Background: an optimization exercise with open tools, aiming at small area and a short achievable clock period. Do not read the settings as production practice.
RTL that was checked went through simulation tests only; none was proved equivalent to the original.
Not every run is shown, and edits may drop behaviour that the tests do not exercise.
No functional check of the RTL was part of runs 2 to 7.

## flow/config.mk

```make
export PLATFORM = sky130hd
export DESIGN_NAME = fir_16tap
export DESIGN_NICKNAME = fir_16tap
export VERILOG_FILES = /design/flow/design.v
export SDC_FILE = /design/flow/constraint.sdc
export NUM_CORES = 4
export LEC_CHECK = 0
export CAP_MARGIN = 20
export CORE_MARGIN = 2
export CORE_UTILIZATION = 40
export SLEW_MARGIN = 20
```

## flow/constraint.sdc

```tcl
create_clock -name core_clock -period 12.5 [get_ports {clk}]
set_input_delay 2.5000 -clock core_clock [delete_from_list [all_inputs] [get_ports {clk}]]
set_output_delay 2.5000 -clock core_clock [all_outputs]
set_load 0.01 [all_outputs]
```

## flow/design.v

```verilog
module fir_16tap (
	input wire				clk,           
	input wire              rst,           
	input wire signed	[15:0]		xin,		 
	output wire signed	[35:0]		yout		 
);
wire signed [15:0]	x_n0,x_n1,x_n2,x_n3,x_n4,x_n5,x_n6,x_n7,x_n8,x_n9,x_n10,x_n11,x_n12,x_n13,x_n14,x_n15;
wire signed [31:0]	y0,y1,y2,y3,y4,y5,y6,y7,y8,y9,y10,y11,y12,y13,y14,y15;
wire signed [15:0] a0,a1,a2,a3,a4,a5,a6,a7,a8,a9,a10,a11,a12,a13,a14,a15;
assign	a0 = 16'd0;			 
assign	a1 = 16'd1;			 
assign	a2 = 16'd2;			 
assign	a3 = 16'd3;			 
assign	a4 = 16'd4;			 
assign	a5 = 16'd5;			 
assign	a6 = 16'd6;			 
assign	a7 = 16'd7;			 
assign	a8 = 16'd8;			 
assign	a9 = 16'd9;			 
assign	a10 = 16'd10;			 
assign	a11 = 16'd11;			 
assign	a12 = 16'd12;			 
assign	a13 = 16'd13;			 
assign	a14 = 16'd14;			 
assign	a15 = 16'd15;			 
assign x_n0=xin;
dff dff1(.rst(rst),.clk(clk),.d(x_n0[15:0]),.q(x_n1[15:0]));
dff dff2(.rst(rst),.clk(clk),.d(x_n1[15:0]),.q(x_n2[15:0]));
dff dff3(.rst(rst),.clk(clk),.d(x_n2[15:0]),.q(x_n3[15:0]));
dff dff4(.rst(rst),.clk(clk),.d(x_n3[15:0]),.q(x_n4[15:0]));
dff dff5(.rst(rst),.clk(clk),.d(x_n4[15:0]),.q(x_n5[15:0]));
dff dff6(.rst(rst),.clk(clk),.d(x_n5[15:0]),.q(x_n6[15:0]));
dff dff7(.rst(rst),.clk(clk),.d(x_n6[15:0]),.q(x_n7[15:0]));
dff dff8(.rst(rst),.clk(clk),.d(x_n7[15:0]),.q(x_n8[15:0]));
dff dff9(.rst(rst),.clk(clk),.d(x_n8[15:0]),.q(x_n9[15:0]));
dff dff10(.rst(rst),.clk(clk),.d(x_n9[15:0]),.q(x_n10[15:0]));
dff dff11(.rst(rst),.clk(clk),.d(x_n10[15:0]),.q(x_n11[15:0]));
dff dff12(.rst(rst),.clk(clk),.d(x_n11[15:0]),.q(x_n12[15:0]));
dff dff13(.rst(rst),.clk(clk),.d(x_n12[15:0]),.q(x_n13[15:0]));
dff dff14(.rst(rst),.clk(clk),.d(x_n13[15:0]),.q(x_n14[15:0]));
dff dff15(.rst(rst),.clk(clk),.d(x_n14[15:0]),.q(x_n15[15:0]));
assign y0=x_n0*a0;
assign y1=x_n1*a1;
assign y2=x_n2*a2;
assign y3=x_n3*a3;
assign y4=x_n4*a4;
assign y5=x_n5*a5;
assign y6=x_n6*a6;
assign y7=x_n7*a7;
assign y8=x_n8*a8;
assign y9=x_n9*a9;
assign y10=x_n10*a10;
assign y11=x_n11*a11;
assign y12=x_n12*a12;
assign y13=x_n13*a13;
assign y14=x_n14*a14;
assign y15=x_n15*a15;
assign yout=y0+y1+y2+y3+y4+y5+y6+y7+y8+y9+y10+y11+y12+y13+y14+y15;
endmodule
module dff (
	input		rst,		 
	input		clk,		 
	input		[15:0]		d,
	output reg	[15:0] 		q
);  
always @ (posedge clk) begin
	if (rst)
		q <= 0;  
    else
		q <= d;
end
endmodule  
```

## flow/run.sh

```bash
#!/bin/bash
# synth_recipe.tcl (not shown) runs the flow's synth.tcl, then flattens the netlist and writes it again
# the make line also repeats each setting of config.mk as NAME=value (left out here)
make -C /OpenROAD-flow-scripts/flow DESIGN_CONFIG=/design/flow/config.mk WORK_HOME=/design/flow/orfs CLKGATE_MAP_FILE= SYNTH_SCRIPT=/design/flow/synth_recipe.tcl finish
```

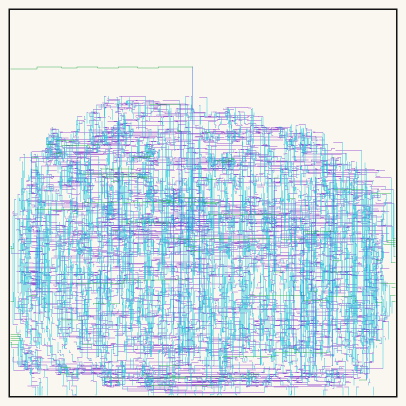
Run 1: metal layers overlaid
Drawn at 1.5 px/µm.
| color | layer | wire length |
|---|---|---|
| purple | metal 1 | 24.5 mm |
| green | metal 3 | 1360 µm |
| cyan | metal 2 | 31.6 mm |
| blue | metal 4 | 2260 µm |

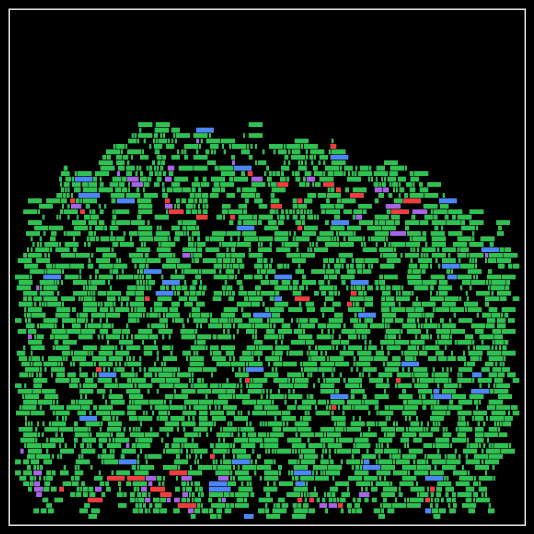
Run 1: drive-strength map
Drawn at 2 px/µm.
| color | size | cells | share |
|---|---|---|---|
| green | _0 and _1 cells | 2517 | 95% |
| red | _3 and _4 cells | 39 | 1.5% |
| blue | _6 and larger | 41 | 1.6% |
| purple | _2 cells | 42 | 1.6% |

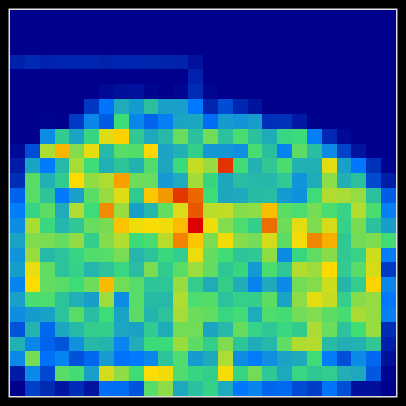
Run 1: signal metal coverage by tile
Drawn at 1.5 px/µm. 26 x 26 tiles, from dark blue (low) to red (high), scaled to the fullest tile. Values are wire area over tile area, all layers added.
nearly empty tiles: 26%
fullest tile: 0.43
densest ninth of the die: center
mean over tiles: 0.14
tiles over half the peak: 29%
emptiest ninth of the die: north-east
Total GRT Usage: 19.0%
DR vias: 16000

==> results.yml, run 1 <==
outcome:
  status: "complete, no violations"
worst_setup_path:
  cp_common_cell: "fa_1"
  r2r_start: "dff11.q[15]"
  crit_path_max_incr_delay_ns: 0.62
  crit_buf_inv: 9
  startpoint: "dff12.q[1]"
  cp.arrival_ns: 9.68
  crit_required_ns: 10.00
  path_delay_family: "adder cells"
  startpoint_type: "flip-flop"
  worst_setup_path_end_kind: "primary output"
  crit_type: "flip-flop to primary output"
  cp_max_fo: 6
  critical-path-slowest-cell: "fa_1"
final_layout:
  antenna_cells: 0
  syn_to_final_growth_pct: 11.0
  nets: 3438
  finalInstanceArea_um2: 28500
  layout-drive-gt1-share_pct: 4.62
  final_cell_count_no_fill: 3485
synthesis:
  yosys-top-cells-area: "fa_1 37%, dfxtp_1 19%, ha_1 16%, inv_1 12%, nor2b_1 3.8%"
  ys_types: 63
  synth_seq_area_share_pct: 18.7
  synth_top_family_by_area: "adder cells"
  synthSimpleGateAreaFrac_pct: 7.86
  synth-seq-cells: 240
  yosysTopAreaCell: "fa_1"
  synthMuxAreaShare_pct: 0.195
  synthAdderAreaFrac_pct: 53.0
  synth-async-reset-ratio_pct: 0
  synth-compound-area-share_pct: 5.57
  syn_area_per_cell_um2: 10.0
  synth-edff-count: 0
  synth_xor_area_share_pct: 2.49
  synthCells: 2553
  syn_nets: 3375
  ys_warn_count: 1
  netlist.area_leader.share_pct: 36.8
  syn_area_um2: 25700
  synthFlopType: "dfxtp_1"
floorplan:
  ios: 54
  core_area_um2: 63200
  initial_utilization_pct: 40.6
  dieArea_um2: 66200
  die_w_um: 257
  chipHeight_um: 257
  rows: 92
drt:
  viasPerCell: 4.60
  wl_mm: 59.7
  drt_first_pass_iters: 5
  drt-initial-drc-count: 579
  route.detailed.drc: 0
  ant_nets: 0
  wl_per_cell_um: 17.1
timing:
  max_freq_mhz: 82.1
  fin_worst_skew_ns: 0.0238
  hold_violations: 0
  slew_violations: 0
  slew_headroom_pct: 30.0
  setup_viol: 0
  min_period_over_period_pct: 97.4
  min_period_ns: 12.18
  worst_slew_pin_slew_ns: 1.05
  fin_tns_setup_ns: 0
cts:
  cts_made_buffers: 30
  cts-root-buf: "clkbuf_16"
  htree_levels: 1
  cts.sinks: 240
  path_clk_slew_ns: 0.07
  clk_latency_ns: 0.59
  ctsHoldBuffers: 0
  clock_path_buffers: 3
  cts_tree: "built"
placed_design:
  place_congestion: 0.853
  port_buffers: 53
  placed_area_um2: 27100
  dpl.hpwl_mm: 51.1
  place_inst: 3424
flow_run:
  maxCapViolCount: 0
global_routing:
  grt_overflow_total: 0
  antenna_found_initial: 0
  grt_pass1_wl_mm: 97.4
  grt_max_degree: 87
  grt_pass1_vias: 18000
min_path:
  hold_start: "dff8.q[14]"
  hp-class: "flip-flop to flip-flop"
run 1: layout make-up:
class | count | area [µm²]
clock buffers | 34 | 817
repair buffers | 67 | 639
fillers | 5992 | 34700
well taps | 846 | 1060
inverters | 789 | 2960
flip-flops and latches | 240 | 4810
multi-input cells | 1488 | 18000
clock inverters | 21 | 199
run 1: registers in the layout, indices dropped and copies added (netlist names):
name     count
dff1.q      16
dff10.q     16
dff11.q     16
dff12.q     16
dff13.q     16
dff14.q     16
dff15.q     16
dff2.q      16
dff3.q      16
dff4.q      16
dff5.q      16
dff6.q      16
dff7.q      16
dff8.q      16
dff9.q      16
run 1: metrics by stage:
stage	setup WS [ns]	hold slack (ns)	utilization, %
after floorplan	1.34	0.434	-
after global placement	0.301	0.442	43.0
after detailed placement	0.212	0.451	43.0
after CTS	0.0209	0.451	44.8
after global routing	-0.0135	0.473	45.1
final	0.323	0.447	45.1
run 1: tightest hold or removal path: cells and delay by family (launching register included):
family	cells	cell delay [ns]
flip-flops	1	0.30
AND/OR/NAND/NOR	1	0.05
buffers and inverters	1	0.07
run 1: repair_timing:
item | 4_1_cts | 5_1_grt
setup endpoints to repair | 15 | 21
pin swaps | 7 | 19
setup buffers | 5 | 1
gates resized for setup | 30 | 42
run 1: cells by family (layout without fill, tap and decap cells):
logic type / Yosys count / count (layout)
buf+inv: 825 / 911
fa+ha+maj: 804 / 804
simple gates: 397 / 397
flops: 240 / 240
compound gates: 209 / 209
xor+xnor: 73 / 73
mux: 5 / 5
run 1: synth_stat cells (all sizes together), types with 17 or more instances:
cell and count:
a21o 26, nor2 152, nor3 17, xnor2 50, clkbuf 30, xor2 23
inv 789, nand2 29, a21oi 55, nor2b 155, o21ai 39, dfxtp 240
ha 333, fa 471
run 1: layout by cell type, fill, tap and decap left out, types with 4 or more instances in the layout:
cell / instances
a211oi_1: 10
xor2_1: 23
a21oi_2: 5
and3_1: 6
clkinvlp_4: 6
o21ai_0: 20
mux2i_1: 5
dlygate4sd2_1: 8
ha_4: 5
inv_1: 789
nand2_1: 28
fa_1: 470
a21oi_1: 47
ha_1: 324
dfxtp_1: 238
clkbuf_16: 31
nand2b_1: 13
nor2_1: 150
clkdlybuf4s50_1: 36
dlymetal6s2s_1: 6
ha_2: 4
nand4_1: 5
nor2b_1: 154
clkinv_2: 6
clkbuf_8: 4
nand3_1: 7
o21ai_1: 15
xnor2_1: 48
o31ai_1: 4
o22ai_1: 4
buf_4: 14
nor3_1: 14
o21a_1: 16
a21o_1: 26
o211ai_1: 6
run 1: final timing paths:
kind,depth (start not counted),slack (ns),end
worst max-delay path,33,0.32,yout[30]
worst max register to register,2,11.51,dff12.q[15]
worst min register to register,2,0.45,dff9.q[14]
worst min-delay path,2,0.45,dff9.q[14]
run 1: routing by layer:
layer	track usage [%]	vias up	routed length, µm
met4	6.20	0	2260
li1	-	7701	-
met2	34.8	210	31600
met5	0	-	0
met1	23.2	8007	24500
met3	2.00	97	1360
==> run 1 -> run 2 <==
==> flow/design.v (replaced) <==
module fir_16tap (
	input  wire               clk,
	input  wire               rst,
	input  wire signed [15:0] xin,
	output wire signed [35:0] yout
);
reg signed [15:0] d [1:14];      
reg signed [15:0] x15;           
reg signed [22:0] y;
reg signed [19:0] w;
reg        [3:0]  cnt;           
wire              v14 = &cnt[3:1];
wire signed [15:0] x14m = v14 ? d[14] : 16'sd0;
integer k;
always @(posedge clk) begin
	d[1] <= xin;
	for (k = 2; k <= 14; k = k + 1)
		d[k] <= d[k-1];
end
always @(posedge clk) begin
	if (rst) begin
		cnt <= 4'd0;
		x15 <= 16'sd0;
		y   <= 23'sd0;
		w   <= 20'sd0;
	end else begin
		if (cnt != 4'd15)
			cnt <= cnt + 4'd1;
		x15 <= x14m;
		y   <= y + w - 23'sd15 * x15 + xin;
		w   <= w - x14m + xin;
	end
end
assign yout = y;
endmodule
==> results.yml, run 2 <==
cts:
  path_clk_slew_ns: 0.06
  cts-root-buf: "clkbuf_16"
  clk_latency_ns: 0.57
  post_cts_resized: 0
  cts_made_buffers: 30
  ctsHoldBuffers: 0
  cts_tree: "built"
  cts.sinks: 287
  clock_path_buffers: 3
  htree_levels: 1
  post-cts-setup-buffers: 0
final_layout:
  antenna_cells: 0
  nets: 1309
  multi_input_area_um2: 5090
  fillers: 2691
  final_common_cell: "dfxtp_1"
  reg_top3: "d: 224 flops, y: 23 flops, w: 20 flops"
  fin_util_pct: 46.8
  max_flop_register: "d"
  layout_common_cells: "287 x dfxtp_1, 226 x inv_1, 109 x fa_1"
  layout-drive-gt1-share_pct: 5.31
  largest_reg_flops: 224
  regArea_um2: 5750
drt:
  drt_first_pass_iters: 4
  ant_nets: 0
  wl_per_cell_um: 13.3
  viasPerCell: 4.38
  route.detailed.drc: 0
  drt-initial-drc-count: 373
placed_design:
  place_congestion: 0.825
  dpl.hpwl_mm: 14.9
  port_buffers: 53
synthesis:
  ys_types: 50
  synthFlopType: "dfxtp_1"
  synth-async-reset-ratio_pct: 0
  syn_area_um2: 11900
  yosysTopAreaCell: "dfxtp_1"
  yosysMostFrequentCell: "dfxtp_1"
  ys_warn_count: 2
  synth-seq-cells: 287
  synth-edff-count: 0
  yosys-top-cells-area: "dfxtp_1 48%, fa_1 18%, ha_1 7.8%, inv_1 7.2%, nor2_1 2.0%"
  syn_nets: 1252
  syn_area_per_cell_um2: 11.3
  netlist.area_leader.share_pct: 48.5
  synth_seq_area_share_pct: 48.5
  synthCells: 1051
  synth_top_cells_by_count: "287 x dfxtp_1, 226 x inv_1, 109 x fa_1, 74 x ha_1, 62 x nor2_1"
timing:
  hold_violations: 0
  min_period_ns: 6.65
  rsz0062_at_grt: "no"
  worst_slew_pin_slew_ns: 0.850
  fin_worst_skew_ns: 0.0155
  slew_violations: 0
  slew_headroom_pct: 43.3
  max_freq_mhz: 150
  setup_viol: 0
  min_period_over_period_pct: 53.2
  fin_tns_setup_ns: 0
floorplan:
  die_w_um: 176
  initial_utilization_pct: 40.3
  core_area_um2: 29400
  rows: 63
  chipHeight_um: 176
  dieArea_um2: 31000
  ios: 54
worst_setup_path:
  crit_buf_inv: 3
  path_delay_family: "adder cells"
  crit_path_max_incr_delay_ns: 0.95
  cp_max_fo: 11
  worst_setup_path_end_kind: "flip-flop"
  crit_required_ns: 12.95
  cp_common_cell: "fa_1"
  crit_chain: "clkdlybuf4s50_1 > fa_1 > fa_1 > fa_1 > inv_1 > fa_1 > inv_1 > ha_1 > a21oi_1 > o21ai_0 > a21boi_0 > o21ai_0 > a41oi_1 > mux2_2"
  critical-path-slowest-cell: "clkdlybuf4s50_1"
  cp.arrival_ns: 7.10
  startpoint_type: "input port"
  crit_type: "input port to flip-flop"
flow_run:
  maxCapViolCount: 0
min_path:
  hp-class: "flip-flop to flip-flop"
global_routing:
  grt_overflow_total: 0
  grt_max_degree: 70
  grt_pass1_wl_mm: 34.8
  antenna_found_initial: 0
  grt_pass1_vias: 6995
outcome:
  status: "complete, no violations"
## run 2: changes by cell type after synthesis, sizes merged, moves of 10 or more
cell,before,now
inv,789,226
fa,471,109
ha,333,74
nor2b,155,26
nor2,152,62
dfxtp,240,287
xnor2,50,18
o21ai,39,16
a21oi,55,33
and2,2,18
clkbuf,30,15
o21a,16,4
a21o,26,15
nand2b,13,3
## run 2: metrics by stage
step / setup WS [ns] / std cells / cell area (µm²) / hold slack [ns]
after floorplan: 6.06 / 1051 / 11900 / 0.310
after global placement: 5.27 / 1466 / 12700 / 0.311
after detailed placement: 5.20 / 1466 / 12700 / 0.312
after CTS: 5.81 / 1521 / 13800 / 0.320
after global routing: 5.52 / 1521 / 13800 / 0.325
final: 5.85 / 1521 / 13800 / 0.318
## run 2: worst paths after layout
path	start	depth (start not counted)	slack [ns]	to
setup / recovery	xin[15]	14	5.85	y[20]
hold / removal	d[5][3]	0	0.32	d[6][3]
setup reg to reg	x15[6]	15	7.87	y[20]
hold reg to reg	d[5][3]	0	0.32	d[6][3]
## run 2: final cells by class
type | count | area share (%)
multi-input cells | 509 | 37.0
inverters | 226 | 6.17
clock inverters | 15 | 1.56
clock buffers | 40 | 6.02
well taps | 390 | 3.55
repair buffers | 54 | 3.88
flip-flops and latches | 287 | 41.8
## run 2: cells by family after synthesis
logic type,share of synthesized area (%)
AO/OA/AOI/OAI,6.08
XOR/XNOR,2.96
adder cells (fa/ha/maj),26.2
buffers and inverters,8.55
flip-flops,48.5
multiplexers,0.538
AND/OR/NAND/NOR,7.18
## run 2: metal layers
layer	wire length, µm	GRT usage, %	vias up	part of all wire, %
met2	8670	21.5	99	43
met4	656	4.79	0	3.2
met3	853	2.52	43	4.2
met1	10100	19.8	3189	50
met5	0	0	-	0
li1	-	-	3324	-
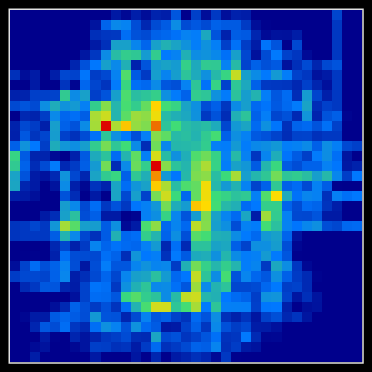
Run 2: signal metal coverage by tile
Drawn at 2 px/µm. 35 x 35 tiles, from dark blue (low) to red (high), scaled to the fullest tile. Values are wire area over tile area, all layers added.
tiles over half the peak: 6.6%
mean over tiles: 0.10
densest ninth of the die: center
emptiest ninth of the die: south-east
fullest tile: 0.51

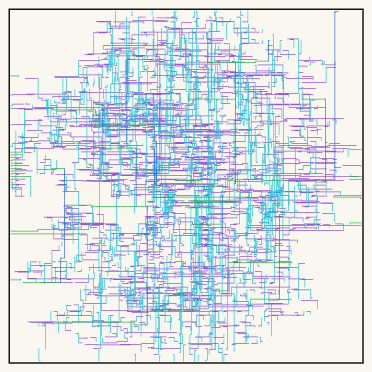
Run 2: metal layers overlaid
Drawn at 2 px/µm.
| color | layer | wire length |
|---|---|---|
| blue | metal 4 | 657 µm |
| purple | metal 1 | 10100 µm |
| green | metal 3 | 853 µm |
| cyan | metal 2 | 8670 µm |
Total GRT Usage: 13.9%
drt total wl: 20.3 mm
DR vias: 6655

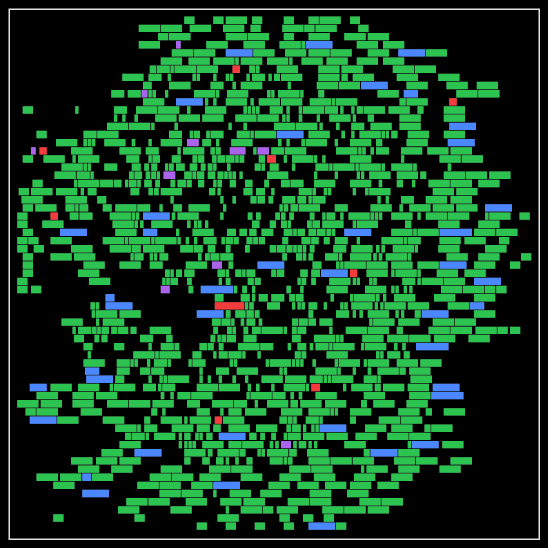
Run 2: drive-strength map
Drawn at 3 px/µm.
| color | size | cells | share |
|---|---|---|---|
| purple | _2 cells | 10 | 0.88% |
| green | _0 and _1 cells | 1071 | 95% |
| blue | _6 and larger | 41 | 3.6% |
| red | _3 and _4 cells | 9 | 0.80% |
Area growth syn-to-layout: 16.0%
Final Instance Area: 13800 µm²
final worst setup slack: 5.85 ns
Buffers excl. clock: 54

==> run 2 -> run 3 <==
==> flow/design.v (replaced) <==
module fir_16tap (
	input  wire               clk,
	input  wire               rst,
	input  wire signed [15:0] xin,
	output wire signed [35:0] yout
);
reg signed [15:0] d [1:15];      
reg signed [22:0] y;
reg signed [19:0] s;
reg        [3:0]  cnt;           
wire               v15  = &cnt;
wire signed [15:0] x15m = v15 ? d[15] : 16'sd0;
wire signed [19:0] a = s - x15m;
wire signed [22:0] b = y + s - $signed({x15m, 4'd0});
wire signed [19:0] s_n;
wire signed [22:0] y_n;
fir_add #(.N(20)) u_adds (.a(a), .x(xin), .s(s_n));
fir_add #(.N(23)) u_addy (.a(b), .x(xin), .s(y_n));
integer k;
always @(posedge clk) begin
	d[1] <= xin;
	for (k = 2; k <= 15; k = k + 1)
		d[k] <= d[k-1];
end
always @(posedge clk) begin
	if (rst) begin
		cnt <= 4'd0;
		y   <= 23'sd0;
		s   <= 20'sd0;
	end else begin
		if (!v15)
			cnt <= cnt + 4'd1;
		y   <= y_n;
		s   <= s_n;
	end
end
assign yout = y;
endmodule
module fir_add #(parameter N = 20) (
	input  wire signed [N-1:0] a,
	input  wire signed [15:0]  x,
	output wire signed [N-1:0] s
);
assign s = a + x;
endmodule
==> results.yml, run 3 <==
global_routing:
  grt_pass1_vias: 5840
  grt_overflow_total: 0
  grt_max_degree: 55
  grt_pass1_wl_mm: 28.6
  grt_usage_pct: 13.4
  antenna_found_initial: 0
final_layout:
  fillers: 2323
  layout_common_cells: "287 x dfxtp_1, 182 x inv_1, 62 x nor2_1"
  antenna_cells: 0
  largest_reg_flops: 240
  max_flop_register: "d"
  final_common_cell: "dfxtp_1"
  layout-drive-gt1-share_pct: 6.57
  nets: 1076
  reg_top3: "d: 240 flops, y: 23 flops, s: 20 flops"
  syn_to_final_growth_pct: 18.0
synthesis:
  syn_area_per_cell_um2: 11.3
  synth_top_cells_by_count: "287 x dfxtp_1, 182 x inv_1, 62 x nor2_1, 59 x fa_1"
  ys_warn_count: 2
  synthCells: 895
  netlist.area_leader.share_pct: 56.9
  syn_area_um2: 10100
  syn_nets: 1018
  synth_seq_area_share_pct: 56.9
  synth-seq-cells: 287
  yosys-top-cells-area: "dfxtp_1 57%, fa_1 12%, inv_1 6.8%, ha_1 5.7%, nor2_1 2.3%"
  yosysMostFrequentCell: "dfxtp_1"
  synthFlopType: "dfxtp_1"
  synth-edff-count: 0
  ys_types: 51
  yosysTopAreaCell: "dfxtp_1"
  synth-async-reset-ratio_pct: 0
floorplan:
  core_area_um2: 25000
  rows: 58
  dieArea_um2: 26600
  chipHeight_um: 163
  initial_utilization_pct: 40.5
  ios: 54
  die_w_um: 163
cts:
  htree_levels: 1
  cts_tree: "built"
  path_clk_slew_ns: 0.07
  cts_made_buffers: 28
  cts-root-buf: "clkbuf_16"
  ctsHoldBuffers: 0
  clock_path_buffers: 3
  post-cts-setup-buffers: 0
  cts.sinks: 287
  post_cts_resized: 0
  clk_latency_ns: 0.55
timing:
  slew_headroom_pct: 35.4
  rsz0062_at_grt: "no"
  fin_ws_ns: 7.26
  min_period_over_period_pct: 41.9
  setup_viol: 0
  fin_tns_setup_ns: 0
  hold_violations: 0
  worst_slew_pin_slew_ns: 0.969
  hold_ws_ns: 0.306
  slew_violations: 0
  max_freq_mhz: 191
  fin_worst_skew_ns: 0.0271
  min_period_ns: 5.24
drt:
  vias: 5591
  route.detailed.drc: 0
  viasPerCell: 4.29
  drt-initial-drc-count: 263
  ant_nets: 0
  drt_first_pass_iters: 4
flow_run:
  maxCapViolCount: 0
worst_setup_path:
  crit_type: "input port to flip-flop"
  cp.arrival_ns: 5.66
  worst_setup_path_end_kind: "flip-flop"
  crit_required_ns: 12.91
  cp_max_fo: 3
  startpoint_type: "input port"
placed_design:
  dpl.hpwl_mm: 11.9
  place_congestion: 0.840
  port_buffers: 53
  pre_cts_ws_ns: 6.69
min_path:
  hp-class: "flip-flop to flip-flop"
outcome:
  status: "complete, no violations"
## run 3: worst max-delay path: stages
cell and delay, ns:
clkdlybuf4s50_1 0.47, inv_1 0.08, fa_1 0.39, inv_1 0.06
ha_1 0.16, inv_1 0.06, fa_1 0.40, nand2b_1 0.19
a21oi_1 0.20, nor2b_1 0.10, o21ai_1 0.28, a21oi_1 0.16
o31ai_1 0.25, mux2_2 0.36
## run 3: path summary, 6_finish.rpt
path / from / endpoint / slack, ns / cells after the start
worst min-delay path: d[12][1] / d[13][1] / 0.31 / 0
worst max register to register: cnt[0] / y[22] / 7.59 / 15
worst max-delay path: xin[0] / y[21] / 7.26 / 14
worst min register to register: d[12][1] / d[13][1] / 0.31 / 0
## run 3: cells by family (layout without fill, tap and decap cells)
| logic type | Yosys count | in the layout | synth area share [%] |
|---|---|---|---|
| flip-flops | 287 | 287 | 56.9 |
| AO/OA/AOI/OAI | 97 | 97 | 6.71 |
| XOR/XNOR | 38 | 38 | 3.29 |
| buffers and inverters | 208 | 287 | 8.22 |
| AND/OR/NAND/NOR | 153 | 153 | 6.82 |
| adder cells (fa/ha/maj) | 105 | 105 | 17.4 |
| multiplexers | 7 | 7 | 0.718 |
## run 3: cell type report
class	count	area (µm²)	share of cell area [%]
sequential	287	5750	48.2
clock buffer	33	749	6.28
multi-input combinational	400	3530	29.6
tap	330	413	3.46
clock inverter	18	255	2.14
inverter	182	683	5.73
timing repair buffer	54	553	4.64
## run 3: layer usage
layer | global-route usage [%] | up-vias | share of wire, %
li1 | - | 2866 | -
met1 | 18.6 | 2608 | 50
met2 | 21.6 | 86 | 43
met3 | 2.60 | 31 | 4.5
met4 | 3.66 | 0 | 2.1
met5 | 0 | - | 0
## run 3: stage by stage
step,std cells,instance area [µm²],utilization [%]
floorplan,895,10100,-
global placement,1252,10900,43.6
detailed placement,1252,10900,43.6
CTS,1303,11900,47.7
global route,1304,11900,47.8
finish,1304,11900,47.8
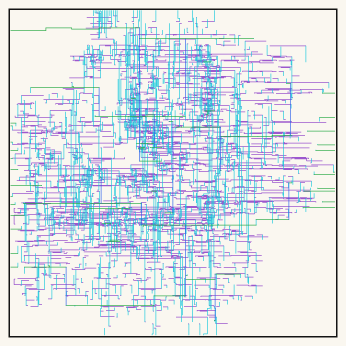
Run 3: metal layers overlaid
Drawn at 2 px/µm.
| color | layer | wire length |
|---|---|---|
| purple | metal 1 | 8390 µm |
| cyan | metal 2 | 7180 µm |
| green | metal 3 | 757 µm |
| blue | metal 4 | 345 µm |
DR WL/cell: 12.8 µm
drt total wl: 16.7 mm

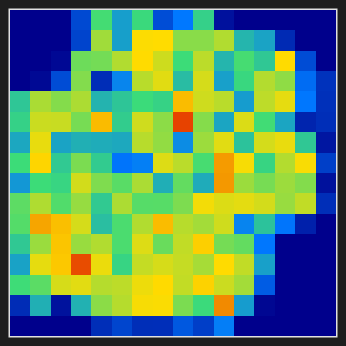
Run 3: local utilization
Drawn at 2 px/µm. 16 x 16 tiles, from dark blue (low) to red (high), 0 to 100% covered.
mean over tiles: 43%
tiles over 75% full: 7.8%
emptiest ninth of the die: south-east
fullest tile: 92%
nearly empty tiles: 16%

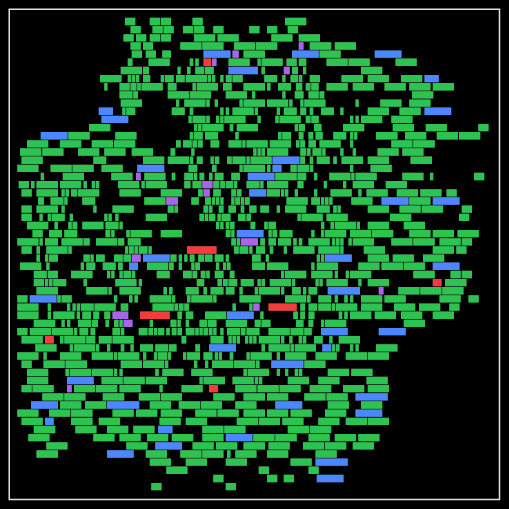
Run 3: drive-strength map
Drawn at 3 px/µm.
| color | size | cells | share |
|---|---|---|---|
| purple | _2 cells | 15 | 1.5% |
| blue | _6 and larger | 42 | 4.3% |
| green | _0 and _1 cells | 910 | 93% |
| red | _3 and _4 cells | 7 | 0.72% |

==> run 3 -> run 4 <==
--- a/flow/config.mk
+++ b/flow/config.mk
@@ -9,3 +9,4 @@
 export CORE_MARGIN = 2
 export CORE_UTILIZATION = 40
 export SLEW_MARGIN = 20
+export SYNTH_HIERARCHICAL = 1
==> results.yml, run 4 <==
synthesis:
  synth_top_cells_by_count: "287 x dfxtp_1, 116 x inv_1, 86 x ha_1, 73 x a21oi_1, 66 x nand2_1"
  yosys-top-cells-area: "dfxtp_1 50%, ha_1 9.4%, inv_1 3.8%, fa_1 3.7%, xnor2_1 3.4%"
  syn_nets: 1234
  yosysMostFrequentCell: "dfxtp_1"
  synth-edff-count: 0
  synthFlopType: "dfxtp_1"
  synth-async-reset-ratio_pct: 0
  ys_warn_count: 8
  synth-seq-cells: 287
  synthCells: 1109
  syn_area_per_cell_um2: 10.4
  yosysTopAreaCell: "dfxtp_1"
  netlist.area_leader.share_pct: 50.0
  ys_types: 85
  synth_seq_area_share_pct: 50.0
  syn_area_um2: 11500
drt:
  ant_nets: 0
  drt_first_pass_iters: 5
  viasPerCell: 4.88
  drt-initial-drc-count: 361
  vias: 7650
  route.detailed.drc: 0
  wl_mm: 22.3
  wl_per_cell_um: 14.2
worst_setup_path:
  worst_setup_path_end_kind: "flip-flop"
  crit_required_ns: 12.88
  crit_type: "flip-flop to flip-flop"
  critical-path-slowest-cell: "and3_1"
  path_delay_family: "simple AND/OR/NAND/NOR gates"
  crit_path_max_incr_delay_ns: 0.67
  startpoint_type: "flip-flop"
  cp_common_cell: "ha_1"
  crit_buf_inv: 2
  crit_chain: "ha_1 > and3_1 > nand2_1 > inv_1 > fa_1 > inv_1 > ha_1 > a21o_1 > or3_1 > o21a_1 > a211oi_1 > or3b_2 > nand3_1 > ha_1 > and3_1 > a221o_2 > a21oi_4 > o211ai_1 > a31oi_1 > xnor2_1 > nor2b_1"
  cp_max_fo: 17
  cp.arrival_ns: 6.02
  rrSetupSlack_ns: 6.86
global_routing:
  grt_pass1_wl_mm: 36.5
  grt_overflow_total: 0
  grt_pass1_vias: 7206
  grt_max_degree: 48
  grt_usage_pct: 15.0
  antenna_found_initial: 0
flow_run:
  maxCapViolCount: 0
floorplan:
  rows: 62
  chipHeight_um: 173
  core_area_um2: 28500
  die_w_um: 173
  initial_utilization_pct: 40.3
  dieArea_um2: 30100
  ios: 54
final_layout:
  largest_reg_flops: 240
  regArea_um2: 5750
  fin_util_pct: 46.9
  layout-drive-gt1-share_pct: 7.09
  antenna_cells: 0
  final_common_cell: "dfxtp_1"
  multi_input_area_um2: 5130
  nets: 1288
  reg_top3: "d: 240 flops, y: 23 flops, s: 20 flops"
  fillers: 2700
  layout_common_cells: "287 x dfxtp_1, 116 x inv_1, 86 x ha_1"
  syn_to_final_growth_pct: 16.4
  max_flop_register: "d"
cts:
  post_cts_resized: 0
  cts_tree: "built"
  ctsHoldBuffers: 0
  post-cts-setup-buffers: 0
  path_clk_slew_ns: 0.06
  clk_latency_ns: 0.56
  htree_levels: 1
  clock_path_buffers: 3
timing:
  hold_violations: 0
  setup_viol: 0
  slew_violations: 0
  fin_worst_skew_ns: 0.0353
  fin_tns_setup_ns: 0
  min_period_over_period_pct: 45.1
  min_period_ns: 5.64
  slew_headroom_pct: 33.7
  worst_slew_pin_slew_ns: 0.994
  max_freq_mhz: 177
  rsz0062_at_grt: "no"
placed_design:
  dpl.hpwl_mm: 16.7
  place_congestion: 0.880
  port_buffers: 53
outcome:
  status: "complete, no violations"
min_path:
  hp-class: "flip-flop to flip-flop"
[run 4: kinds of logic after synthesis]
logic type | Yosys count | share of synthesized area (%)
DFF | 287 | 50.0
and+or+nand+nor | 256 | 11.5
AOI/OAI and AO/OA | 242 | 14.8
buffers and inverters | 148 | 5.34
adders and majority gates | 107 | 13.0
xor gates and xnor gates | 66 | 5.03
muxes | 3 | 0.305
[run 4: layout make-up]
class / instances / area share [%]
Sequential cell: 287 / 43.0
Inverter: 116 / 3.26
Tap cell: 384 / 3.59
Clock inverter: 18 / 1.81
Clock buffer: 36 / 6.01
Timing Repair Buffer: 54 / 3.99
Multi-Input combinational cell: 674 / 38.4
[run 4: stage by stage]
stage | area, µm² | hold slack [ns] | std cells | worst slack, ns
after floorplan | 11500 | 0.310 | 1109 | 7.59
after global placement | 12300 | 0.310 | 1515 | 7.15
after detailed placement | 12300 | 0.312 | 1515 | 6.92
after CTS | 13400 | 0.321 | 1569 | 6.88
after global routing | 13400 | 0.327 | 1569 | 6.44
final | 13400 | 0.320 | 1569 | 6.86
[run 4: final timing paths]
check / from / end / depth (start not counted)
worst min-delay path: d[9][7] / d[10][7] / 0
worst min register to register: d[9][7] / d[10][7] / 0
worst max register to register: cnt[0] / y[22] / 21
worst max-delay path: cnt[0] / y[22] / 21
[run 4: metal layers]
layer / GRT usage [%] / share of wire, % / up-vias
met1: 21.3 / 49 / 3538
met2: 22.7 / 42 / 202
met5: 0 / 0 / -
met3: 2.72 / 5.6 / 36
li1: - / - / 3874
met4: 5.37 / 3.3 / 0
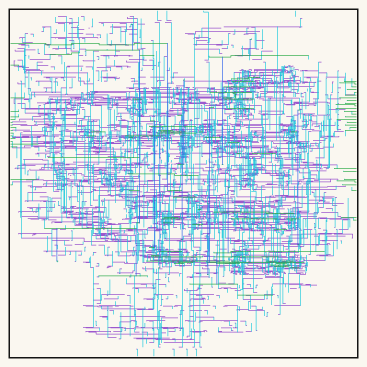
Run 4: metal layers overlaid
Drawn at 2 px/µm.
| color | layer | wire length |
|---|---|---|
| blue | metal 4 | 743 µm |
| purple | metal 1 | 11000 µm |
| cyan | metal 2 | 9340 µm |
| green | metal 3 | 1240 µm |

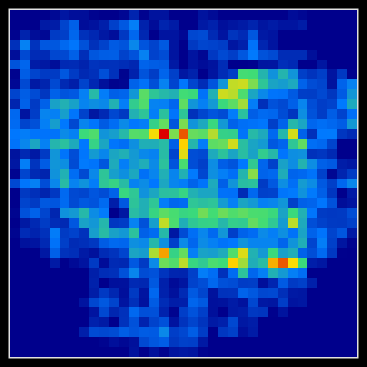
Run 4: signal metal coverage by tile
Drawn at 2 px/µm. 35 x 35 tiles, from dark blue (low) to red (high), scaled to the fullest tile. Values are wire area over tile area, all layers added.
mean over tiles: 0.12
densest ninth of the die: center
emptiest ninth of the die: south-west
tiles over half the peak: 5.2%
nearly empty tiles: 22%

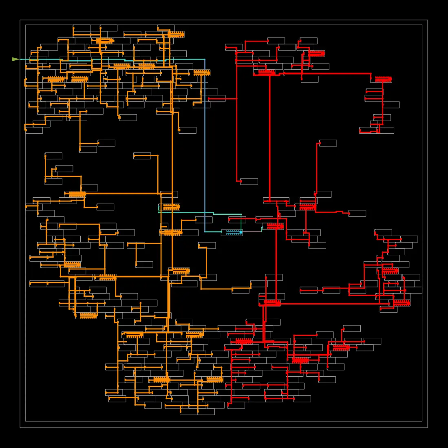
Run 4: the clock tree on the layout
Root Buffer: clkbuf_16
TritonCTS Buffers: 30
Clock Sinks: 287

==> run 4 -> run 5 <==
==> flow/design.v (replaced) <==
module fir_16tap (
	input  wire               clk,
	input  wire               rst,
	input  wire signed [15:0] xin,
	output wire signed [35:0] yout
);
reg  [15:0] d [1:14];            
reg  [15:0] m;                   
reg  [22:0] y;
reg  [22:0] u;
reg  [3:0]  cnt;                 
wire [22:0] mx = {{7{m[15]}}, m};
wire [22:0] b  = {y[21:0], 1'b0} - u - {mx[18:0], 4'd0};
wire [22:0] y_n;
fir_add u_add (.a(b), .x(xin), .s(y_n));
integer k;
always @(posedge clk) begin
	d[1] <= xin;
	for (k = 2; k <= 14; k = k + 1)
		d[k] <= d[k-1];
end
always @(posedge clk) begin
	if (rst || !(&cnt[3:1]))
		m <= 16'd0;
	else
		m <= d[14];
end
always @(posedge clk) begin
	if (rst) begin
		cnt <= 4'd0;
		y   <= 23'd0;
		u   <= 23'd0;
	end else begin
		if (!(&cnt))
			cnt <= cnt + 4'd1;
		y   <= y_n;
		u   <= y - {mx[18:0], 4'd0} + mx;
	end
end
assign yout = {{13{y[22]}}, y};
endmodule
module fir_add (
	input  wire [22:0] a,
	input  wire [15:0] x,
	output wire [22:0] s
);
assign s = a + {{7{x[15]}}, x};
endmodule
==> results.yml, run 5 <==
cts:
  path_clk_slew_ns: 0.06
  clk_latency_ns: 0.54
  clock_path_buffers: 3
  cts_tree: "built"
  ctsHoldBuffers: 0
  post-cts-setup-buffers: 0
  post_cts_resized: 0
  cts-root-buf: "clkbuf_16"
floorplan:
  chipHeight_um: 168
  ios: 54
  initial_utilization_pct: 41.0
  die_w_um: 168
  core_area_um2: 26200
  rows: 59
final_layout:
  multi_input_area_um2: 4360
  regArea_um2: 5810
  final_common_cell: "dfxtp_1"
  reg_top3: "d: 224 flops, u: 23 flops, y: 23 flops"
  antenna_cells: 0
  final_cell_count_no_fill: 1371
  nets: 1140
  largest_reg_flops: 224
  layout-drive-gt1-share_pct: 7.53
timing:
  slew_violations: 0
  worst_slew_pin_slew_ns: 0.737
  hold_violations: 0
  slew_headroom_pct: 50.8
  fin_tns_setup_ns: 0
  fin_worst_skew_ns: 0.0270
  min_period_over_period_pct: 37.6
  setup_viol: 0
  min_period_ns: 4.70
  max_freq_mhz: 213
synthesis:
  synth_top_cells_by_count: "290 x dfxtp_1, 112 x inv_1, 72 x ha_1, 52 x a21oi_1, 47 x nor2_1"
  ys_warn_count: 8
  synth-edff-count: 0
  yosys-top-cells-area: "dfxtp_1 54%, ha_1 8.4%, fa_1 6.5%, inv_1 3.9%, xnor2_1 3.5%"
  synth_seq_area_share_pct: 54.1
  synthFlopType: "dfxtp_1"
  synth-seq-cells: 290
  netlist.area_leader.share_pct: 54.1
  syn_area_um2: 10700
  yosysTopAreaCell: "dfxtp_1"
  syn_area_per_cell_um2: 11.2
  synth-async-reset-ratio_pct: 0
  synthCells: 958
  yosysMostFrequentCell: "dfxtp_1"
global_routing:
  grt_pass1_wl_mm: 31.7
  grt_overflow_total: 0
  grt_pass1_vias: 6319
  grt_max_degree: 56
  antenna_found_initial: 0
drt:
  route.detailed.drc: 0
  drt_first_pass_iters: 5
  drt-initial-drc-count: 334
  viasPerCell: 4.73
  vias: 6484
  wl_per_cell_um: 14.3
  ant_nets: 0
  wl_mm: 19.6
worst_setup_path:
  crit_required_ns: 12.96
  startpoint_type: "flip-flop"
  worst_setup_path_end_kind: "flip-flop"
  cp_max_fo: 5
placed_design:
  port_buffers: 53
  pre_cts_ws_ns: 7.29
  place_inst: 1320
  place_congestion: 0.819
  dpl.hpwl_mm: 14.5
min_path:
  hp-class: "flip-flop to flip-flop"
outcome:
  status: "complete, no violations"
[run 5: cells by family after synthesis]
family | share of synthesized area (%)
AO/OA/AOI/OAI | 11.5
XOR/XNOR | 4.81
adder cells (fa/ha/maj) | 14.9
buffers and inverters | 5.32
flip-flops | 54.1
multiplexers | 0.513
AND/OR/NAND/NOR | 8.83
[run 5: worst max-delay path, stage by stage, from the launching register on]
cell       delay, ns
dfxtp_1         0.36
inv_1           0.11
fa_1            0.50
ha_1            0.39
a21oi_1         0.11
a31oi_1         0.55
a2111oi_2       0.08
o31ai_1         0.38
nor2b_1         0.22
nand2b_1        0.13
xor2_1          0.25
ha_1            0.29
nand3_1         0.10
nor2_1          0.26
nand2_1         0.10
nor4b_1         0.34
o2bb2ai_1       0.13
a41oi_1         0.15
nor2b_1         0.14
[run 5: metrics by stage]
step / hold slack (ns) / cell area (µm²)
2_1_floorplan: 0.310 / 10700
3_3_place_gp: 0.310 / 11500
3_5_place_dp: 0.312 / 11500
4_1_cts: 0.324 / 12500
5_1_grt: 0.328 / 12500
6_report: 0.323 / 12500
[run 5: area by class of cell]
class | instances | area share, %
well taps | 335 | 3.36
inverters | 112 | 3.37
repair buffers | 54 | 4.27
clock buffers | 37 | 6.44
flip-flops and latches | 290 | 46.5
clock inverters | 14 | 1.19
multi-input cells | 529 | 34.9
[run 5: metal layers]
layer	vias to the layer above	global-route usage [%]	part of all wire [%]	wire length, µm
met3	31	2.56	4.6	910
met1	3050	19.2	49	9690
met4	0	4.05	1.8	359
met2	124	22.4	44	8630
met5	-	0	0	0
li1	3279	-	-	-
[run 5: final timing paths]
kind	from	end	slack, ns	cells after the start
worst max-delay path	m[4]	y[21]	7.80	18
worst min-delay path	d[5][8]	d[6][8]	0.32	0
worst min register to register	d[5][8]	d[6][8]	0.32	0
worst max register to register	m[4]	y[21]	7.80	18
[run 5: Yosys stat by module (local to each module, per instance)]
module / cell area [µm²] / copies in the design / flops+latches
fir_16tap: 9570 / 1 / 290
fir_add: 1170 / 1 / 0
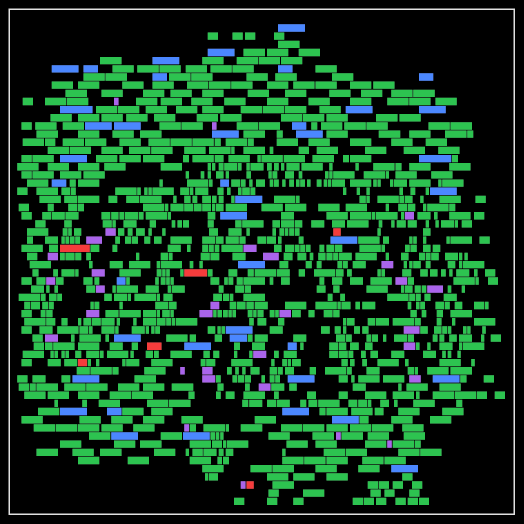
Run 5: drive-strength map
Drawn at 3 px/µm.
| color | size | cells | share |
|---|---|---|---|
| blue | _6 and larger | 41 | 4.0% |
| purple | _2 cells | 31 | 3.0% |
| green | _0 and _1 cells | 958 | 92% |
| red | _3 and _4 cells | 6 | 0.58% |
final worst setup slack: 7.80 ns
Area growth syn-to-layout: 16.3%

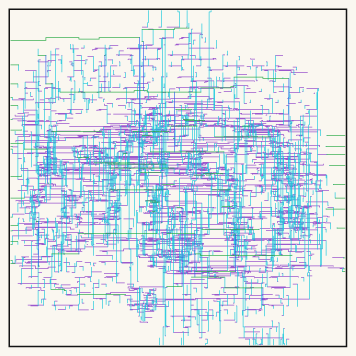
Run 5: metal layers overlaid
Drawn at 2 px/µm.
| color | layer | wire length |
|---|---|---|
| purple | metal 1 | 9690 µm |
| green | metal 3 | 911 µm |
| cyan | metal 2 | 8630 µm |
| blue | metal 4 | 360 µm |

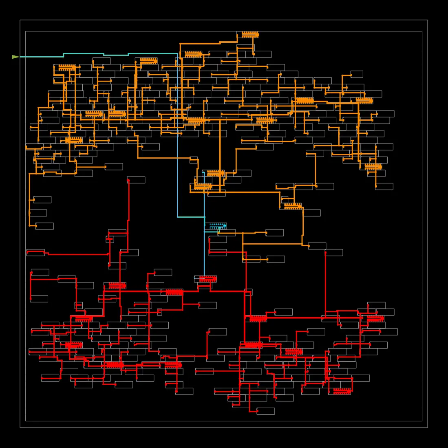
Run 5: the clock tree on the layout
H-Tree Depth: 1
sequential cell count: 290
TritonCTS Buffers: 28
Clock Sinks: 290

==> run 5 -> run 6 <==
==> flow/flow/run.sh (new file) <==
#!/bin/bash
# The standard layout, with a tighter setup target for timing repair, small
# port buffers and no dummy clock loads.  make's output goes to make.log.
set -euo pipefail
bash standard.sh \
  SETUP_SLACK_MARGIN=9.0 \
  "BUFFER_PORTS_ARGS=-buffer_cell sky130_fd_sc_hd__buf_2" \
  "CTS_ARGS=-sink_clustering_enable -repair_clock_nets -dont_use_dummy_load" \
  finish > make.log 2>&1
==> flow/standard.sh (new file) <==
#!/bin/bash
# synth_recipe.tcl (not shown) runs the flow's synth.tcl, then flattens the netlist and writes it again
# the make line also repeats each setting of config.mk as NAME=value (left out here)
make -C /OpenROAD-flow-scripts/flow DESIGN_CONFIG=/design/flow/config.mk WORK_HOME=/design/flow/orfs CLKGATE_MAP_FILE= SYNTH_SCRIPT=/design/flow/synth_recipe.tcl "${@:-finish}"
removed: flow/run.sh
==> results.yml, run 6 <==
worst_setup_path:
  worst_setup_path_end_kind: "flip-flop"
  crit_type: "flip-flop to flip-flop"
  crit_required_ns: 12.94
  critical-path-slowest-cell: "fa_1"
  crit_buf_inv: 1
  path_delay_family: "adder cells"
  cp.arrival_ns: 4.54
  cp_max_fo: 7
  startpoint_type: "flip-flop"
  crit_chain: "inv_1 > fa_1 > ha_4 > a21oi_1 > o21ai_2 > a32oi_4 > a31oi_1 > o31ai_1 > nor2b_2 > xnor2_1 > ha_2 > nand3_2 > nor2_4 > nand2_2 > nor4b_2 > o2bb2ai_1 > a41oi_1 > nor2b_1"
  crit_path_max_incr_delay_ns: 0.58
  rrSetupSlack_ns: 8.41
drt:
  wl_per_cell_um: 15.1
  route.detailed.drc: 0
  drt-initial-drc-count: 238
  m1WireLength_mm: 9.88
  viasPerCell: 4.76
  routed.top_layer: "met4"
  wl_met2_mm: 9.59
  drt_first_pass_iters: 6
  ant_nets: 0
  wl_met3_um: 947
final_layout:
  largest_reg_flops: 224
  final_common_cell: "dfxtp_1"
  syn_to_final_growth_pct: 26.4
  max_flop_register: "d"
  nets: 1196
  layout_common_cells: "259 x dfxtp_1, 108 x inv_1, 51 x buf_4"
  fillers: 2195
  reg_top3: "d: 224 flops, u: 23 flops, y: 23 flops"
  layout-drive-gt1-share_pct: 27.9
  antenna_cells: 0
timing:
  hold_violations: 0
  setup_viol: 0
  fin_tns_setup_ns: 0
  slew_violations: 0
  min_period_over_period_pct: 32.7
  fin_worst_skew_ns: 0.0389
  slew_headroom_pct: 52.7
  min_period_ns: 4.09
  rsz0062_at_grt: "yes"
  max_freq_mhz: 244
  worst_slew_pin_slew_ns: 0.706
cts:
  cts.sinks: 290
  htree_levels: 1
  clk_latency_ns: 0.55
  clock_path_buffers: 3
  cts_tree: "built"
  ctsHoldBuffers: 0
  path_clk_slew_ns: 0.06
  cts-root-buf: "clkbuf_16"
synthesis:
  yosysTopAreaCell: "dfxtp_1"
  synth_top_cells_by_count: "290 x dfxtp_1, 112 x inv_1, 72 x ha_1, 52 x a21oi_1, 47 x nor2_1"
  ys_types: 63
  netlist.area_leader.share_pct: 54.1
  yosysMostFrequentCell: "dfxtp_1"
  synth-async-reset-ratio_pct: 0
  syn_area_per_cell_um2: 11.2
  synth-seq-cells: 290
  synthFlopType: "dfxtp_1"
  synthCells: 958
  synth_seq_area_share_pct: 54.1
  syn_area_um2: 10700
  ys_warn_count: 8
  syn_nets: 1083
  yosys-top-cells-area: "dfxtp_1 54%, ha_1 8.4%, fa_1 6.5%, inv_1 3.9%, xnor2_1 3.5%"
  synth-edff-count: 0
global_routing:
  grt_usage_pct: 15.2
  grt_pass1_wl_mm: 34.4
  antenna_found_initial: 0
  grt_overflow_total: 0
  grt_pass1_vias: 6670
  grt_max_degree: 56
min_path:
  hp-class: "flip-flop to flip-flop"
floorplan:
  initial_utilization_pct: 41.0
  chipHeight_um: 168
  core_area_um2: 26200
  dieArea_um2: 28200
  die_w_um: 168
  ios: 54
  rows: 59
placed_design:
  dpl.hpwl_mm: 14.7
  place_congestion: 0.875
  port_buffers: 53
outcome:
  status: "complete, no violations"
flow_run:
  maxCapViolCount: 0
## run 6: cell counts after synthesis
Identical to the previous run, type by type.
## run 6: routing by layer
| metal | vias to the layer above | global-route usage [%] |
|---|---|---|
| li1 | 3366 | - |
| met1 | 3148 | 20.1 |
| met2 | 118 | 24.5 |
| met3 | 52 | 2.94 |
| met4 | 0 | 6.09 |
| met5 | - | 0 |
## run 6: repair_timing
item	4_1_cts	5_1_grt
buffers inserted	31	24
gates resized for setup	132	60
pin swaps	38	39
hold endpoints to repair	0	0
setup endpoints to repair	68	53
## run 6: final timing paths
kind	start	endpoint	depth (start not counted)
setup / recovery	m[6]	y[21]	18
hold / removal	d[3][12]	d[4][12]	0
setup reg to reg	m[6]	y[21]	18
hold reg to reg	d[3][12]	d[4][12]	0
## run 6: per-module statistics from Yosys, one instance, submodules excluded
module	times used	cells inside	cell area, µm²	flip-flops and latches
fir_add	1	154	1170	0
fir_16tap	1	804	9570	290
## run 6: final cells by class
| cell class | instances | area (µm²) | area share (%) |
|---|---|---|---|
| inverter | 112 | 420 | 3.10 |
| tap | 335 | 419 | 3.09 |
| multi-input combinational | 529 | 5210 | 38.4 |
| timing repair buffer | 109 | 907 | 6.68 |
| sequential | 290 | 5880 | 43.4 |
| clock buffer | 29 | 726 | 5.35 |
## run 6: cell families after synthesis
logic type | count (synthesis) | share of synthesized area (%)
XOR/XNOR | 59 | 4.81
flip-flops | 290 | 54.1
adder cells (fa/ha/maj) | 107 | 14.9
buffers and inverters | 139 | 5.32
multiplexers | 5 | 0.513
AND/OR/NAND/NOR | 181 | 8.83
AO/OA/AOI/OAI | 177 | 11.5
## run 6: worst register-to-register path: stages, from the launching register on
cell and delay (ns):
dfxtp_2 0.35, inv_1 0.10, fa_1 0.58, ha_4 0.26
a21oi_1 0.18, o21ai_2 0.11, a32oi_4 0.24, a31oi_1 0.13
o31ai_1 0.23, nor2b_2 0.20, xnor2_1 0.09, ha_2 0.41
nand3_2 0.14, nor2_4 0.17, nand2_2 0.07, nor4b_2 0.27
o2bb2ai_1 0.11, a41oi_1 0.20, nor2b_1 0.15
## run 6: through the flow
stage | instances | setup WS, ns | area (µm²) | util (%) | hold WS, ns
floorplan | 958 | 8.29 | 11000 | - | 0.310
global placement | 1320 | 7.98 | 11500 | 44.0 | 0.310
detailed placement | 1320 | 7.95 | 11500 | 44.0 | 0.312
CTS | 1380 | 8.49 | 13100 | 49.9 | 0.300
global route | 1404 | 8.27 | 13600 | 51.8 | 0.298
finish | 1404 | 8.41 | 13600 | 51.8 | 0.301
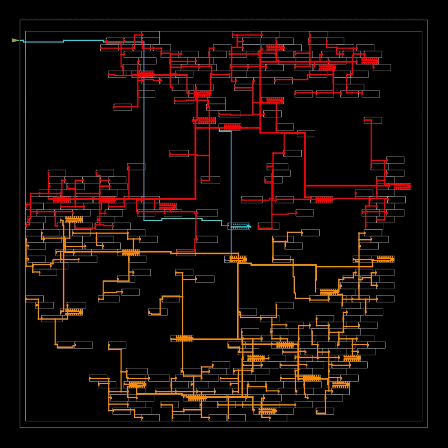
Run 6: the clock tree on the layout
TritonCTS Buffers: 29

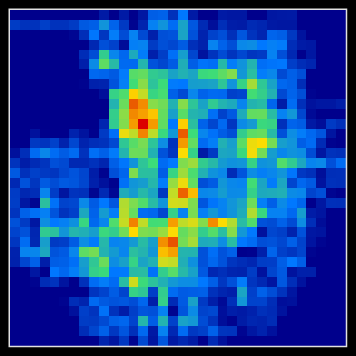
Run 6: signal metal coverage by tile
Drawn at 2 px/µm. 34 x 34 tiles, from dark blue (low) to red (high), scaled to the fullest tile. Values are wire area over tile area, all layers added.
mean over tiles: 0.12
nearly empty tiles: 24%
tiles over half the peak: 9.9%
drt total wl: 21.2 mm
DR vias: 6684

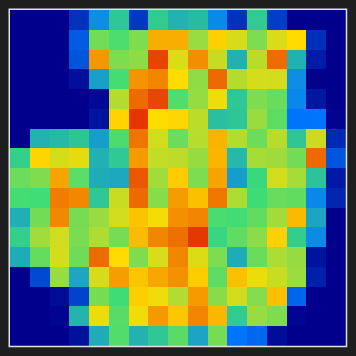
Run 6: local utilization
Drawn at 2 px/µm. 17 x 17 tiles, from dark blue (low) to red (high), 0 to 100% covered.
fullest tile: 94%
mean over tiles: 47%
nearly empty tiles: 18%
emptiest ninth of the die: north-west
tiles over 75% full: 20%

==> run 6 -> run 7 <==
==> flow/design.v (replaced) <==
module fir_16tap (
	input  wire               clk,
	input  wire               rst,
	input  wire signed [15:0] xin,
	output wire signed [35:0] yout
);
reg  [15:0] d [1:14];            
reg  [15:0] m;                   
reg  [22:0] y;
reg  [22:0] v;
reg  [3:0]  cnt;                 
wire        mv = &cnt[3:1];      
wire [15:0] mn = mv ? d[14] : 16'd0;
wire [22:0] b;
wire [22:0] y_n;
fir_add2 u_b   (.a({y[21:0], 1'b0}), .b(v), .s(b));
fir_addx u_add (.a(b), .x(xin), .s(y_n));
integer k;
always @(posedge clk) begin
	d[1] <= xin;
	for (k = 2; k <= 14; k = k + 1)
		d[k] <= d[k-1];
end
always @(posedge clk) begin
	if (rst) begin
		cnt <= 4'd0;
		m   <= 16'd0;
		y   <= 23'd0;
		v   <= 23'd0;
	end else begin
		if (!(&cnt))
			cnt <= cnt + 4'd1;
		m   <= mn;
		y   <= y_n;
		v   <= {{3{m[15]}}, m, 4'd0} - {{7{m[15]}}, m} - y - {{3{mn[15]}}, mn, 4'd0};
	end
end
assign yout = {{13{y[22]}}, y};
endmodule
module fir_add2 (
	input  wire [22:0] a,
	input  wire [22:0] b,
	output wire [22:0] s
);
assign s = a + b;
endmodule
module fir_addx (
	input  wire [22:0] a,
	input  wire [15:0] x,
	output wire [22:0] s
);
assign s = a + {{7{x[15]}}, x};
endmodule
==> flow/flow/run.sh (replaced) <==
#!/bin/bash
# The standard layout, with a tighter setup target for timing repair, small
# port buffers and no dummy clock loads.  make's output goes to make.log.
set -euo pipefail
bash standard.sh \
  SETUP_SLACK_MARGIN=8.8 \
  "BUFFER_PORTS_ARGS=-buffer_cell sky130_fd_sc_hd__buf_2" \
  "CTS_ARGS=-sink_clustering_enable -repair_clock_nets -dont_use_dummy_load" \
  finish > make.log 2>&1
==> results.yml, run 7 <==
drt:
  ant_nets: 0
  viasPerCell: 4.86
  drt_first_pass_iters: 5
  wl_mm: 23.3
  wl_per_cell_um: 15.2
  route.detailed.drc: 0
  vias: 7429
  drt-initial-drc-count: 244
final_layout:
  fillers: 2449
  reg_top3: "d: 224 flops, v: 23 flops, y: 23 flops"
  multi_input_area_um2: 6210
  layout-drive-gt1-share_pct: 27.7
  max_flop_register: "d"
  final_cell_count_no_fill: 1528
  regArea_um2: 5830
  layout_common_cells: "276 x dfxtp_1, 67 x nor2_1, 58 x nand2_1"
  largest_reg_flops: 224
  antenna_cells: 0
  final_common_cell: "dfxtp_1"
  nets: 1275
  fin_util_pct: 50.9
floorplan:
  die_w_um: 173
  chipHeight_um: 173
  ios: 54
  rows: 61
  dieArea_um2: 29800
  initial_utilization_pct: 40.8
  core_area_um2: 27900
timing:
  rsz0062_at_grt: "yes"
  min_period_over_period_pct: 31.6
  fin_worst_skew_ns: 0.0510
  worst_slew_pin_slew_ns: 0.837
  slew_headroom_pct: 44.2
  max_freq_mhz: 253
  hold_ws_ns: 0.281
  hold_violations: 0
  setup_viol: 0
  slew_violations: 0
  min_period_ns: 3.95
  fin_tns_setup_ns: 0
worst_setup_path:
  crit_type: "flip-flop to flip-flop"
  startpoint_type: "flip-flop"
  cp.arrival_ns: 4.33
  worst_setup_path_end_kind: "flip-flop"
  cp_max_fo: 5
  crit_path_max_incr_delay_ns: 0.48
  critical-path-slowest-cell: "fa_1"
  crit_required_ns: 12.88
  crit_chain: "inv_2 > ha_4 > and4bb_2 > o2111ai_4 > a21oi_2 > o21a_1 > nor2_2 > xnor2_2 > fa_1 > ha_4 > or4_4 > o21ba_4 > a211oi_2 > mux2_1"
  cp_common_cell: "ha_4"
synthesis:
  synthFlopType: "dfxtp_1"
  synth-async-reset-ratio_pct: 0
  synthCells: 1052
  syn_area_per_cell_um2: 10.8
  ys_types: 76
  yosys-top-cells-area: "dfxtp_1 51%, ha_1 9.3%, fa_1 3.7%, xnor2_1 3.5%, a21oi_1 2.9%"
  synth_top_cells_by_count: "290 x dfxtp_1, 84 x ha_1, 74 x nor2_1, 65 x a21oi_1, 62 x nand2_1"
  synth-seq-cells: 290
  ys_warn_count: 8
  synth_seq_area_share_pct: 51.1
  netlist.area_leader.share_pct: 51.1
  syn_nets: 1175
  synth-edff-count: 0
  yosysTopAreaCell: "dfxtp_1"
  syn_area_um2: 11400
  yosysMostFrequentCell: "dfxtp_1"
min_path:
  hp-class: "flip-flop to flip-flop"
outcome:
  status: "complete, no violations"
cts:
  cts_tree: "built"
  path_clk_slew_ns: 0.06
  clk_latency_ns: 0.55
  htree_levels: 1
  cts_made_buffers: 29
  cts-root-buf: "clkbuf_16"
  clock_path_buffers: 3
  cts.sinks: 290
  ctsHoldBuffers: 0
placed_design:
  dpl.hpwl_mm: 16.4
  place_inst: 1450
  port_buffers: 53
  place_congestion: 0.853
global_routing:
  antenna_found_initial: 0
  grt_pass1_vias: 7497
  grt_overflow_total: 0
  grt_pass1_wl_mm: 37.4
  grt_usage_pct: 15.3
  grt_max_degree: 74
flow_run:
  maxCapViolCount: 0
-- run 7: cell count changes in the layout (fill, tap and decap cells not counted), sizes merged, moves of 8 or more --
| cell | previous run | this run |
|---|---|---|
| inv | 112 | 58 |
| nand2 | 29 | 63 |
| nor2 | 47 | 74 |
| a21oi | 53 | 69 |
| and2 | 19 | 5 |
| fa | 35 | 21 |
| ha | 72 | 84 |
| o21ai | 32 | 40 |
| xor2 | 16 | 24 |
-- run 7: layout make-up --
cell class	instances	area share (%)
sequential	290	41.2
timing repair buffer	103	4.99
multi-input combinational	670	43.9
inverter	58	1.54
clock buffer	29	5.12
tap	378	3.34
-- run 7: kinds of logic after synthesis --
group                    share of synthesized area (%)
XOR/XNOR                                          5.40
adder cells (fa/ha/maj)                           13.0
AND/OR/NAND/NOR                                   11.3
multiplexers                                     0.771
flip-flops                                        51.1
other                                           0.0330
buffers and inverters                             3.68
AO/OA/AOI/OAI                                     14.7
-- run 7: critical path, delay by kind of cell (launching register included) --
| kind | cells | cell delay, ns |
|---|---|---|
| AO/OA/AOI/OAI | 5 | 1.12 |
| adder cells (fa/ha/maj) | 3 | 0.91 |
| AND/OR/NAND/NOR | 3 | 0.87 |
| multiplexers | 1 | 0.34 |
| flip-flops | 1 | 0.33 |
| XOR/XNOR | 1 | 0.14 |
| buffers and inverters | 1 | 0.05 |
-- run 7: through the flow --
stage	setup slack (ns)	area [µm²]
2_1_floorplan	8.29	11700
3_3_place_gp	7.96	12300
3_5_place_dp	7.96	12300
4_1_cts	8.58	13600
5_1_grt	8.45	14200
6_report	8.55	14200
-- run 7: modules after synthesis (local to each module, per instance) --
module / cells / times used / area, µm²
fir_addx: 154 / 1 / 1170
fir_add2: 157 / 1 / 1170
fir_16tap: 741 / 1 / 9010
-- run 7: final timing paths --
kind	from	end	slack, ns	cells past startpoint
max reg2reg	m[4]	v[21]	8.55	14
max	m[4]	v[21]	8.55	14
min	d[6][9]	d[7][9]	0.28	0
min reg2reg	d[6][9]	d[7][9]	0.28	0
-- run 7: repair_timing --
item	CTS	global route
endpoints found under the setup margin	38	43
pin swaps	52	60
gates resized for setup	86	78
buffers inserted	19	30
-- run 7: metal layers --
metal	vias up	routed length, µm	share of wire [%]	GRT usage, %
met1	3470	11100	48	20.5
met4	0	622	2.7	5.63
met2	131	10700	46	25.2
met5	-	0	0	0
li1	3788	-	-	-
met3	40	873	3.7	2.19
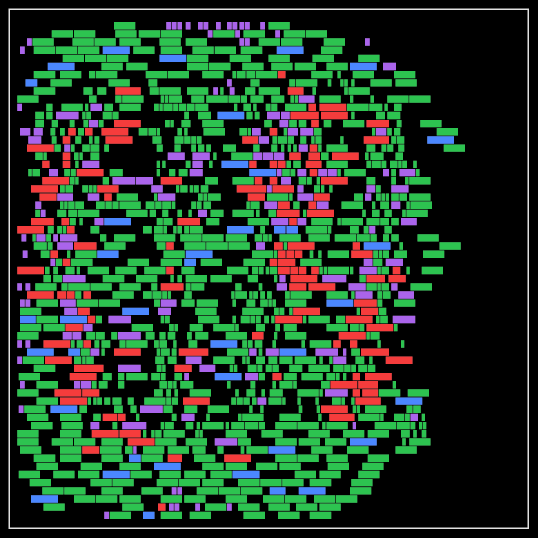
Run 7: drive-strength map
Drawn at 3 px/µm.
| color | size | cells | share |
|---|---|---|---|
| green | _0 and _1 cells | 831 | 72% |
| purple | _2 cells | 149 | 13% |
| red | _3 and _4 cells | 131 | 11% |
| blue | _6 and larger | 39 | 3.4% |
final worst setup slack: 8.55 ns
Final Instance Area: 14200 µm²
Area growth syn-to-layout: 24.7%
Buffers excl. clock: 103

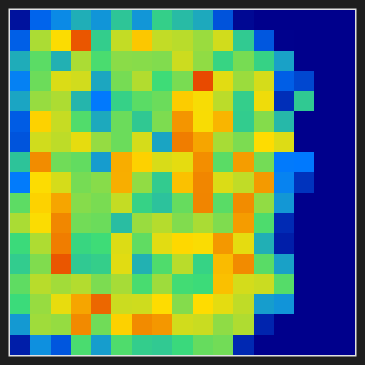
Run 7: local utilization
Drawn at 2 px/µm. 17 x 17 tiles, from dark blue (low) to red (high), 0 to 100% covered.
mean over tiles: 46%
tiles over 75% full: 13%
nearly empty tiles: 19%
fullest tile: 92%

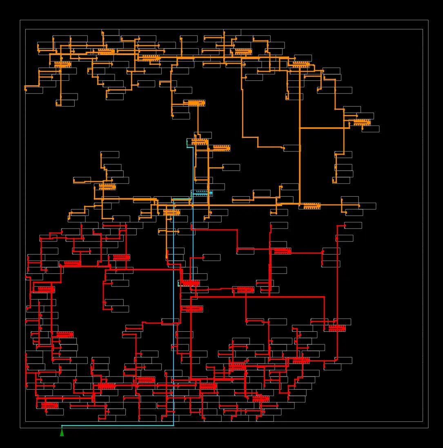
Run 7: the clock tree on the layout

## Run 8: files that changed since run 7, shown whole
==> flow/design.v <==
module fir_16tap (
	input  wire               clk,
	input  wire               rst,
	input  wire signed [15:0] xin,
	output wire signed [35:0] yout
);
reg  [15:0] d [1:14];            
reg  [15:0] m;                   
reg  [22:0] y;
reg  [22:0] v;
reg  [3:0]  cnt;                 
wire        mv = &cnt[3:1];      
wire [15:0] mn = mv ? {~d[14][15], d[14][14:0]} : 16'h8000;
wire [15:0] xf = {~xin[15], xin[14:0]};
wire [22:0] b, y_n, v_n;
fir_v u_v (.y(y), .m(m), .mn(mn), .s(v_n));
fir_b u_b (.y(y), .v(v), .s(b));
fir_y u_y (.b(b), .xf(xf), .s(y_n));
integer k;
always @(posedge clk) begin
	d[1] <= xin;
	for (k = 2; k <= 14; k = k + 1)
		d[k] <= d[k-1];
end
always @(posedge clk) begin
	if (rst) begin
		cnt <= 4'd0;
		m   <= 16'h8000;
		y   <= 23'd0;
		v   <= 23'h7f8000;
	end else begin
		if (!(&cnt))
			cnt <= cnt + 4'd1;
		m   <= mn;
		y   <= y_n;
		v   <= v_n;
	end
end
assign yout = {{13{y[22]}}, y};
endmodule
module fir_v (
	input  wire [22:0] y,
	input  wire [15:0] m,
	input  wire [15:0] mn,
	output wire [22:0] s
);
wire s1 = ~m[1] ^ ~y[1] ^ 1'b1;
wire c2 = (~m[1] & ~y[1]) | (~m[1] & 1'b1) | (~y[1] & 1'b1);
wire s3 = m[0] ^ ~m[4] ^ ~y[4];
wire c4 = (m[0] & ~m[4]) | (m[0] & ~y[4]) | (~m[4] & ~y[4]);
wire s5 = m[1] ^ ~m[5] ^ ~y[5];
wire c6 = (m[1] & ~m[5]) | (m[1] & ~y[5]) | (~m[5] & ~y[5]);
wire s7 = m[2] ^ ~m[6] ^ ~y[6];
wire c8 = (m[2] & ~m[6]) | (m[2] & ~y[6]) | (~m[6] & ~y[6]);
wire s9 = m[3] ^ ~m[7] ^ ~y[7];
wire c10 = (m[3] & ~m[7]) | (m[3] & ~y[7]) | (~m[7] & ~y[7]);
wire s11 = m[4] ^ ~m[8] ^ ~y[8];
wire c12 = (m[4] & ~m[8]) | (m[4] & ~y[8]) | (~m[8] & ~y[8]);
wire s13 = m[5] ^ ~m[9] ^ ~y[9];
wire c14 = (m[5] & ~m[9]) | (m[5] & ~y[9]) | (~m[9] & ~y[9]);
wire s15 = m[6] ^ ~m[10] ^ ~y[10];
wire c16 = (m[6] & ~m[10]) | (m[6] & ~y[10]) | (~m[10] & ~y[10]);
wire s17 = m[7] ^ ~m[11] ^ ~y[11];
wire c18 = (m[7] & ~m[11]) | (m[7] & ~y[11]) | (~m[11] & ~y[11]);
wire s19 = m[8] ^ ~m[12] ^ ~y[12];
wire c20 = (m[8] & ~m[12]) | (m[8] & ~y[12]) | (~m[12] & ~y[12]);
wire s21 = m[9] ^ ~m[13] ^ ~y[13];
wire c22 = (m[9] & ~m[13]) | (m[9] & ~y[13]) | (~m[13] & ~y[13]);
wire s23 = m[10] ^ ~m[14] ^ ~y[14];
wire c24 = (m[10] & ~m[14]) | (m[10] & ~y[14]) | (~m[14] & ~y[14]);
wire s25 = m[11] ^ ~m[15] ^ ~y[15];
wire c26 = (m[11] & ~m[15]) | (m[11] & ~y[15]) | (~m[15] & ~y[15]);
wire s27 = m[12] ^ ~y[16] ^ ~mn[12];
wire c28 = (m[12] & ~y[16]) | (m[12] & ~mn[12]) | (~y[16] & ~mn[12]);
wire s29 = m[13] ^ ~y[17] ^ ~mn[13];
wire c30 = (m[13] & ~y[17]) | (m[13] & ~mn[13]) | (~y[17] & ~mn[13]);
wire s31 = m[14] ^ ~y[18] ^ ~mn[14];
wire c32 = (m[14] & ~y[18]) | (m[14] & ~mn[14]) | (~y[18] & ~mn[14]);
wire s33 = m[15] ^ ~y[19] ^ ~mn[15];
wire c34 = (m[15] & ~y[19]) | (m[15] & ~mn[15]) | (~y[19] & ~mn[15]);
wire s35 = c2 ^ ~m[2] ^ ~y[2];
wire c36 = (c2 & ~m[2]) | (c2 & ~y[2]) | (~m[2] & ~y[2]);
wire s37 = s3 ^ ~mn[0] ^ 1'b1;
wire c38 = (s3 & ~mn[0]) | (s3 & 1'b1) | (~mn[0] & 1'b1);
wire s39 = c4 ^ s5 ^ ~mn[1];
wire c40 = (c4 & s5) | (c4 & ~mn[1]) | (s5 & ~mn[1]);
wire s41 = c6 ^ s7 ^ ~mn[2];
wire c42 = (c6 & s7) | (c6 & ~mn[2]) | (s7 & ~mn[2]);
wire s43 = c8 ^ s9 ^ ~mn[3];
wire c44 = (c8 & s9) | (c8 & ~mn[3]) | (s9 & ~mn[3]);
wire s45 = c10 ^ s11 ^ ~mn[4];
wire c46 = (c10 & s11) | (c10 & ~mn[4]) | (s11 & ~mn[4]);
wire s47 = c12 ^ s13 ^ ~mn[5];
wire c48 = (c12 & s13) | (c12 & ~mn[5]) | (s13 & ~mn[5]);
wire s49 = c14 ^ s15 ^ ~mn[6];
wire c50 = (c14 & s15) | (c14 & ~mn[6]) | (s15 & ~mn[6]);
wire s51 = c16 ^ s17 ^ ~mn[7];
wire c52 = (c16 & s17) | (c16 & ~mn[7]) | (s17 & ~mn[7]);
wire s53 = c18 ^ s19 ^ ~mn[8];
wire c54 = (c18 & s19) | (c18 & ~mn[8]) | (s19 & ~mn[8]);
wire s55 = c20 ^ s21 ^ ~mn[9];
wire c56 = (c20 & s21) | (c20 & ~mn[9]) | (s21 & ~mn[9]);
wire s57 = c22 ^ s23 ^ ~mn[10];
wire c58 = (c22 & s23) | (c22 & ~mn[10]) | (s23 & ~mn[10]);
wire s59 = c24 ^ s25 ^ ~mn[11];
wire c60 = (c24 & s25) | (c24 & ~mn[11]) | (s25 & ~mn[11]);
wire s61 = c26 ^ s27 ^ 1'b1;
wire c62 = (c26 & s27) | (c26 & 1'b1) | (s27 & 1'b1);
wire s63 = c28 ^ s29 ^ 1'b1;
wire c64 = (c28 & s29) | (c28 & 1'b1) | (s29 & 1'b1);
wire s65 = c30 ^ s31 ^ 1'b1;
wire c66 = (c30 & s31) | (c30 & 1'b1) | (s31 & 1'b1);
wire s67 = c32 ^ s33 ^ 1'b1;
wire c68 = (c32 & s33) | (c32 & 1'b1) | (s33 & 1'b1);
wire s69 = c36 ^ ~m[3] ^ ~y[3];
wire c70 = (c36 & ~m[3]) | (c36 & ~y[3]) | (~m[3] & ~y[3]);
wire s71 = c68 ^ c34 ^ ~y[20];
wire c72 = (c68 & c34) | (c68 & ~y[20]) | (c34 & ~y[20]);
wire s73 = c72 ^ ~y[21] ^ 1'b1;
wire c74 = (c72 & ~y[21]) | (c72 & 1'b1) | (~y[21] & 1'b1);
wire s75 = c74 ^ ~y[22] ^ 1'b1;
wire vp76 = ~m[0] ^ ~y[0];
wire vg77 = ~m[0] & ~y[0];
wire vp78 = c70 ^ s37;
wire vg79 = c70 & s37;
wire vp80 = c38 ^ s39;
wire vg81 = c38 & s39;
wire vp82 = c40 ^ s41;
wire vg83 = c40 & s41;
wire vp84 = c42 ^ s43;
wire vg85 = c42 & s43;
wire vp86 = c44 ^ s45;
wire vg87 = c44 & s45;
wire vp88 = c46 ^ s47;
wire vg89 = c46 & s47;
wire vp90 = c48 ^ s49;
wire vg91 = c48 & s49;
wire vp92 = c50 ^ s51;
wire vg93 = c50 & s51;
wire vp94 = c52 ^ s53;
wire vg95 = c52 & s53;
wire vp96 = c54 ^ s55;
wire vg97 = c54 & s55;
wire vp98 = c56 ^ s57;
wire vg99 = c56 & s57;
wire vp100 = c58 ^ s59;
wire vg101 = c58 & s59;
wire vp102 = c60 ^ s61;
wire vg103 = c60 & s61;
wire vp104 = c62 ^ s63;
wire vg105 = c62 & s63;
wire vp106 = c64 ^ s65;
wire vg107 = c64 & s65;
wire vp108 = c66 ^ s67;
wire vg109 = c66 & s67;
wire [22:0] vsum110 = {s75,s73,s71,c66,c64,c62,c60,c58,c56,c54,c52,c50,c48,c46,c44,c42,c40,c38,c70,s69,s35,s1,~m[0]} + {1'b0,1'b0,1'b0,s67,s65,s63,s61,s59,s57,s55,s53,s51,s49,s47,s45,s43,s41,s39,s37,1'b0,1'b0,1'b0,~y[0]};
assign s = {vsum110[22],vsum110[21],vsum110[20],vsum110[19],vsum110[18],vsum110[17],vsum110[16],vsum110[15],vsum110[14],vsum110[13],vsum110[12],vsum110[11],vsum110[10],vsum110[9],vsum110[8],vsum110[7],vsum110[6],vsum110[5],vsum110[4],vsum110[3],vsum110[2],vsum110[1],vsum110[0]};
endmodule
module fir_b (
	input  wire [22:0] y,
	input  wire [22:0] v,
	output wire [22:0] s
);
wire bp1 = y[0] ^ v[1];
wire bg2 = y[0] & v[1];
wire bp3 = y[1] ^ v[2];
wire bg4 = y[1] & v[2];
wire bp5 = y[2] ^ v[3];
wire bg6 = y[2] & v[3];
wire bp7 = y[3] ^ v[4];
wire bg8 = y[3] & v[4];
wire bp9 = y[4] ^ v[5];
wire bg10 = y[4] & v[5];
wire bp11 = y[5] ^ v[6];
wire bg12 = y[5] & v[6];
wire bp13 = y[6] ^ v[7];
wire bg14 = y[6] & v[7];
wire bp15 = y[7] ^ v[8];
wire bg16 = y[7] & v[8];
wire bp17 = y[8] ^ v[9];
wire bg18 = y[8] & v[9];
wire bp19 = y[9] ^ v[10];
wire bg20 = y[9] & v[10];
wire bp21 = y[10] ^ v[11];
wire bg22 = y[10] & v[11];
wire bp23 = y[11] ^ v[12];
wire bg24 = y[11] & v[12];
wire bp25 = y[12] ^ v[13];
wire bg26 = y[12] & v[13];
wire bp27 = y[13] ^ v[14];
wire bg28 = y[13] & v[14];
wire bp29 = y[14] ^ v[15];
wire bg30 = y[14] & v[15];
wire bp31 = y[15] ^ v[16];
wire bg32 = y[15] & v[16];
wire bp33 = y[16] ^ v[17];
wire bg34 = y[16] & v[17];
wire bp35 = y[17] ^ v[18];
wire bg36 = y[17] & v[18];
wire bp37 = y[18] ^ v[19];
wire bg38 = y[18] & v[19];
wire bp39 = y[19] ^ v[20];
wire bg40 = y[19] & v[20];
wire bp41 = y[20] ^ v[21];
wire bg42 = y[20] & v[21];
wire bp43 = y[21] ^ v[22];
wire bg44 = y[21] & v[22];
wire [22:0] bsum45 = {y[21],y[20],y[19],y[18],y[17],y[16],y[15],y[14],y[13],y[12],y[11],y[10],y[9],y[8],y[7],y[6],y[5],y[4],y[3],y[2],y[1],y[0],v[0]} + {v[22],v[21],v[20],v[19],v[18],v[17],v[16],v[15],v[14],v[13],v[12],v[11],v[10],v[9],v[8],v[7],v[6],v[5],v[4],v[3],v[2],v[1],1'b0};
assign s = {bsum45[22],bsum45[21],bsum45[20],bsum45[19],bsum45[18],bsum45[17],bsum45[16],bsum45[15],bsum45[14],bsum45[13],bsum45[12],bsum45[11],bsum45[10],bsum45[9],bsum45[8],bsum45[7],bsum45[6],bsum45[5],bsum45[4],bsum45[3],bsum45[2],bsum45[1],bsum45[0]};
endmodule
module fir_y (
	input  wire [22:0] b,
	input  wire [15:0] xf,
	output wire [22:0] s
);
wire yp1 = b[0] ^ xf[0];
wire yg2 = b[0] & xf[0];
wire yp3 = b[1] ^ xf[1];
wire yg4 = b[1] & xf[1];
wire yp5 = b[2] ^ xf[2];
wire yg6 = b[2] & xf[2];
wire yp7 = b[3] ^ xf[3];
wire yg8 = b[3] & xf[3];
wire yp9 = b[4] ^ xf[4];
wire yg10 = b[4] & xf[4];
wire yp11 = b[5] ^ xf[5];
wire yg12 = b[5] & xf[5];
wire yp13 = b[6] ^ xf[6];
wire yg14 = b[6] & xf[6];
wire yp15 = b[7] ^ xf[7];
wire yg16 = b[7] & xf[7];
wire yp17 = b[8] ^ xf[8];
wire yg18 = b[8] & xf[8];
wire yp19 = b[9] ^ xf[9];
wire yg20 = b[9] & xf[9];
wire yp21 = b[10] ^ xf[10];
wire yg22 = b[10] & xf[10];
wire yp23 = b[11] ^ xf[11];
wire yg24 = b[11] & xf[11];
wire yp25 = b[12] ^ xf[12];
wire yg26 = b[12] & xf[12];
wire yp27 = b[13] ^ xf[13];
wire yg28 = b[13] & xf[13];
wire yp29 = b[14] ^ xf[14];
wire yg30 = b[14] & xf[14];
wire yp31 = b[15] ^ xf[15];
wire yg32 = b[15] & xf[15];
wire [22:0] ysum33 = {b[22],b[21],b[20],b[19],b[18],b[17],b[16],b[15],b[14],b[13],b[12],b[11],b[10],b[9],b[8],b[7],b[6],b[5],b[4],b[3],b[2],b[1],b[0]} + {1'b0,1'b0,1'b0,1'b0,1'b0,1'b0,1'b0,xf[15],xf[14],xf[13],xf[12],xf[11],xf[10],xf[9],xf[8],xf[7],xf[6],xf[5],xf[4],xf[3],xf[2],xf[1],xf[0]};
assign s = {ysum33[22],ysum33[21],ysum33[20],ysum33[19],ysum33[18],ysum33[17],ysum33[16],ysum33[15],ysum33[14],ysum33[13],ysum33[12],ysum33[11],ysum33[10],ysum33[9],ysum33[8],ysum33[7],ysum33[6],ysum33[5],ysum33[4],ysum33[3],ysum33[2],ysum33[1],ysum33[0]};
endmodule
==> flow/flow/run.sh <==
#!/bin/bash
# The standard layout, with a tighter setup target for timing repair, small
# port buffers and a clock tree of small buffers without dummy loads.
# make's output goes to make.log.
set -euo pipefail
bash standard.sh \
  SETUP_SLACK_MARGIN=8.8 \
  "BUFFER_PORTS_ARGS=-buffer_cell sky130_fd_sc_hd__buf_2" \
  "CTS_ARGS=-sink_clustering_enable -repair_clock_nets -dont_use_dummy_load -buf_list {sky130_fd_sc_hd__clkbuf_8} -sink_clustering_size 20 -sink_clustering_max_diameter 50" \
  finish > make.log 2>&1
==> flow/config.mk <==
export PLATFORM = sky130hd
export DESIGN_NAME = fir_16tap
export DESIGN_NICKNAME = fir_16tap
export VERILOG_FILES = /design/flow/design.v
export SDC_FILE = /design/flow/constraint.sdc
export NUM_CORES = 4
export LEC_CHECK = 0
export CAP_MARGIN = 20
export CORE_MARGIN = 2
export CORE_UTILIZATION = 65
export SLEW_MARGIN = 20
export SYNTH_HIERARCHICAL = 1
==> results.yml, run 8 <==
synthesis:
  yosys-top-cells-area: "dfxtp_1 55%, ha_1 7.5%, fa_1 6.1%, inv_1 3.0%, xnor2_1 3.0%"
  synth-seq-cells: 290
  synthFlopType: "dfxtp_1"
  yosysTopAreaCell: "dfxtp_1"
  yosysMostFrequentCell: "dfxtp_1"
  netlist.area_leader.share_pct: 55.3
  synthCells: 936
  ys_types: 73
  synth-async-reset-ratio_pct: 0
  synth-edff-count: 0
  syn_nets: 1049
  ys_warn_count: 8
  synth_top_cells_by_count: "290 x dfxtp_1, 84 x inv_1, 63 x ha_1, 59 x nor2_1, 56 x a21oi_1"
  syn_area_per_cell_um2: 11.2
  syn_area_um2: 10500
  synth_seq_area_share_pct: 55.3
cts:
  path_clk_slew_ns: 0.10
  cts.sinks: 290
  clk_latency_ns: 0.56
  htree_levels: 1
  clock_path_buffers: 3
  cts_tree: "built"
drt:
  ant_nets: 0
  drt_first_pass_iters: 5
  viasPerCell: 5.35
  route.detailed.drc: 0
  drt-initial-drc-count: 310
global_routing:
  grt.busiest_layer: "met2"
  grt_pass1_vias: 6575
  grtUsageMet3_pct: 4.17
  grt_max_degree: 53
  grt_overflow_total: 0
  grt_pass1_wl_mm: 32.3
  use_met2_pct: 38.7
  antenna_found_initial: 0
  met1_usage_pct: 30.0
worst_setup_path:
  startpoint_type: "input port"
  worst_setup_path_end_kind: "flip-flop"
  crit_chain: "buf_8 > ha_4 > fa_2 > a21o_1 > a31oi_4 > o21ai_4 > a221oi_4 > o21ai_1 > xor2_1 > and2b_1"
  cp.arrival_ns: 4.36
  crit_path_max_incr_delay_ns: 0.35
  crit_type: "input port to flip-flop"
  crit_required_ns: 12.92
  worstRegToRegCells: 17
  r2r_start: "y[0]"
  crit_buf_inv: 1
  path_delay_family: "compound AO/OA/AOI/OAI gates"
  cp_max_fo: 3
  r2r-end: "y[22]"
  critical-path-slowest-cell: "fa_2"
  rrSetupSlack_ns: 8.79
timing:
  fin_tns_setup_ns: 0
  setup_viol: 0
  hold_violations: 0
  worst_slew_pin_slew_ns: 0.920
  max_freq_mhz: 254
  min_period_over_period_pct: 31.5
  fin_ws_ns: 8.56
  slew_violations: 0
  fin_worst_skew_ns: 0.0597
  slew_headroom_pct: 38.7
  min_period_ns: 3.94
  rsz0062_at_grt: "yes"
final_layout:
  layout_common_cells: "282 x dfxtp_1, 84 x inv_1, 56 x nor2_1"
  reg_top3: "d: 224 flops, v: 23 flops, y: 23 flops"
  max_flop_register: "d"
  nets: 1124
  antenna_cells: 0
  largest_reg_flops: 224
  final_common_cell: "dfxtp_1"
  layout-drive-gt1-share_pct: 20.7
  finalInstanceArea_um2: 11900
  syn_to_final_growth_pct: 13.3
floorplan:
  dieArea_um2: 17200
  chipHeight_um: 131
  initial_utilization_pct: 66.4
  core_area_um2: 15800
  ios: 54
  die_w_um: 131
  rows: 46
placed_design:
  place_congestion: 0.907
  port_buffers: 53
  dpl.hpwl_mm: 14.3
  pre_cts_ws_ns: 7.94
  placed_area_um2: 11000
min_path:
  hold_start: "d[12][13]"
  min_to: "d[13][13]"
  hp-class: "flip-flop to flip-flop"
  worstHoldPathCells: 0
flow_run:
  maxCapViolCount: 0
outcome:
  status: "complete, no violations"
## run 8: cell types whose count changed in the layout (fill, tap and decap cells not counted), sizes merged, moves of 11 or more
cell and delta:
buf -23, fa +11, nor2 -15, nand2 -15, a21oi -11, inv +26
and2b +12, o21ai -18, ha -21
## run 8: layer usage
metal,up-vias,wire [µm]
met5,-,0
li1,3215,-
met2,191,9660
met3,51,918
met4,0,760
met1,3098,8960
## run 8: worst reg2reg max path, stage by stage, from the launching register on
cell and delay, ns:
dfxtp_2 0.37, ha_4 0.14, inv_1 0.06, fa_2 0.39
nand2b_4 0.17, a2111oi_4 0.36, nor3_4 0.11, a21oi_2 0.17
a21o_1 0.14, a21oi_2 0.07, xnor2_2 0.15, ha_1 0.35
buf_6 0.15, a211oi_2 0.26, a21boi_4 0.31, nor3_2 0.08
xor2_1 0.14, nor2b_1 0.13
## run 8: worst max path at each step
stage | startpoint | end | slack (ns) | depth (start not counted)
after detailed placement | xin[0] | y[14] | 7.94 | 10
after CTS | xin[0] | y[14] | 8.65 | 10
after global routing | xin[0] | y[14] | 8.49 | 10
final | xin[0] | y[14] | 8.56 | 10
after floorplan | xin[0] | y[14] | 8.26 | 9
after global placement | xin[0] | y[14] | 7.99 | 10
## run 8: layout make-up
cell class | count | area, µm²
Inverter | 84 | 315
Fill cell | 1099 | 3930
Tap cell | 216 | 270
Clock buffer | 24 | 330
Sequential cell | 290 | 5820
Multi-Input combinational cell | 531 | 4660
Timing Repair Buffer | 80 | 502
## run 8: cell families after synthesis
family / count (synthesis) / synth area share, %
mux: 2 / 0.191
compound gates: 157 / 10.2
xor+xnor: 56 / 4.67
flops: 290 / 55.3
fa+ha+maj: 95 / 13.6
buf+inv: 115 / 4.95
simple gates: 221 / 11.1
## run 8: stage by stage
| step | hold WS, ns | util, % | instances |
|---|---|---|---|
| after floorplan | 0.310 | - | 936 |
| after global placement | 0.310 | 69.4 | 1174 |
| after detailed placement | 0.312 | 69.4 | 1174 |
| after CTS | 0.306 | 72.8 | 1209 |
| after global routing | 0.299 | 75.2 | 1225 |
| final | 0.301 | 75.2 | 1225 |
## run 8: Yosys stat by module (local to each module, per instance)
module / cells / cell area (µm²) / times used / flip-flops and latches
fir_16tap: 424 / 6580 / 1 / 290
fir_y: 129 / 922 / 1 / 0
fir_b: 138 / 1030 / 1 / 0
fir_v: 245 / 1980 / 1 / 0
## run 8: what timing repair did
item                                    4_1_cts  5_1_grt
hold endpoints to repair                      0        0
pin swaps                                    11       20
endpoints found under the setup margin       33       34
hold buffers                                  0        0
resized for setup                            31       47
buffers inserted                             11       16
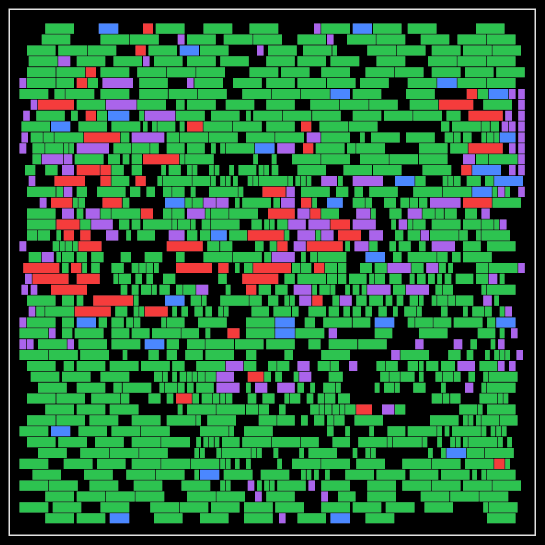
Run 8: drive-strength map
Drawn at 4 px/µm.
| color | size | cells | share |
|---|---|---|---|
| blue | _6 and larger | 30 | 3.0% |
| red | _3 and _4 cells | 59 | 5.8% |
| purple | _2 cells | 120 | 12% |
| green | _0 and _1 cells | 800 | 79% |

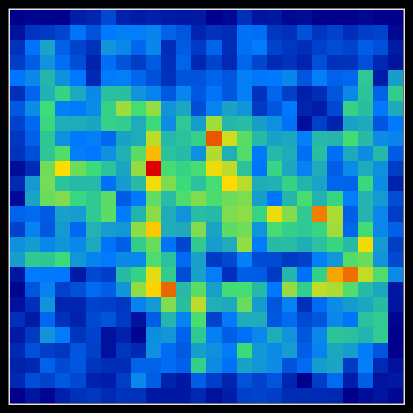
Run 8: signal metal coverage by tile
Drawn at 3 px/µm. 26 x 26 tiles, from dark blue (low) to red (high), scaled to the fullest tile. Values are wire area over tile area, all layers added.
mean over tiles: 0.19
nearly empty tiles: 3.6%
densest ninth of the die: center
Total GRT Usage: 23.1%
DR vias: 6555
DR WL/cell: 16.6 µm
drt total wl: 20.3 mm

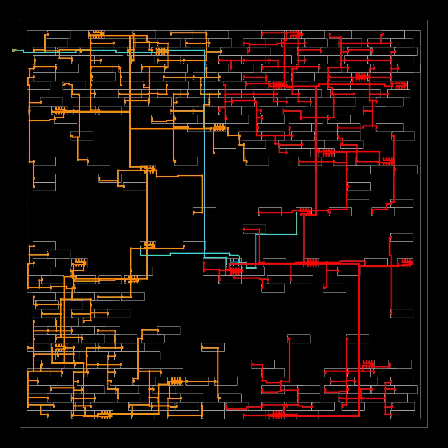
Run 8: the clock tree on the layout
Root Buffer: clkbuf_8
TritonCTS Buffers: 24

==> run 8 -> run 9 <==
--- a/flow/config.mk
+++ b/flow/config.mk
@@ -5,6 +5,7 @@
 export SDC_FILE = /design/flow/constraint.sdc
 export NUM_CORES = 4
 export LEC_CHECK = 0
+export ABC_AREA = 1
 export CAP_MARGIN = 20
 export CORE_MARGIN = 2
 export CORE_UTILIZATION = 65
==> results.yml, run 9 <==
cts:
  htree_levels: 1
  cts_made_buffers: 24
  clk_latency_ns: 0.55
  path_clk_slew_ns: 0.11
  cts.sinks: 290
  cts-root-buf: "clkbuf_8"
worst_setup_path:
  worst_setup_path_end_kind: "primary output"
  cp_max_fo: 3
  crit_type: "flip-flop to primary output"
  crit_path_max_incr_delay_ns: 0.44
  crit_chain: "buf_2"
  path_delay_family: "flip-flops"
  crit_buf_inv: 1
  crit_required_ns: 10.00
  cp.arrival_ns: 1.15
final_layout:
  nets: 1582
  layout_common_cells: "361 x nand2_1, 288 x inv_1, 272 x dfxtp_1"
  layout-drive-gt1-share_pct: 10.4
  reg_top3: "d: 224 flops, v: 23 flops, y: 23 flops"
  max_flop_register: "d"
  final_cell_count_no_fill: 1696
  syn_to_final_growth_pct: 6.53
  largest_reg_flops: 224
  antenna_cells: 0
timing:
  min_period_over_period_pct: 29.2
  min_period_ns: 3.65
  fin_worst_skew_ns: 0.0635
  rsz0062_at_grt: "yes"
  fin_tns_setup_ns: 0
  slew_violations: 0
  setup_viol: 0
  worst_slew_pin_slew_ns: 0.821
  slew_headroom_pct: 45.3
  max_freq_mhz: 274
  hold_violations: 0
drt:
  viasPerCell: 4.90
  drt_first_pass_iters: 5
  ant_nets: 0
  route.detailed.drc: 0
  drt-initial-drc-count: 377
synthesis:
  synth_seq_area_share_pct: 49.1
  ys_warn_count: 8
  syn_area_um2: 11800
  synth-async-reset-ratio_pct: 0
  synth-edff-count: 0
  synth_top_cells_by_count: "361 x nand2_1, 290 x dfxtp_1, 288 x inv_1, 132 x nor2_1, 63 x ha_1"
  yosysMostFrequentCell: "nand2_1"
  yosysTopAreaCell: "dfxtp_1"
  ys_types: 31
  syn_area_per_cell_um2: 8.37
  synthCells: 1412
  syn_nets: 1525
global_routing:
  grt_pass1_vias: 8198
  grt_max_degree: 64
  antenna_found_initial: 0
  grt_pass1_wl_mm: 39.5
outcome:
  status: "complete, no violations"
min_path:
  hp-class: "flip-flop to flip-flop"
placed_design:
  dpl.hpwl_mm: 19.3
  port_buffers: 53
  place_inst: 1671
  place_congestion: 0.907
floorplan:
  die_w_um: 139
  dieArea_um2: 19300
  rows: 49
  ios: 54
  chipHeight_um: 139
flow_run:
  maxCapViolCount: 0
## run 9: per-layer routing
| metal | vias up | wire [µm] | track usage [%] |
|---|---|---|---|
| met1 | 3779 | 11100 | 33.7 |
| met4 | 0 | 616 | 6.22 |
| li1 | 4303 | - | - |
| met2 | 177 | 11900 | 45.4 |
| met3 | 44 | 1020 | 3.52 |
| met5 | - | 0 | 0 |
## run 9: final cells by class
cell class	count	area [µm²]
inverters	288	1080
well taps	229	287
fillers	1439	5310
flip-flops and latches	290	5830
multi-input cells	811	4790
repair buffers	54	273
clock buffers	24	330
## run 9: path summary, 6_finish.rpt
kind / from / endpoint / slack, ns / cells after the start
worst max-delay path: y[15] / yout[15] / 8.85 / 1
worst min-delay path: d[13][6] / d[14][6] / 0.27 / 0
worst max register to register: cnt[2] / v[22] / 9.04 / 20
worst min register to register: d[13][6] / d[14][6] / 0.27 / 0
## run 9: cells by family (layout without fill, tap and decap cells)
group / after synthesis / count (layout) / synth area share [%]
xor+xnor: 36 / 36 / 2.67
buf+inv: 312 / 366 / 10.7
fa+ha+maj: 95 / 95 / 12.1
compound gates: 51 / 51 / 2.47
flops: 290 / 290 / 49.1
simple gates: 628 / 629 / 23.0
## run 9: stage by stage
stage / cell area, µm² / utilization (%) / setup slack (ns) / hold slack [ns]
final: 12600 / 70.3 / 8.85 / 0.272
after global routing: 12600 / 70.3 / 8.77 / 0.271
after CTS: 12600 / 70.2 / 8.80 / 0.270
after detailed placement: 12200 / 68.2 / 8.30 / 0.312
after global placement: 12200 / 68.2 / 8.26 / 0.310
after floorplan: 11800 / - / 8.74 / 0.310
## run 9: what timing repair did
| action | 4_1_cts | 5_1_grt |
|---|---|---|
| setup buffers | 0 | 0 |
| setup endpoints to repair | 24 | 28 |
| cloned | 0 | 1 |
| pin swaps | 0 | 1 |
| gates resized for setup | 11 | 11 |
## run 9: Yosys stat by module, one instance, submodules excluded
module / cells inside / copies in the design / cell area, µm²
fir_16tap: 473 / 1 / 6730
fir_b: 303 / 1 / 1470
fir_y: 269 / 1 / 1320
fir_v: 367 / 1 / 2310
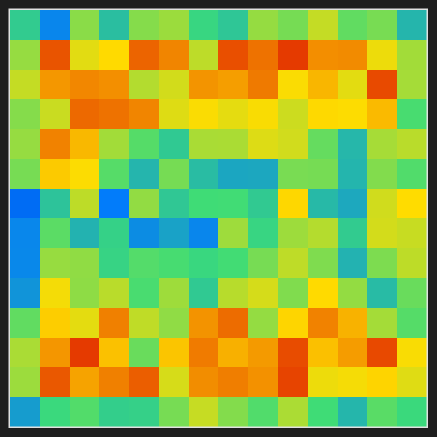
Run 9: local utilization
Drawn at 3 px/µm. 14 x 14 tiles, from dark blue (low) to red (high), 0 to 100% covered.
mean over tiles: 64%
tiles over 75% full: 28%
fullest tile: 93%

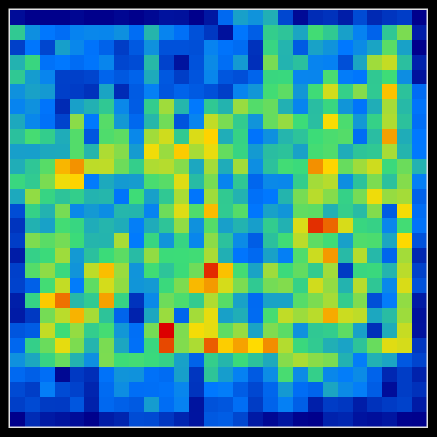
Run 9: signal metal coverage by tile
Drawn at 3 px/µm. 28 x 28 tiles, from dark blue (low) to red (high), scaled to the fullest tile. Values are wire area over tile area, all layers added.
emptiest ninth of the die: north-west
nearly empty tiles: 2.6%
mean over tiles: 0.20
drt total wl: 24.6 mm
DR vias: 8303
DR WL/cell: 14.5 µm
Total GRT Usage: 25.7%

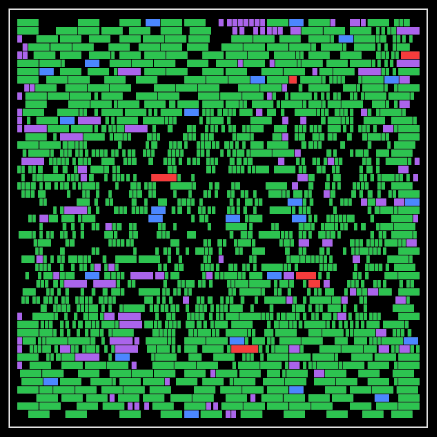
Run 9: drive-strength map
Drawn at 3 px/µm.
| color | size | cells | share |
|---|---|---|---|
| green | _0 and _1 cells | 1315 | 90% |
| red | _3 and _4 cells | 6 | 0.41% |
| purple | _2 cells | 122 | 8.3% |
| blue | _6 and larger | 24 | 1.6% |

==> run 9 -> run 10 <==
--- a/flow/flow/run.sh
+++ b/flow/flow/run.sh
@@ -4,7 +4,7 @@
 # make's output goes to make.log.
 set -euo pipefail
 bash standard.sh \
-  SETUP_SLACK_MARGIN=8.8 \
+  SETUP_SLACK_MARGIN=8.2 \
   "BUFFER_PORTS_ARGS=-buffer_cell sky130_fd_sc_hd__buf_2" \
   "CTS_ARGS=-sink_clustering_enable -repair_clock_nets -dont_use_dummy_load -buf_list {sky130_fd_sc_hd__clkbuf_8} -sink_clustering_size 20 -sink_clustering_max_diameter 50" \
   finish > make.log 2>&1
--- a/flow/config.mk
+++ b/flow/config.mk
@@ -5,7 +5,6 @@
 export SDC_FILE = /design/flow/constraint.sdc
 export NUM_CORES = 4
 export LEC_CHECK = 0
-export ABC_AREA = 1
 export CAP_MARGIN = 20
 export CORE_MARGIN = 2
 export CORE_UTILIZATION = 65
==> results.yml, run 10 <==
cts:
  htree_levels: 1
  cts.sinks: 290
  clk_latency_ns: 0.53
  ctsHoldBuffers: 0
  cts_made_buffers: 23
  cts_tree: "built"
  post-cts-setup-buffers: 0
  cts-root-buf: "clkbuf_8"
  post_cts_resized: 0
  path_clk_slew_ns: 0.11
  clock_path_buffers: 3
synthesis:
  yosysMostFrequentCell: "dfxtp_1"
  syn_area_um2: 10500
  synth-seq-cells: 290
  ys_warn_count: 8
  syn_area_per_cell_um2: 11.2
  yosys-top-cells-area: "dfxtp_1 55%, ha_1 7.5%, fa_1 6.1%, inv_1 3.0%, xnor2_1 3.0%"
  synth_top_cells_by_count: "290 x dfxtp_1, 84 x inv_1, 63 x ha_1, 59 x nor2_1, 56 x a21oi_1"
  netlist.area_leader.share_pct: 55.3
  yosysTopAreaCell: "dfxtp_1"
  synth-edff-count: 0
  synthCells: 936
  synthFlopType: "dfxtp_1"
  ys_types: 73
  syn_nets: 1049
  synth-async-reset-ratio_pct: 0
  synth_seq_area_share_pct: 55.3
flow_run:
  maxCapViolCount: 0
timing:
  min_period_ns: 4.07
  fin_worst_skew_ns: 0.0526
  fin_ws_ns: 8.43
  fin_tns_setup_ns: 0
  rsz0062_at_grt: "no"
  setup_viol: 0
  slew_headroom_pct: 36.7
  max_freq_mhz: 245
  min_period_over_period_pct: 32.6
  worst_slew_pin_slew_ns: 0.949
  slew_violations: 0
  hold_violations: 0
  hold_ws_ns: 0.296
floorplan:
  die_w_um: 131
  core_area_um2: 15800
  dieArea_um2: 17200
  initial_utilization_pct: 66.4
  rows: 46
  chipHeight_um: 131
  ios: 54
global_routing:
  antenna_found_initial: 0
  grt_overflow_total: 0
  grt_pass1_wl_mm: 31.6
  grt_pass1_vias: 6497
  grt_max_degree: 53
worst_setup_path:
  startpoint_type: "input port"
  crit_required_ns: 12.90
  worstRegToRegCells: 18
  cp_max_fo: 5
  worst_setup_path_end_kind: "flip-flop"
  cp.arrival_ns: 4.48
  crit_type: "input port to flip-flop"
final_layout:
  regArea_um2: 5810
  layout-drive-gt1-share_pct: 11.8
  reg_top3: "d: 224 flops, v: 23 flops, y: 23 flops"
  max_flop_register: "d"
  layout_common_cells: "289 x dfxtp_1, 84 x inv_1, 63 x ha_1"
  fillers: 1168
  largest_reg_flops: 224
  syn_to_final_growth_pct: 6.48
  fin_util_pct: 70.7
  final_common_cell: "dfxtp_1"
  nets: 1096
  antenna_cells: 0
  multi_input_area_um2: 4210
drt:
  wl_mm: 19.4
  route.detailed.drc: 0
  viasPerCell: 5.35
  drt-initial-drc-count: 405
  ant_nets: 0
  drt_first_pass_iters: 5
placed_design:
  dpl.hpwl_mm: 14.5
  place_congestion: 0.892
  pre_cts_ws_ns: 7.92
  port_buffers: 53
min_path:
  worstHoldPathCells: 0
  hp-class: "flip-flop to flip-flop"
outcome:
  status: "complete, no violations"
-- run 10: cell count changes in the layout (fill, tap and decap cells not counted), moves of 16 or more --
cell / delta
inv_1: -204
nor2_1: -71
nand2_1: -314
nor2b_1: +28
a21o_1: +17
xnor2_1: +30
dfxtp_2: -16
a21oi_1: +19
nand3_1: -45
dfxtp_1: +17
-- run 10: final cells by class --
cell class	instances	share of cell area [%]
timing repair buffer	53	2.37
inverter	84	2.82
multi-input combinational	531	37.7
clock buffer	23	2.83
tap	216	2.42
sequential	290	51.9
-- run 10: critical path: stages --
cell	delay, ns
buf_2	0.11
ha_1	0.34
nand2_1	0.14
o21ai_0	0.19
a21oi_1	0.09
o21ai_0	0.61
a21oi_1	0.19
xnor2_1	0.16
nor2b_1	0.14
-- run 10: through the flow --
| step | cells | instance area, µm² |
|---|---|---|
| 6_report | 1197 | 11200 |
| 5_1_grt | 1197 | 11200 |
| 4_1_cts | 1197 | 11200 |
| 3_5_place_dp | 1174 | 10800 |
| 3_3_place_gp | 1174 | 10800 |
| 2_1_floorplan | 936 | 10500 |
-- run 10: cell families (layout without fill, tap and decap cells) --
kind of cell | Yosys count | in the layout | synth area share (%)
DFF | 290 | 290 | 55.3
and+or+nand+nor | 221 | 221 | 11.1
AOI/OAI and AO/OA | 157 | 157 | 10.2
buffers and inverters | 115 | 160 | 4.95
adders and majority gates | 95 | 95 | 13.6
xor gates and xnor gates | 56 | 56 | 4.67
muxes | 2 | 2 | 0.191
-- run 10: worst paths after layout --
| check | endpoint | from | slack, ns |
|---|---|---|---|
| worst min register to register | d[12][11] | d[11][11] | 0.30 |
| worst max register to register | y[18] | y[0] | 8.46 |
| worst max-delay path | y[19] | xin[6] | 8.43 |
| worst min-delay path | d[12][11] | d[11][11] | 0.30 |
-- run 10: routing by layer --
| metal | share of wire (%) | track usage [%] | up-vias |
|---|---|---|---|
| met5 | 0 | 0 | - |
| met4 | 2.6 | 7.49 | 0 |
| met3 | 5.0 | 3.90 | 39 |
| met2 | 47 | 38.2 | 174 |
| met1 | 45 | 30.0 | 3029 |
| li1 | - | - | 3163 |
-- run 10: modules after synthesis, one instance, submodules excluded --
module / cell area (µm²) / flops+latches / cells inside / copies in the design
fir_v: 1980 / 0 / 245 / 1
fir_b: 1030 / 0 / 138 / 1
fir_16tap: 6580 / 290 / 424 / 1
fir_y: 922 / 0 / 129 / 1
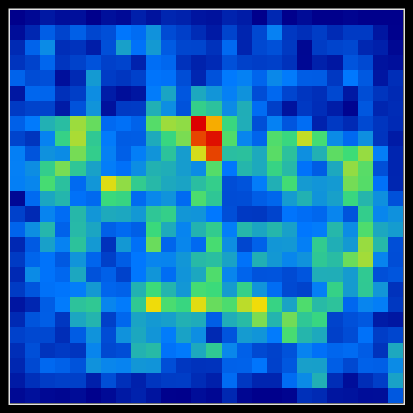
Run 10: signal metal coverage by tile
Drawn at 3 px/µm. 26 x 26 tiles, from dark blue (low) to red (high), scaled to the fullest tile. Values are wire area over tile area, all layers added.
nearly empty tiles: 4.1%
mean over tiles: 0.18
fullest tile: 0.72
emptiest ninth of the die: north-east
tiles over half the peak: 7.7%

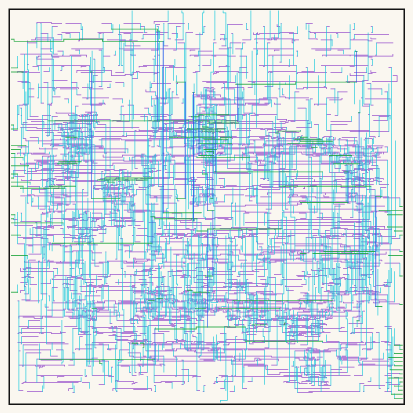
Run 10: metal layers overlaid
Drawn at 3 px/µm.
| color | layer | wire length |
|---|---|---|
| green | metal 3 | 970 µm |
| purple | metal 1 | 8720 µm |
| blue | metal 4 | 504 µm |
| cyan | metal 2 | 9220 µm |
Total GRT Usage: 22.7%
DR WL/cell: 16.2 µm
DR vias: 6405

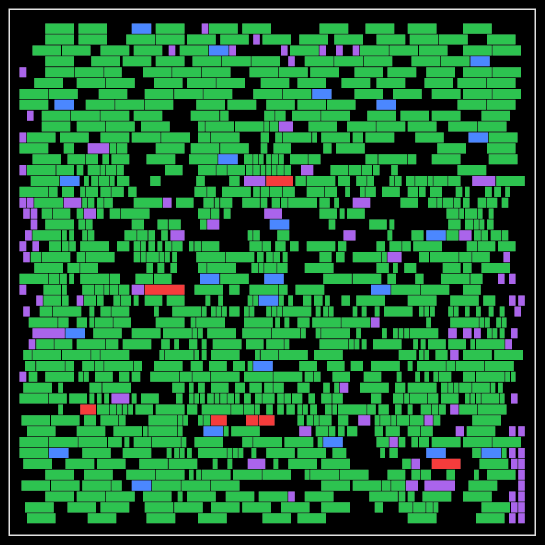
Run 10: drive-strength map
Drawn at 4 px/µm.
| color | size | cells | share |
|---|---|---|---|
| purple | _2 cells | 86 | 8.8% |
| red | _3 and _4 cells | 7 | 0.71% |
| green | _0 and _1 cells | 865 | 88% |
| blue | _6 and larger | 23 | 2.3% |

==> run 10 -> run 11 <==
--- a/flow/flow/run.sh
+++ b/flow/flow/run.sh
@@ -4,7 +4,7 @@
 # make's output goes to make.log.
 set -euo pipefail
 bash standard.sh \
-  SETUP_SLACK_MARGIN=8.2 \
+  SETUP_SLACK_MARGIN=8.5 \
   "BUFFER_PORTS_ARGS=-buffer_cell sky130_fd_sc_hd__buf_2" \
   "CTS_ARGS=-sink_clustering_enable -repair_clock_nets -dont_use_dummy_load -buf_list {sky130_fd_sc_hd__clkbuf_8} -sink_clustering_size 20 -sink_clustering_max_diameter 50" \
   finish > make.log 2>&1
==> results.yml, run 11 <==
global_routing:
  grt_overflow_total: 0
  grt_pass1_vias: 6679
  grt_max_degree: 53
  grt_pass1_wl_mm: 33.1
  antenna_found_initial: 0
final_layout:
  final_common_cell: "dfxtp_1"
  layout-drive-gt1-share_pct: 14.5
  antenna_cells: 0
  max_flop_register: "d"
  layout_common_cells: "289 x dfxtp_1, 84 x inv_1, 59 x nor2_1"
  nets: 1109
  final_cell_count_no_fill: 1210
  fillers: 1131
  reg_top3: "d: 224 flops, v: 23 flops, y: 23 flops"
  syn_to_final_growth_pct: 8.66
  largest_reg_flops: 224
timing:
  worst_slew_pin_slew_ns: 0.957
  slew_headroom_pct: 36.2
  slew_violations: 0
  rsz0062_at_grt: "no"
  fin_ws_ns: 8.52
  fin_worst_skew_ns: 0.0640
  hold_violations: 0
  max_freq_mhz: 251
  min_period_ns: 3.98
  min_period_over_period_pct: 31.8
  setup_viol: 0
  fin_tns_setup_ns: 0
drt:
  route.detailed.drc: 0
  viasPerCell: 5.36
  drt_first_pass_iters: 5
  ant_nets: 0
  drt-initial-drc-count: 313
cts:
  htree_levels: 1
  cts.sinks: 290
  cts-root-buf: "clkbuf_8"
  path_clk_slew_ns: 0.10
  clock_path_buffers: 3
  cts_tree: "built"
  clk_latency_ns: 0.54
floorplan:
  chipHeight_um: 131
  initial_utilization_pct: 66.4
  die_w_um: 131
  rows: 46
  dieArea_um2: 17200
  core_area_um2: 15800
  ios: 54
worst_setup_path:
  critical-path-slowest-cell: "fa_2"
  crit_chain: "buf_6 > ha_4 > fa_2 > a21o_1 > a31oi_4 > o21ai_4 > a221oi_4 > o21ai_2 > xor2_1 > and2b_1"
  crit_buf_inv: 1
  worst_setup_path_end_kind: "flip-flop"
  crit_type: "input port to flip-flop"
  crit_required_ns: 12.89
  path_delay_family: "compound AO/OA/AOI/OAI gates"
  cp.arrival_ns: 4.37
  cp_max_fo: 3
  startpoint_type: "input port"
  crit_path_max_incr_delay_ns: 0.34
synthesis:
  synthFlopType: "dfxtp_1"
  ys_types: 73
  synth-async-reset-ratio_pct: 0
  yosysTopAreaCell: "dfxtp_1"
  yosysMostFrequentCell: "dfxtp_1"
  syn_area_um2: 10500
  syn_nets: 1049
  synth-seq-cells: 290
  synth_seq_area_share_pct: 55.3
  synth_top_cells_by_count: "290 x dfxtp_1, 84 x inv_1, 63 x ha_1, 59 x nor2_1, 56 x a21oi_1"
  synth-edff-count: 0
  synthCells: 936
  yosys-top-cells-area: "dfxtp_1 55%, ha_1 7.5%, fa_1 6.1%, inv_1 3.0%, xnor2_1 3.0%"
  syn_area_per_cell_um2: 11.2
  netlist.area_leader.share_pct: 55.3
  ys_warn_count: 8
outcome:
  status: "complete, no violations"
flow_run:
  maxCapViolCount: 0
placed_design:
  port_buffers: 53
  dpl.hpwl_mm: 15.1
  pre_cts_ws_ns: 7.93
  place_congestion: 0.921
  place_inst: 1175
min_path:
  hp-class: "flip-flop to flip-flop"
==> run 11: cell families (layout without fill, tap and decap cells) <==
| group | count (synthesis) | after routing | share of synthesized area [%] |
|---|---|---|---|
| DFF | 290 | 290 | 55.3 |
| xor gates and xnor gates | 56 | 56 | 4.67 |
| AOI/OAI and AO/OA | 157 | 157 | 10.2 |
| muxes | 2 | 2 | 0.191 |
| and+or+nand+nor | 221 | 221 | 11.1 |
| adders and majority gates | 95 | 95 | 13.6 |
| buffers and inverters | 115 | 173 | 4.95 |
==> run 11: area by class of cell <==
type	instances	area, µm²	share of cell area, %
multi-input cells	531	4340	38.0
inverters	84	315	2.76
flip-flops and latches	290	5810	50.9
clock buffers	23	317	2.77
repair buffers	66	369	3.23
well taps	216	270	2.37
==> run 11: stage by stage <==
stage          hold WS (ns)  cell area [µm²]  utilization [%]
2_1_floorplan         0.310            10500                -
3_3_place_gp          0.309            10900             68.8
3_5_place_dp          0.312            10900             68.8
4_1_cts               0.272            11200             71.0
5_1_grt               0.276            11400             72.1
6_report              0.272            11400             72.1
==> run 11: per-layer routing <==
layer | share of wire, % | vias to the layer above | global-route usage, %
met2 | 49 | 174 | 41.5
met4 | 3.9 | 0 | 8.70
met3 | 4.3 | 46 | 3.67
met1 | 43 | 3071 | 30.5
met5 | 0 | - | 0
li1 | - | 3191 | -
==> run 11: path summary, 6_finish.rpt <==
check                             start  slack [ns]  cells after the start  endpoint
worst max-delay path             xin[0]        8.52                     10     y[14]
worst min-delay path            d[4][5]        0.27                      0   d[5][5]
worst max register to register     y[5]        8.67                     11     v[15]
worst min register to register  d[4][5]        0.27                      0   d[5][5]
==> run 11: Yosys stat by module (local to each module, per instance) <==
module,cells inside,area (µm²)
fir_b,138,1030
fir_y,129,922
fir_v,245,1980
fir_16tap,424,6580
==> run 11: repair_timing <==
action | in CTS | in global routing
gates resized for setup | 5 | 21
setup buffers | 0 | 12
setup endpoints to repair | 4 | 17
pin swaps | 1 | 14
hold buffers | 0 | 0
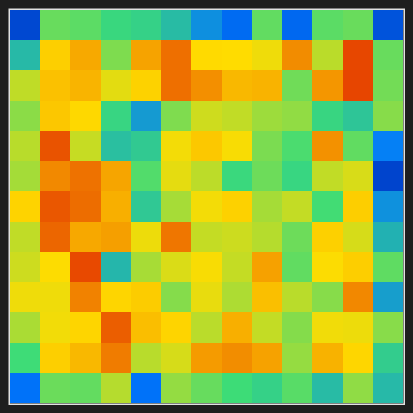
Run 11: local utilization
Drawn at 3 px/µm. 13 x 13 tiles, from dark blue (low) to red (high), 0 to 100% covered.
tiles over 75% full: 34%
densest ninth of the die: west
mean over tiles: 65%
fullest tile: 92%

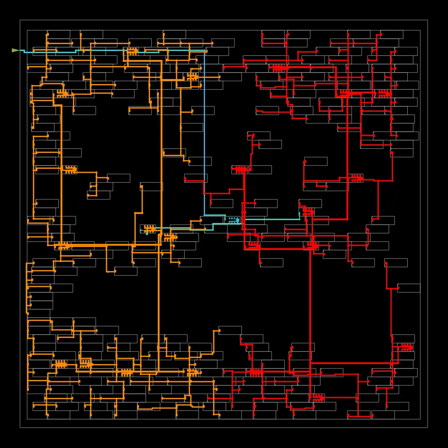
Run 11: the clock tree on the layout
TritonCTS Buffers: 23

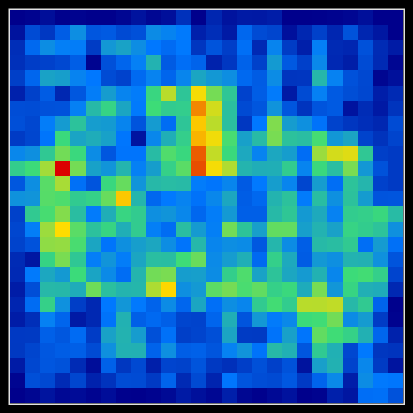
Run 11: signal metal coverage by tile
Drawn at 3 px/µm. 26 x 26 tiles, from dark blue (low) to red (high), scaled to the fullest tile. Values are wire area over tile area, all layers added.
mean over tiles: 0.19
emptiest ninth of the die: north-east
fullest tile: 0.68
DR WL/cell: 16.8 µm
DR vias: 6482
drt total wl: 20.4 mm
Total GRT Usage: 23.9%

==> run 11 -> run 12 <==
==> flow/flow/run.sh (replaced) <==
#!/bin/bash
# The standard layout, with: ORFS synthesis run through flow/my_synth.tcl,
# which is synth_recipe.tcl with Yosys's abc pass given flow/abc.script;
# a tighter setup target for timing repair; small port buffers; and a clock
# tree of small buffers without dummy loads.  make's output goes to make.log.
set -euo pipefail
export MY_ABC_SCRIPT="$PWD/flow/abc.script"
bash standard.sh \
  "SYNTH_SCRIPT=$PWD/flow/my_synth.tcl"  \
  SETUP_SLACK_MARGIN=8.5 \
  "BUFFER_PORTS_ARGS=-buffer_cell sky130_fd_sc_hd__buf_2" \
  "CTS_ARGS=-sink_clustering_enable -repair_clock_nets -dont_use_dummy_load -buf_list {sky130_fd_sc_hd__clkbuf_8} -sink_clustering_size 20 -sink_clustering_max_diameter 50" \
  finish > make.log 2>&1
==> flow/flow/abc.script (new file) <==
&get -n
&st
&syn2
&dch
&nf
&put
buffer -c
topo
stime -c
upsize -c
dnsize -c
==> flow/flow/my_synth.tcl (new file) <==
proc synth {args} { yosys synth -nofsm -noshare {*}$args }
proc abc {args} {
  set i [lsearch -exact $args -script]
  if {$i >= 0 && [info exists ::env(MY_ABC_SCRIPT)]} { lset args [expr {$i + 1}] $::env(MY_ABC_SCRIPT) }
  yosys abc {*}$args
}
source $::env(SCRIPTS_DIR)/synth.tcl
# left out here: clear keep_hierarchy, flatten, clean up, hide names made inside functions, write 1_2_yosys.v
==> results.yml, run 12 <==
synthesis:
  synth-async-reset-ratio_pct: 0
  netlist.area_leader.share_pct: 55.0
  synth_xor_area_share_pct: 5.40
  synth-seq-cells: 290
  synthSimpleGateAreaFrac_pct: 12.4
  ys_warn_count: 8
  yosysMostFrequentCell: "dfxtp_1"
  syn_area_per_cell_um2: 10.9
  yosysTopAreaCell: "dfxtp_1"
  synth-compound-area-share_pct: 9.03
  synth-edff-count: 0
  synthAdderAreaFrac_pct: 13.5
  synth_seq_area_share_pct: 55.0
  synthMuxAreaShare_pct: 0.0949
  yosys-top-cells-area: "dfxtp_1 55%, ha_1 7.5%, fa_1 6.1%, a21oi_1 2.8%, nand2_1 2.7%"
  synthFlopType: "dfxtp_1"
  synthCells: 969
  synth_top_family_by_area: "adder cells"
  synth_top_cells_by_count: "290 x dfxtp_1, 77 x nand2_1, 71 x inv_1, 63 x ha_1"
  ys_types: 63
  syn_area_um2: 10500
  syn_nets: 1082
cts:
  cts_tree: "built"
  htree_levels: 1
  post-cts-setup-buffers: 0
  clock_path_buffers: 3
  ctsHoldBuffers: 0
  cts.sinks: 290
  clk_latency_ns: 0.57
  cts-root-buf: "clkbuf_8"
  path_clk_slew_ns: 0.11
final_layout:
  regArea_um2: 5810
  layout_common_cells: "289 x dfxtp_1, 77 x nand2_1, 71 x inv_1"
  finalInstanceArea_um2: 11200
  largest_reg_flops: 224
  reg_top3: "d: 224 flops, v: 23 flops, y: 23 flops"
  multi_input_area_um2: 4300
  antenna_cells: 0
  fillers: 1156
  max_flop_register: "d"
  final_common_cell: "dfxtp_1"
  layout-drive-gt1-share_pct: 13.1
  syn_to_final_growth_pct: 6.57
  nets: 1125
drt:
  vias: 6673
  wl_per_cell_um: 18.6
  ant_nets: 0
  route.detailed.drc: 0
  wl_mm: 22.8
  viasPerCell: 5.44
  drt-initial-drc-count: 361
  drt_first_pass_iters: 4
worst_setup_path:
  rrSetupSlack_ns: 8.77
  worst_setup_path_end_kind: "flip-flop"
  cp.arrival_ns: 4.33
  crit_type: "input port to flip-flop"
  crit_required_ns: 12.90
  cp_max_fo: 3
  startpoint_type: "input port"
floorplan:
  dieArea_um2: 17300
  chipHeight_um: 131
  die_w_um: 131
  rows: 46
  ios: 54
timing:
  slew_violations: 0
  min_period_over_period_pct: 31.5
  min_period_ns: 3.94
  setup_viol: 0
  max_freq_mhz: 254
  worst_slew_pin_slew_ns: 1.03
  hold_ws_ns: 0.268
  rsz0062_at_grt: "no"
  hold_violations: 0
  fin_worst_skew_ns: 0.0948
  fin_tns_setup_ns: 0
global_routing:
  grt_usage_pct: 27.0
  grt_overflow_total: 0
  grt_pass1_vias: 7124
  grt_max_degree: 53
  antenna_found_initial: 0
  grt_pass1_wl_mm: 36.5
min_path:
  hp-class: "flip-flop to flip-flop"
flow_run:
  maxCapViolCount: 0
placed_design:
  port_buffers: 53
  dpl.hpwl_mm: 17.8
  placed_area_um2: 10900
outcome:
  status: "complete, no violations"
## run 12: cell types whose count changed in the layout (fill, tap and decap cells not counted), sizes merged, moves of 6 or more
| cell | before | now |
|---|---|---|
| inv | 84 | 71 |
| buf | 66 | 53 |
| nor2b | 28 | 41 |
| nor3 | 9 | 16 |
| and2b | 13 | 0 |
| a21oi | 58 | 64 |
| nand4 | 10 | 19 |
| a21o | 18 | 7 |
| nand2b | 7 | 1 |
| nor2 | 59 | 69 |
| nand2 | 48 | 79 |
| o21ai | 22 | 39 |
| xor2 | 20 | 33 |
## run 12: layout make-up
type / count / area share (%)
clock buffers: 24 / 2.94
inverters: 71 / 2.37
multi-input cells: 572 / 38.3
flip-flops and latches: 290 / 51.7
well taps: 216 / 2.40
repair buffers: 53 / 2.36
## run 12: through the flow
step	setup WS, ns	std cells	utilization (%)
after detailed placement	7.96	1202	68.6
final	8.56	1226	70.8
after global placement	8.06	1202	68.6
after floorplan	8.49	969	-
after global routing	8.49	1226	70.8
after CTS	8.55	1226	70.7
## run 12: per-module statistics from Yosys (local to each module, per instance)
module / area (µm²) / cells
fir_y: 931 / 135
fir_b: 1100 / 162
fir_v: 1960 / 249
fir_16tap: 6550 / 423
## run 12: final timing paths
path,depth (start not counted),startpoint,to
setup / recovery,9,xin[0],y[14]
hold / removal,0,d[1][8],d[2][8]
setup reg to reg,14,y[1],y[16]
hold reg to reg,0,d[1][8],d[2][8]
## run 12: cells by family after synthesis
family,after synthesis
AO/OA/AOI/OAI,149
XOR/XNOR,65
adder cells (fa/ha/maj),95
buffers and inverters,107
flip-flops,290
multiplexers,1
AND/OR/NAND/NOR,262
## run 12: layer usage
layer,wire length (µm),GRT usage (%),vias to the layer above
met5,0,0,-
met4,658,7.79,0
met3,991,4.48,46
met2,11300,48.0,175
met1,9870,34.0,3215
li1,-,-,3237
## run 12: critical path: stages
cell and delay (ns):
buf_2 0.09, ha_2 0.22, fa_2 0.26, nand3_2 0.08, a21oi_1 0.25, nor2b_1 0.12, o41ai_1 0.54, xor2_1 0.12
nor2b_1 0.15
## run 12: repair_timing
item | CTS | global route
endpoints found under the hold margin | 0 | 0
endpoints found under the setup margin | 0 | 2
resized for setup | 0 | 2
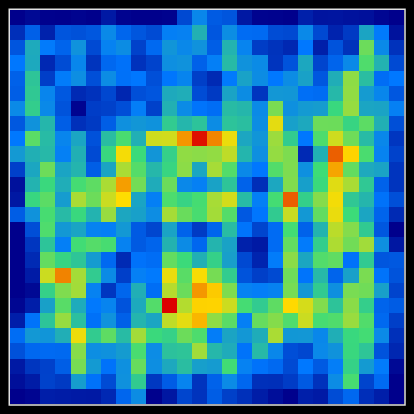
Run 12: signal metal coverage by tile
Drawn at 3 px/µm. 26 x 26 tiles, from dark blue (low) to red (high), scaled to the fullest tile. Values are wire area over tile area, all layers added.
fullest tile: 0.63
tiles over half the peak: 22%
nearly empty tiles: 4.6%

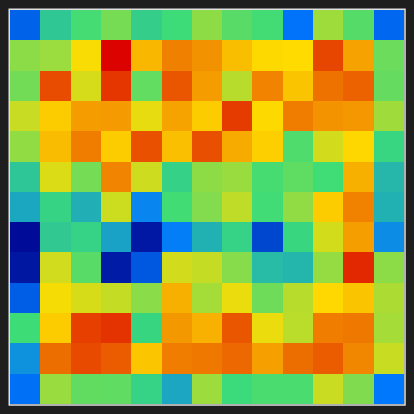
Run 12: local utilization
Drawn at 3 px/µm. 13 x 13 tiles, from dark blue (low) to red (high), 0 to 100% covered.
mean over tiles: 64%
fullest tile: 100%
tiles over 75% full: 38%
starting density of the core: 66.4%
Core ar.: 15900 µm²
final design utilization: 70.8%

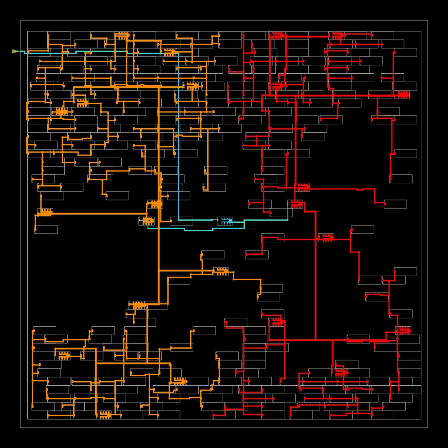
Run 12: the clock tree on the layout
TritonCTS Buffers: 24

[afterwards: timing with drivers on the ports]
The results above use ideal ports. As a check the final layouts listed here were re-extracted and re-timed, cells and wires unchanged.
Step 1 sets driving cells, clkbuf_16 on the clock port and buf_2 on the other inputs (assumed; they add their load-dependent delay and slew).
Step 2, shift: input delay + t, output delay - t, t = (earliest + latest rising clock arrival at the registers) / 2. This alone moves slack from input paths to output paths.
Slacks: ideal / step 1 / step 2; pairs: ideal / step 1.
run | t (ns) | slack for setup (ns) | worst data-port slew with drivers (ns)
run 1 | 0.635 | 0.323 / 0.265 / 0.900 | 0.06
run 2 | 0.607 | 5.848 / 5.875 / 5.268 | 0.04
run 3 | 0.582 | 7.257 / 7.282 / 6.700 | 0.04
run 4 | 0.591 | 6.860 / 6.860 / 6.860 | 0.04
run 5 | 0.576 | 7.802 / 7.802 / 7.281 | 0.03
run 6 | 0.577 | 8.408 / 8.408 / 7.985 | 0.04
run 7 | 0.568 | 8.547 / 8.547 / 8.017 | 0.05
run 8 | 0.569 | 8.561 / 8.553 / 7.984 | 0.06
run 9 | 0.572 | 8.848 / 8.808 / 8.377 | 0.03
run 10 | 0.548 | 8.426 / 8.444 / 7.896 | 0.03
run 11 | 0.546 | 8.520 / 8.527 / 7.981 | 0.04
run 12 | 0.561 | 8.562 / 8.566 / 8.013 | 0.04
After both steps setup and hold are still met in every run listed. The setup slack of run 2, which loses most, moves by +0.027 ns with the drivers and by -0.580 ns with both steps.
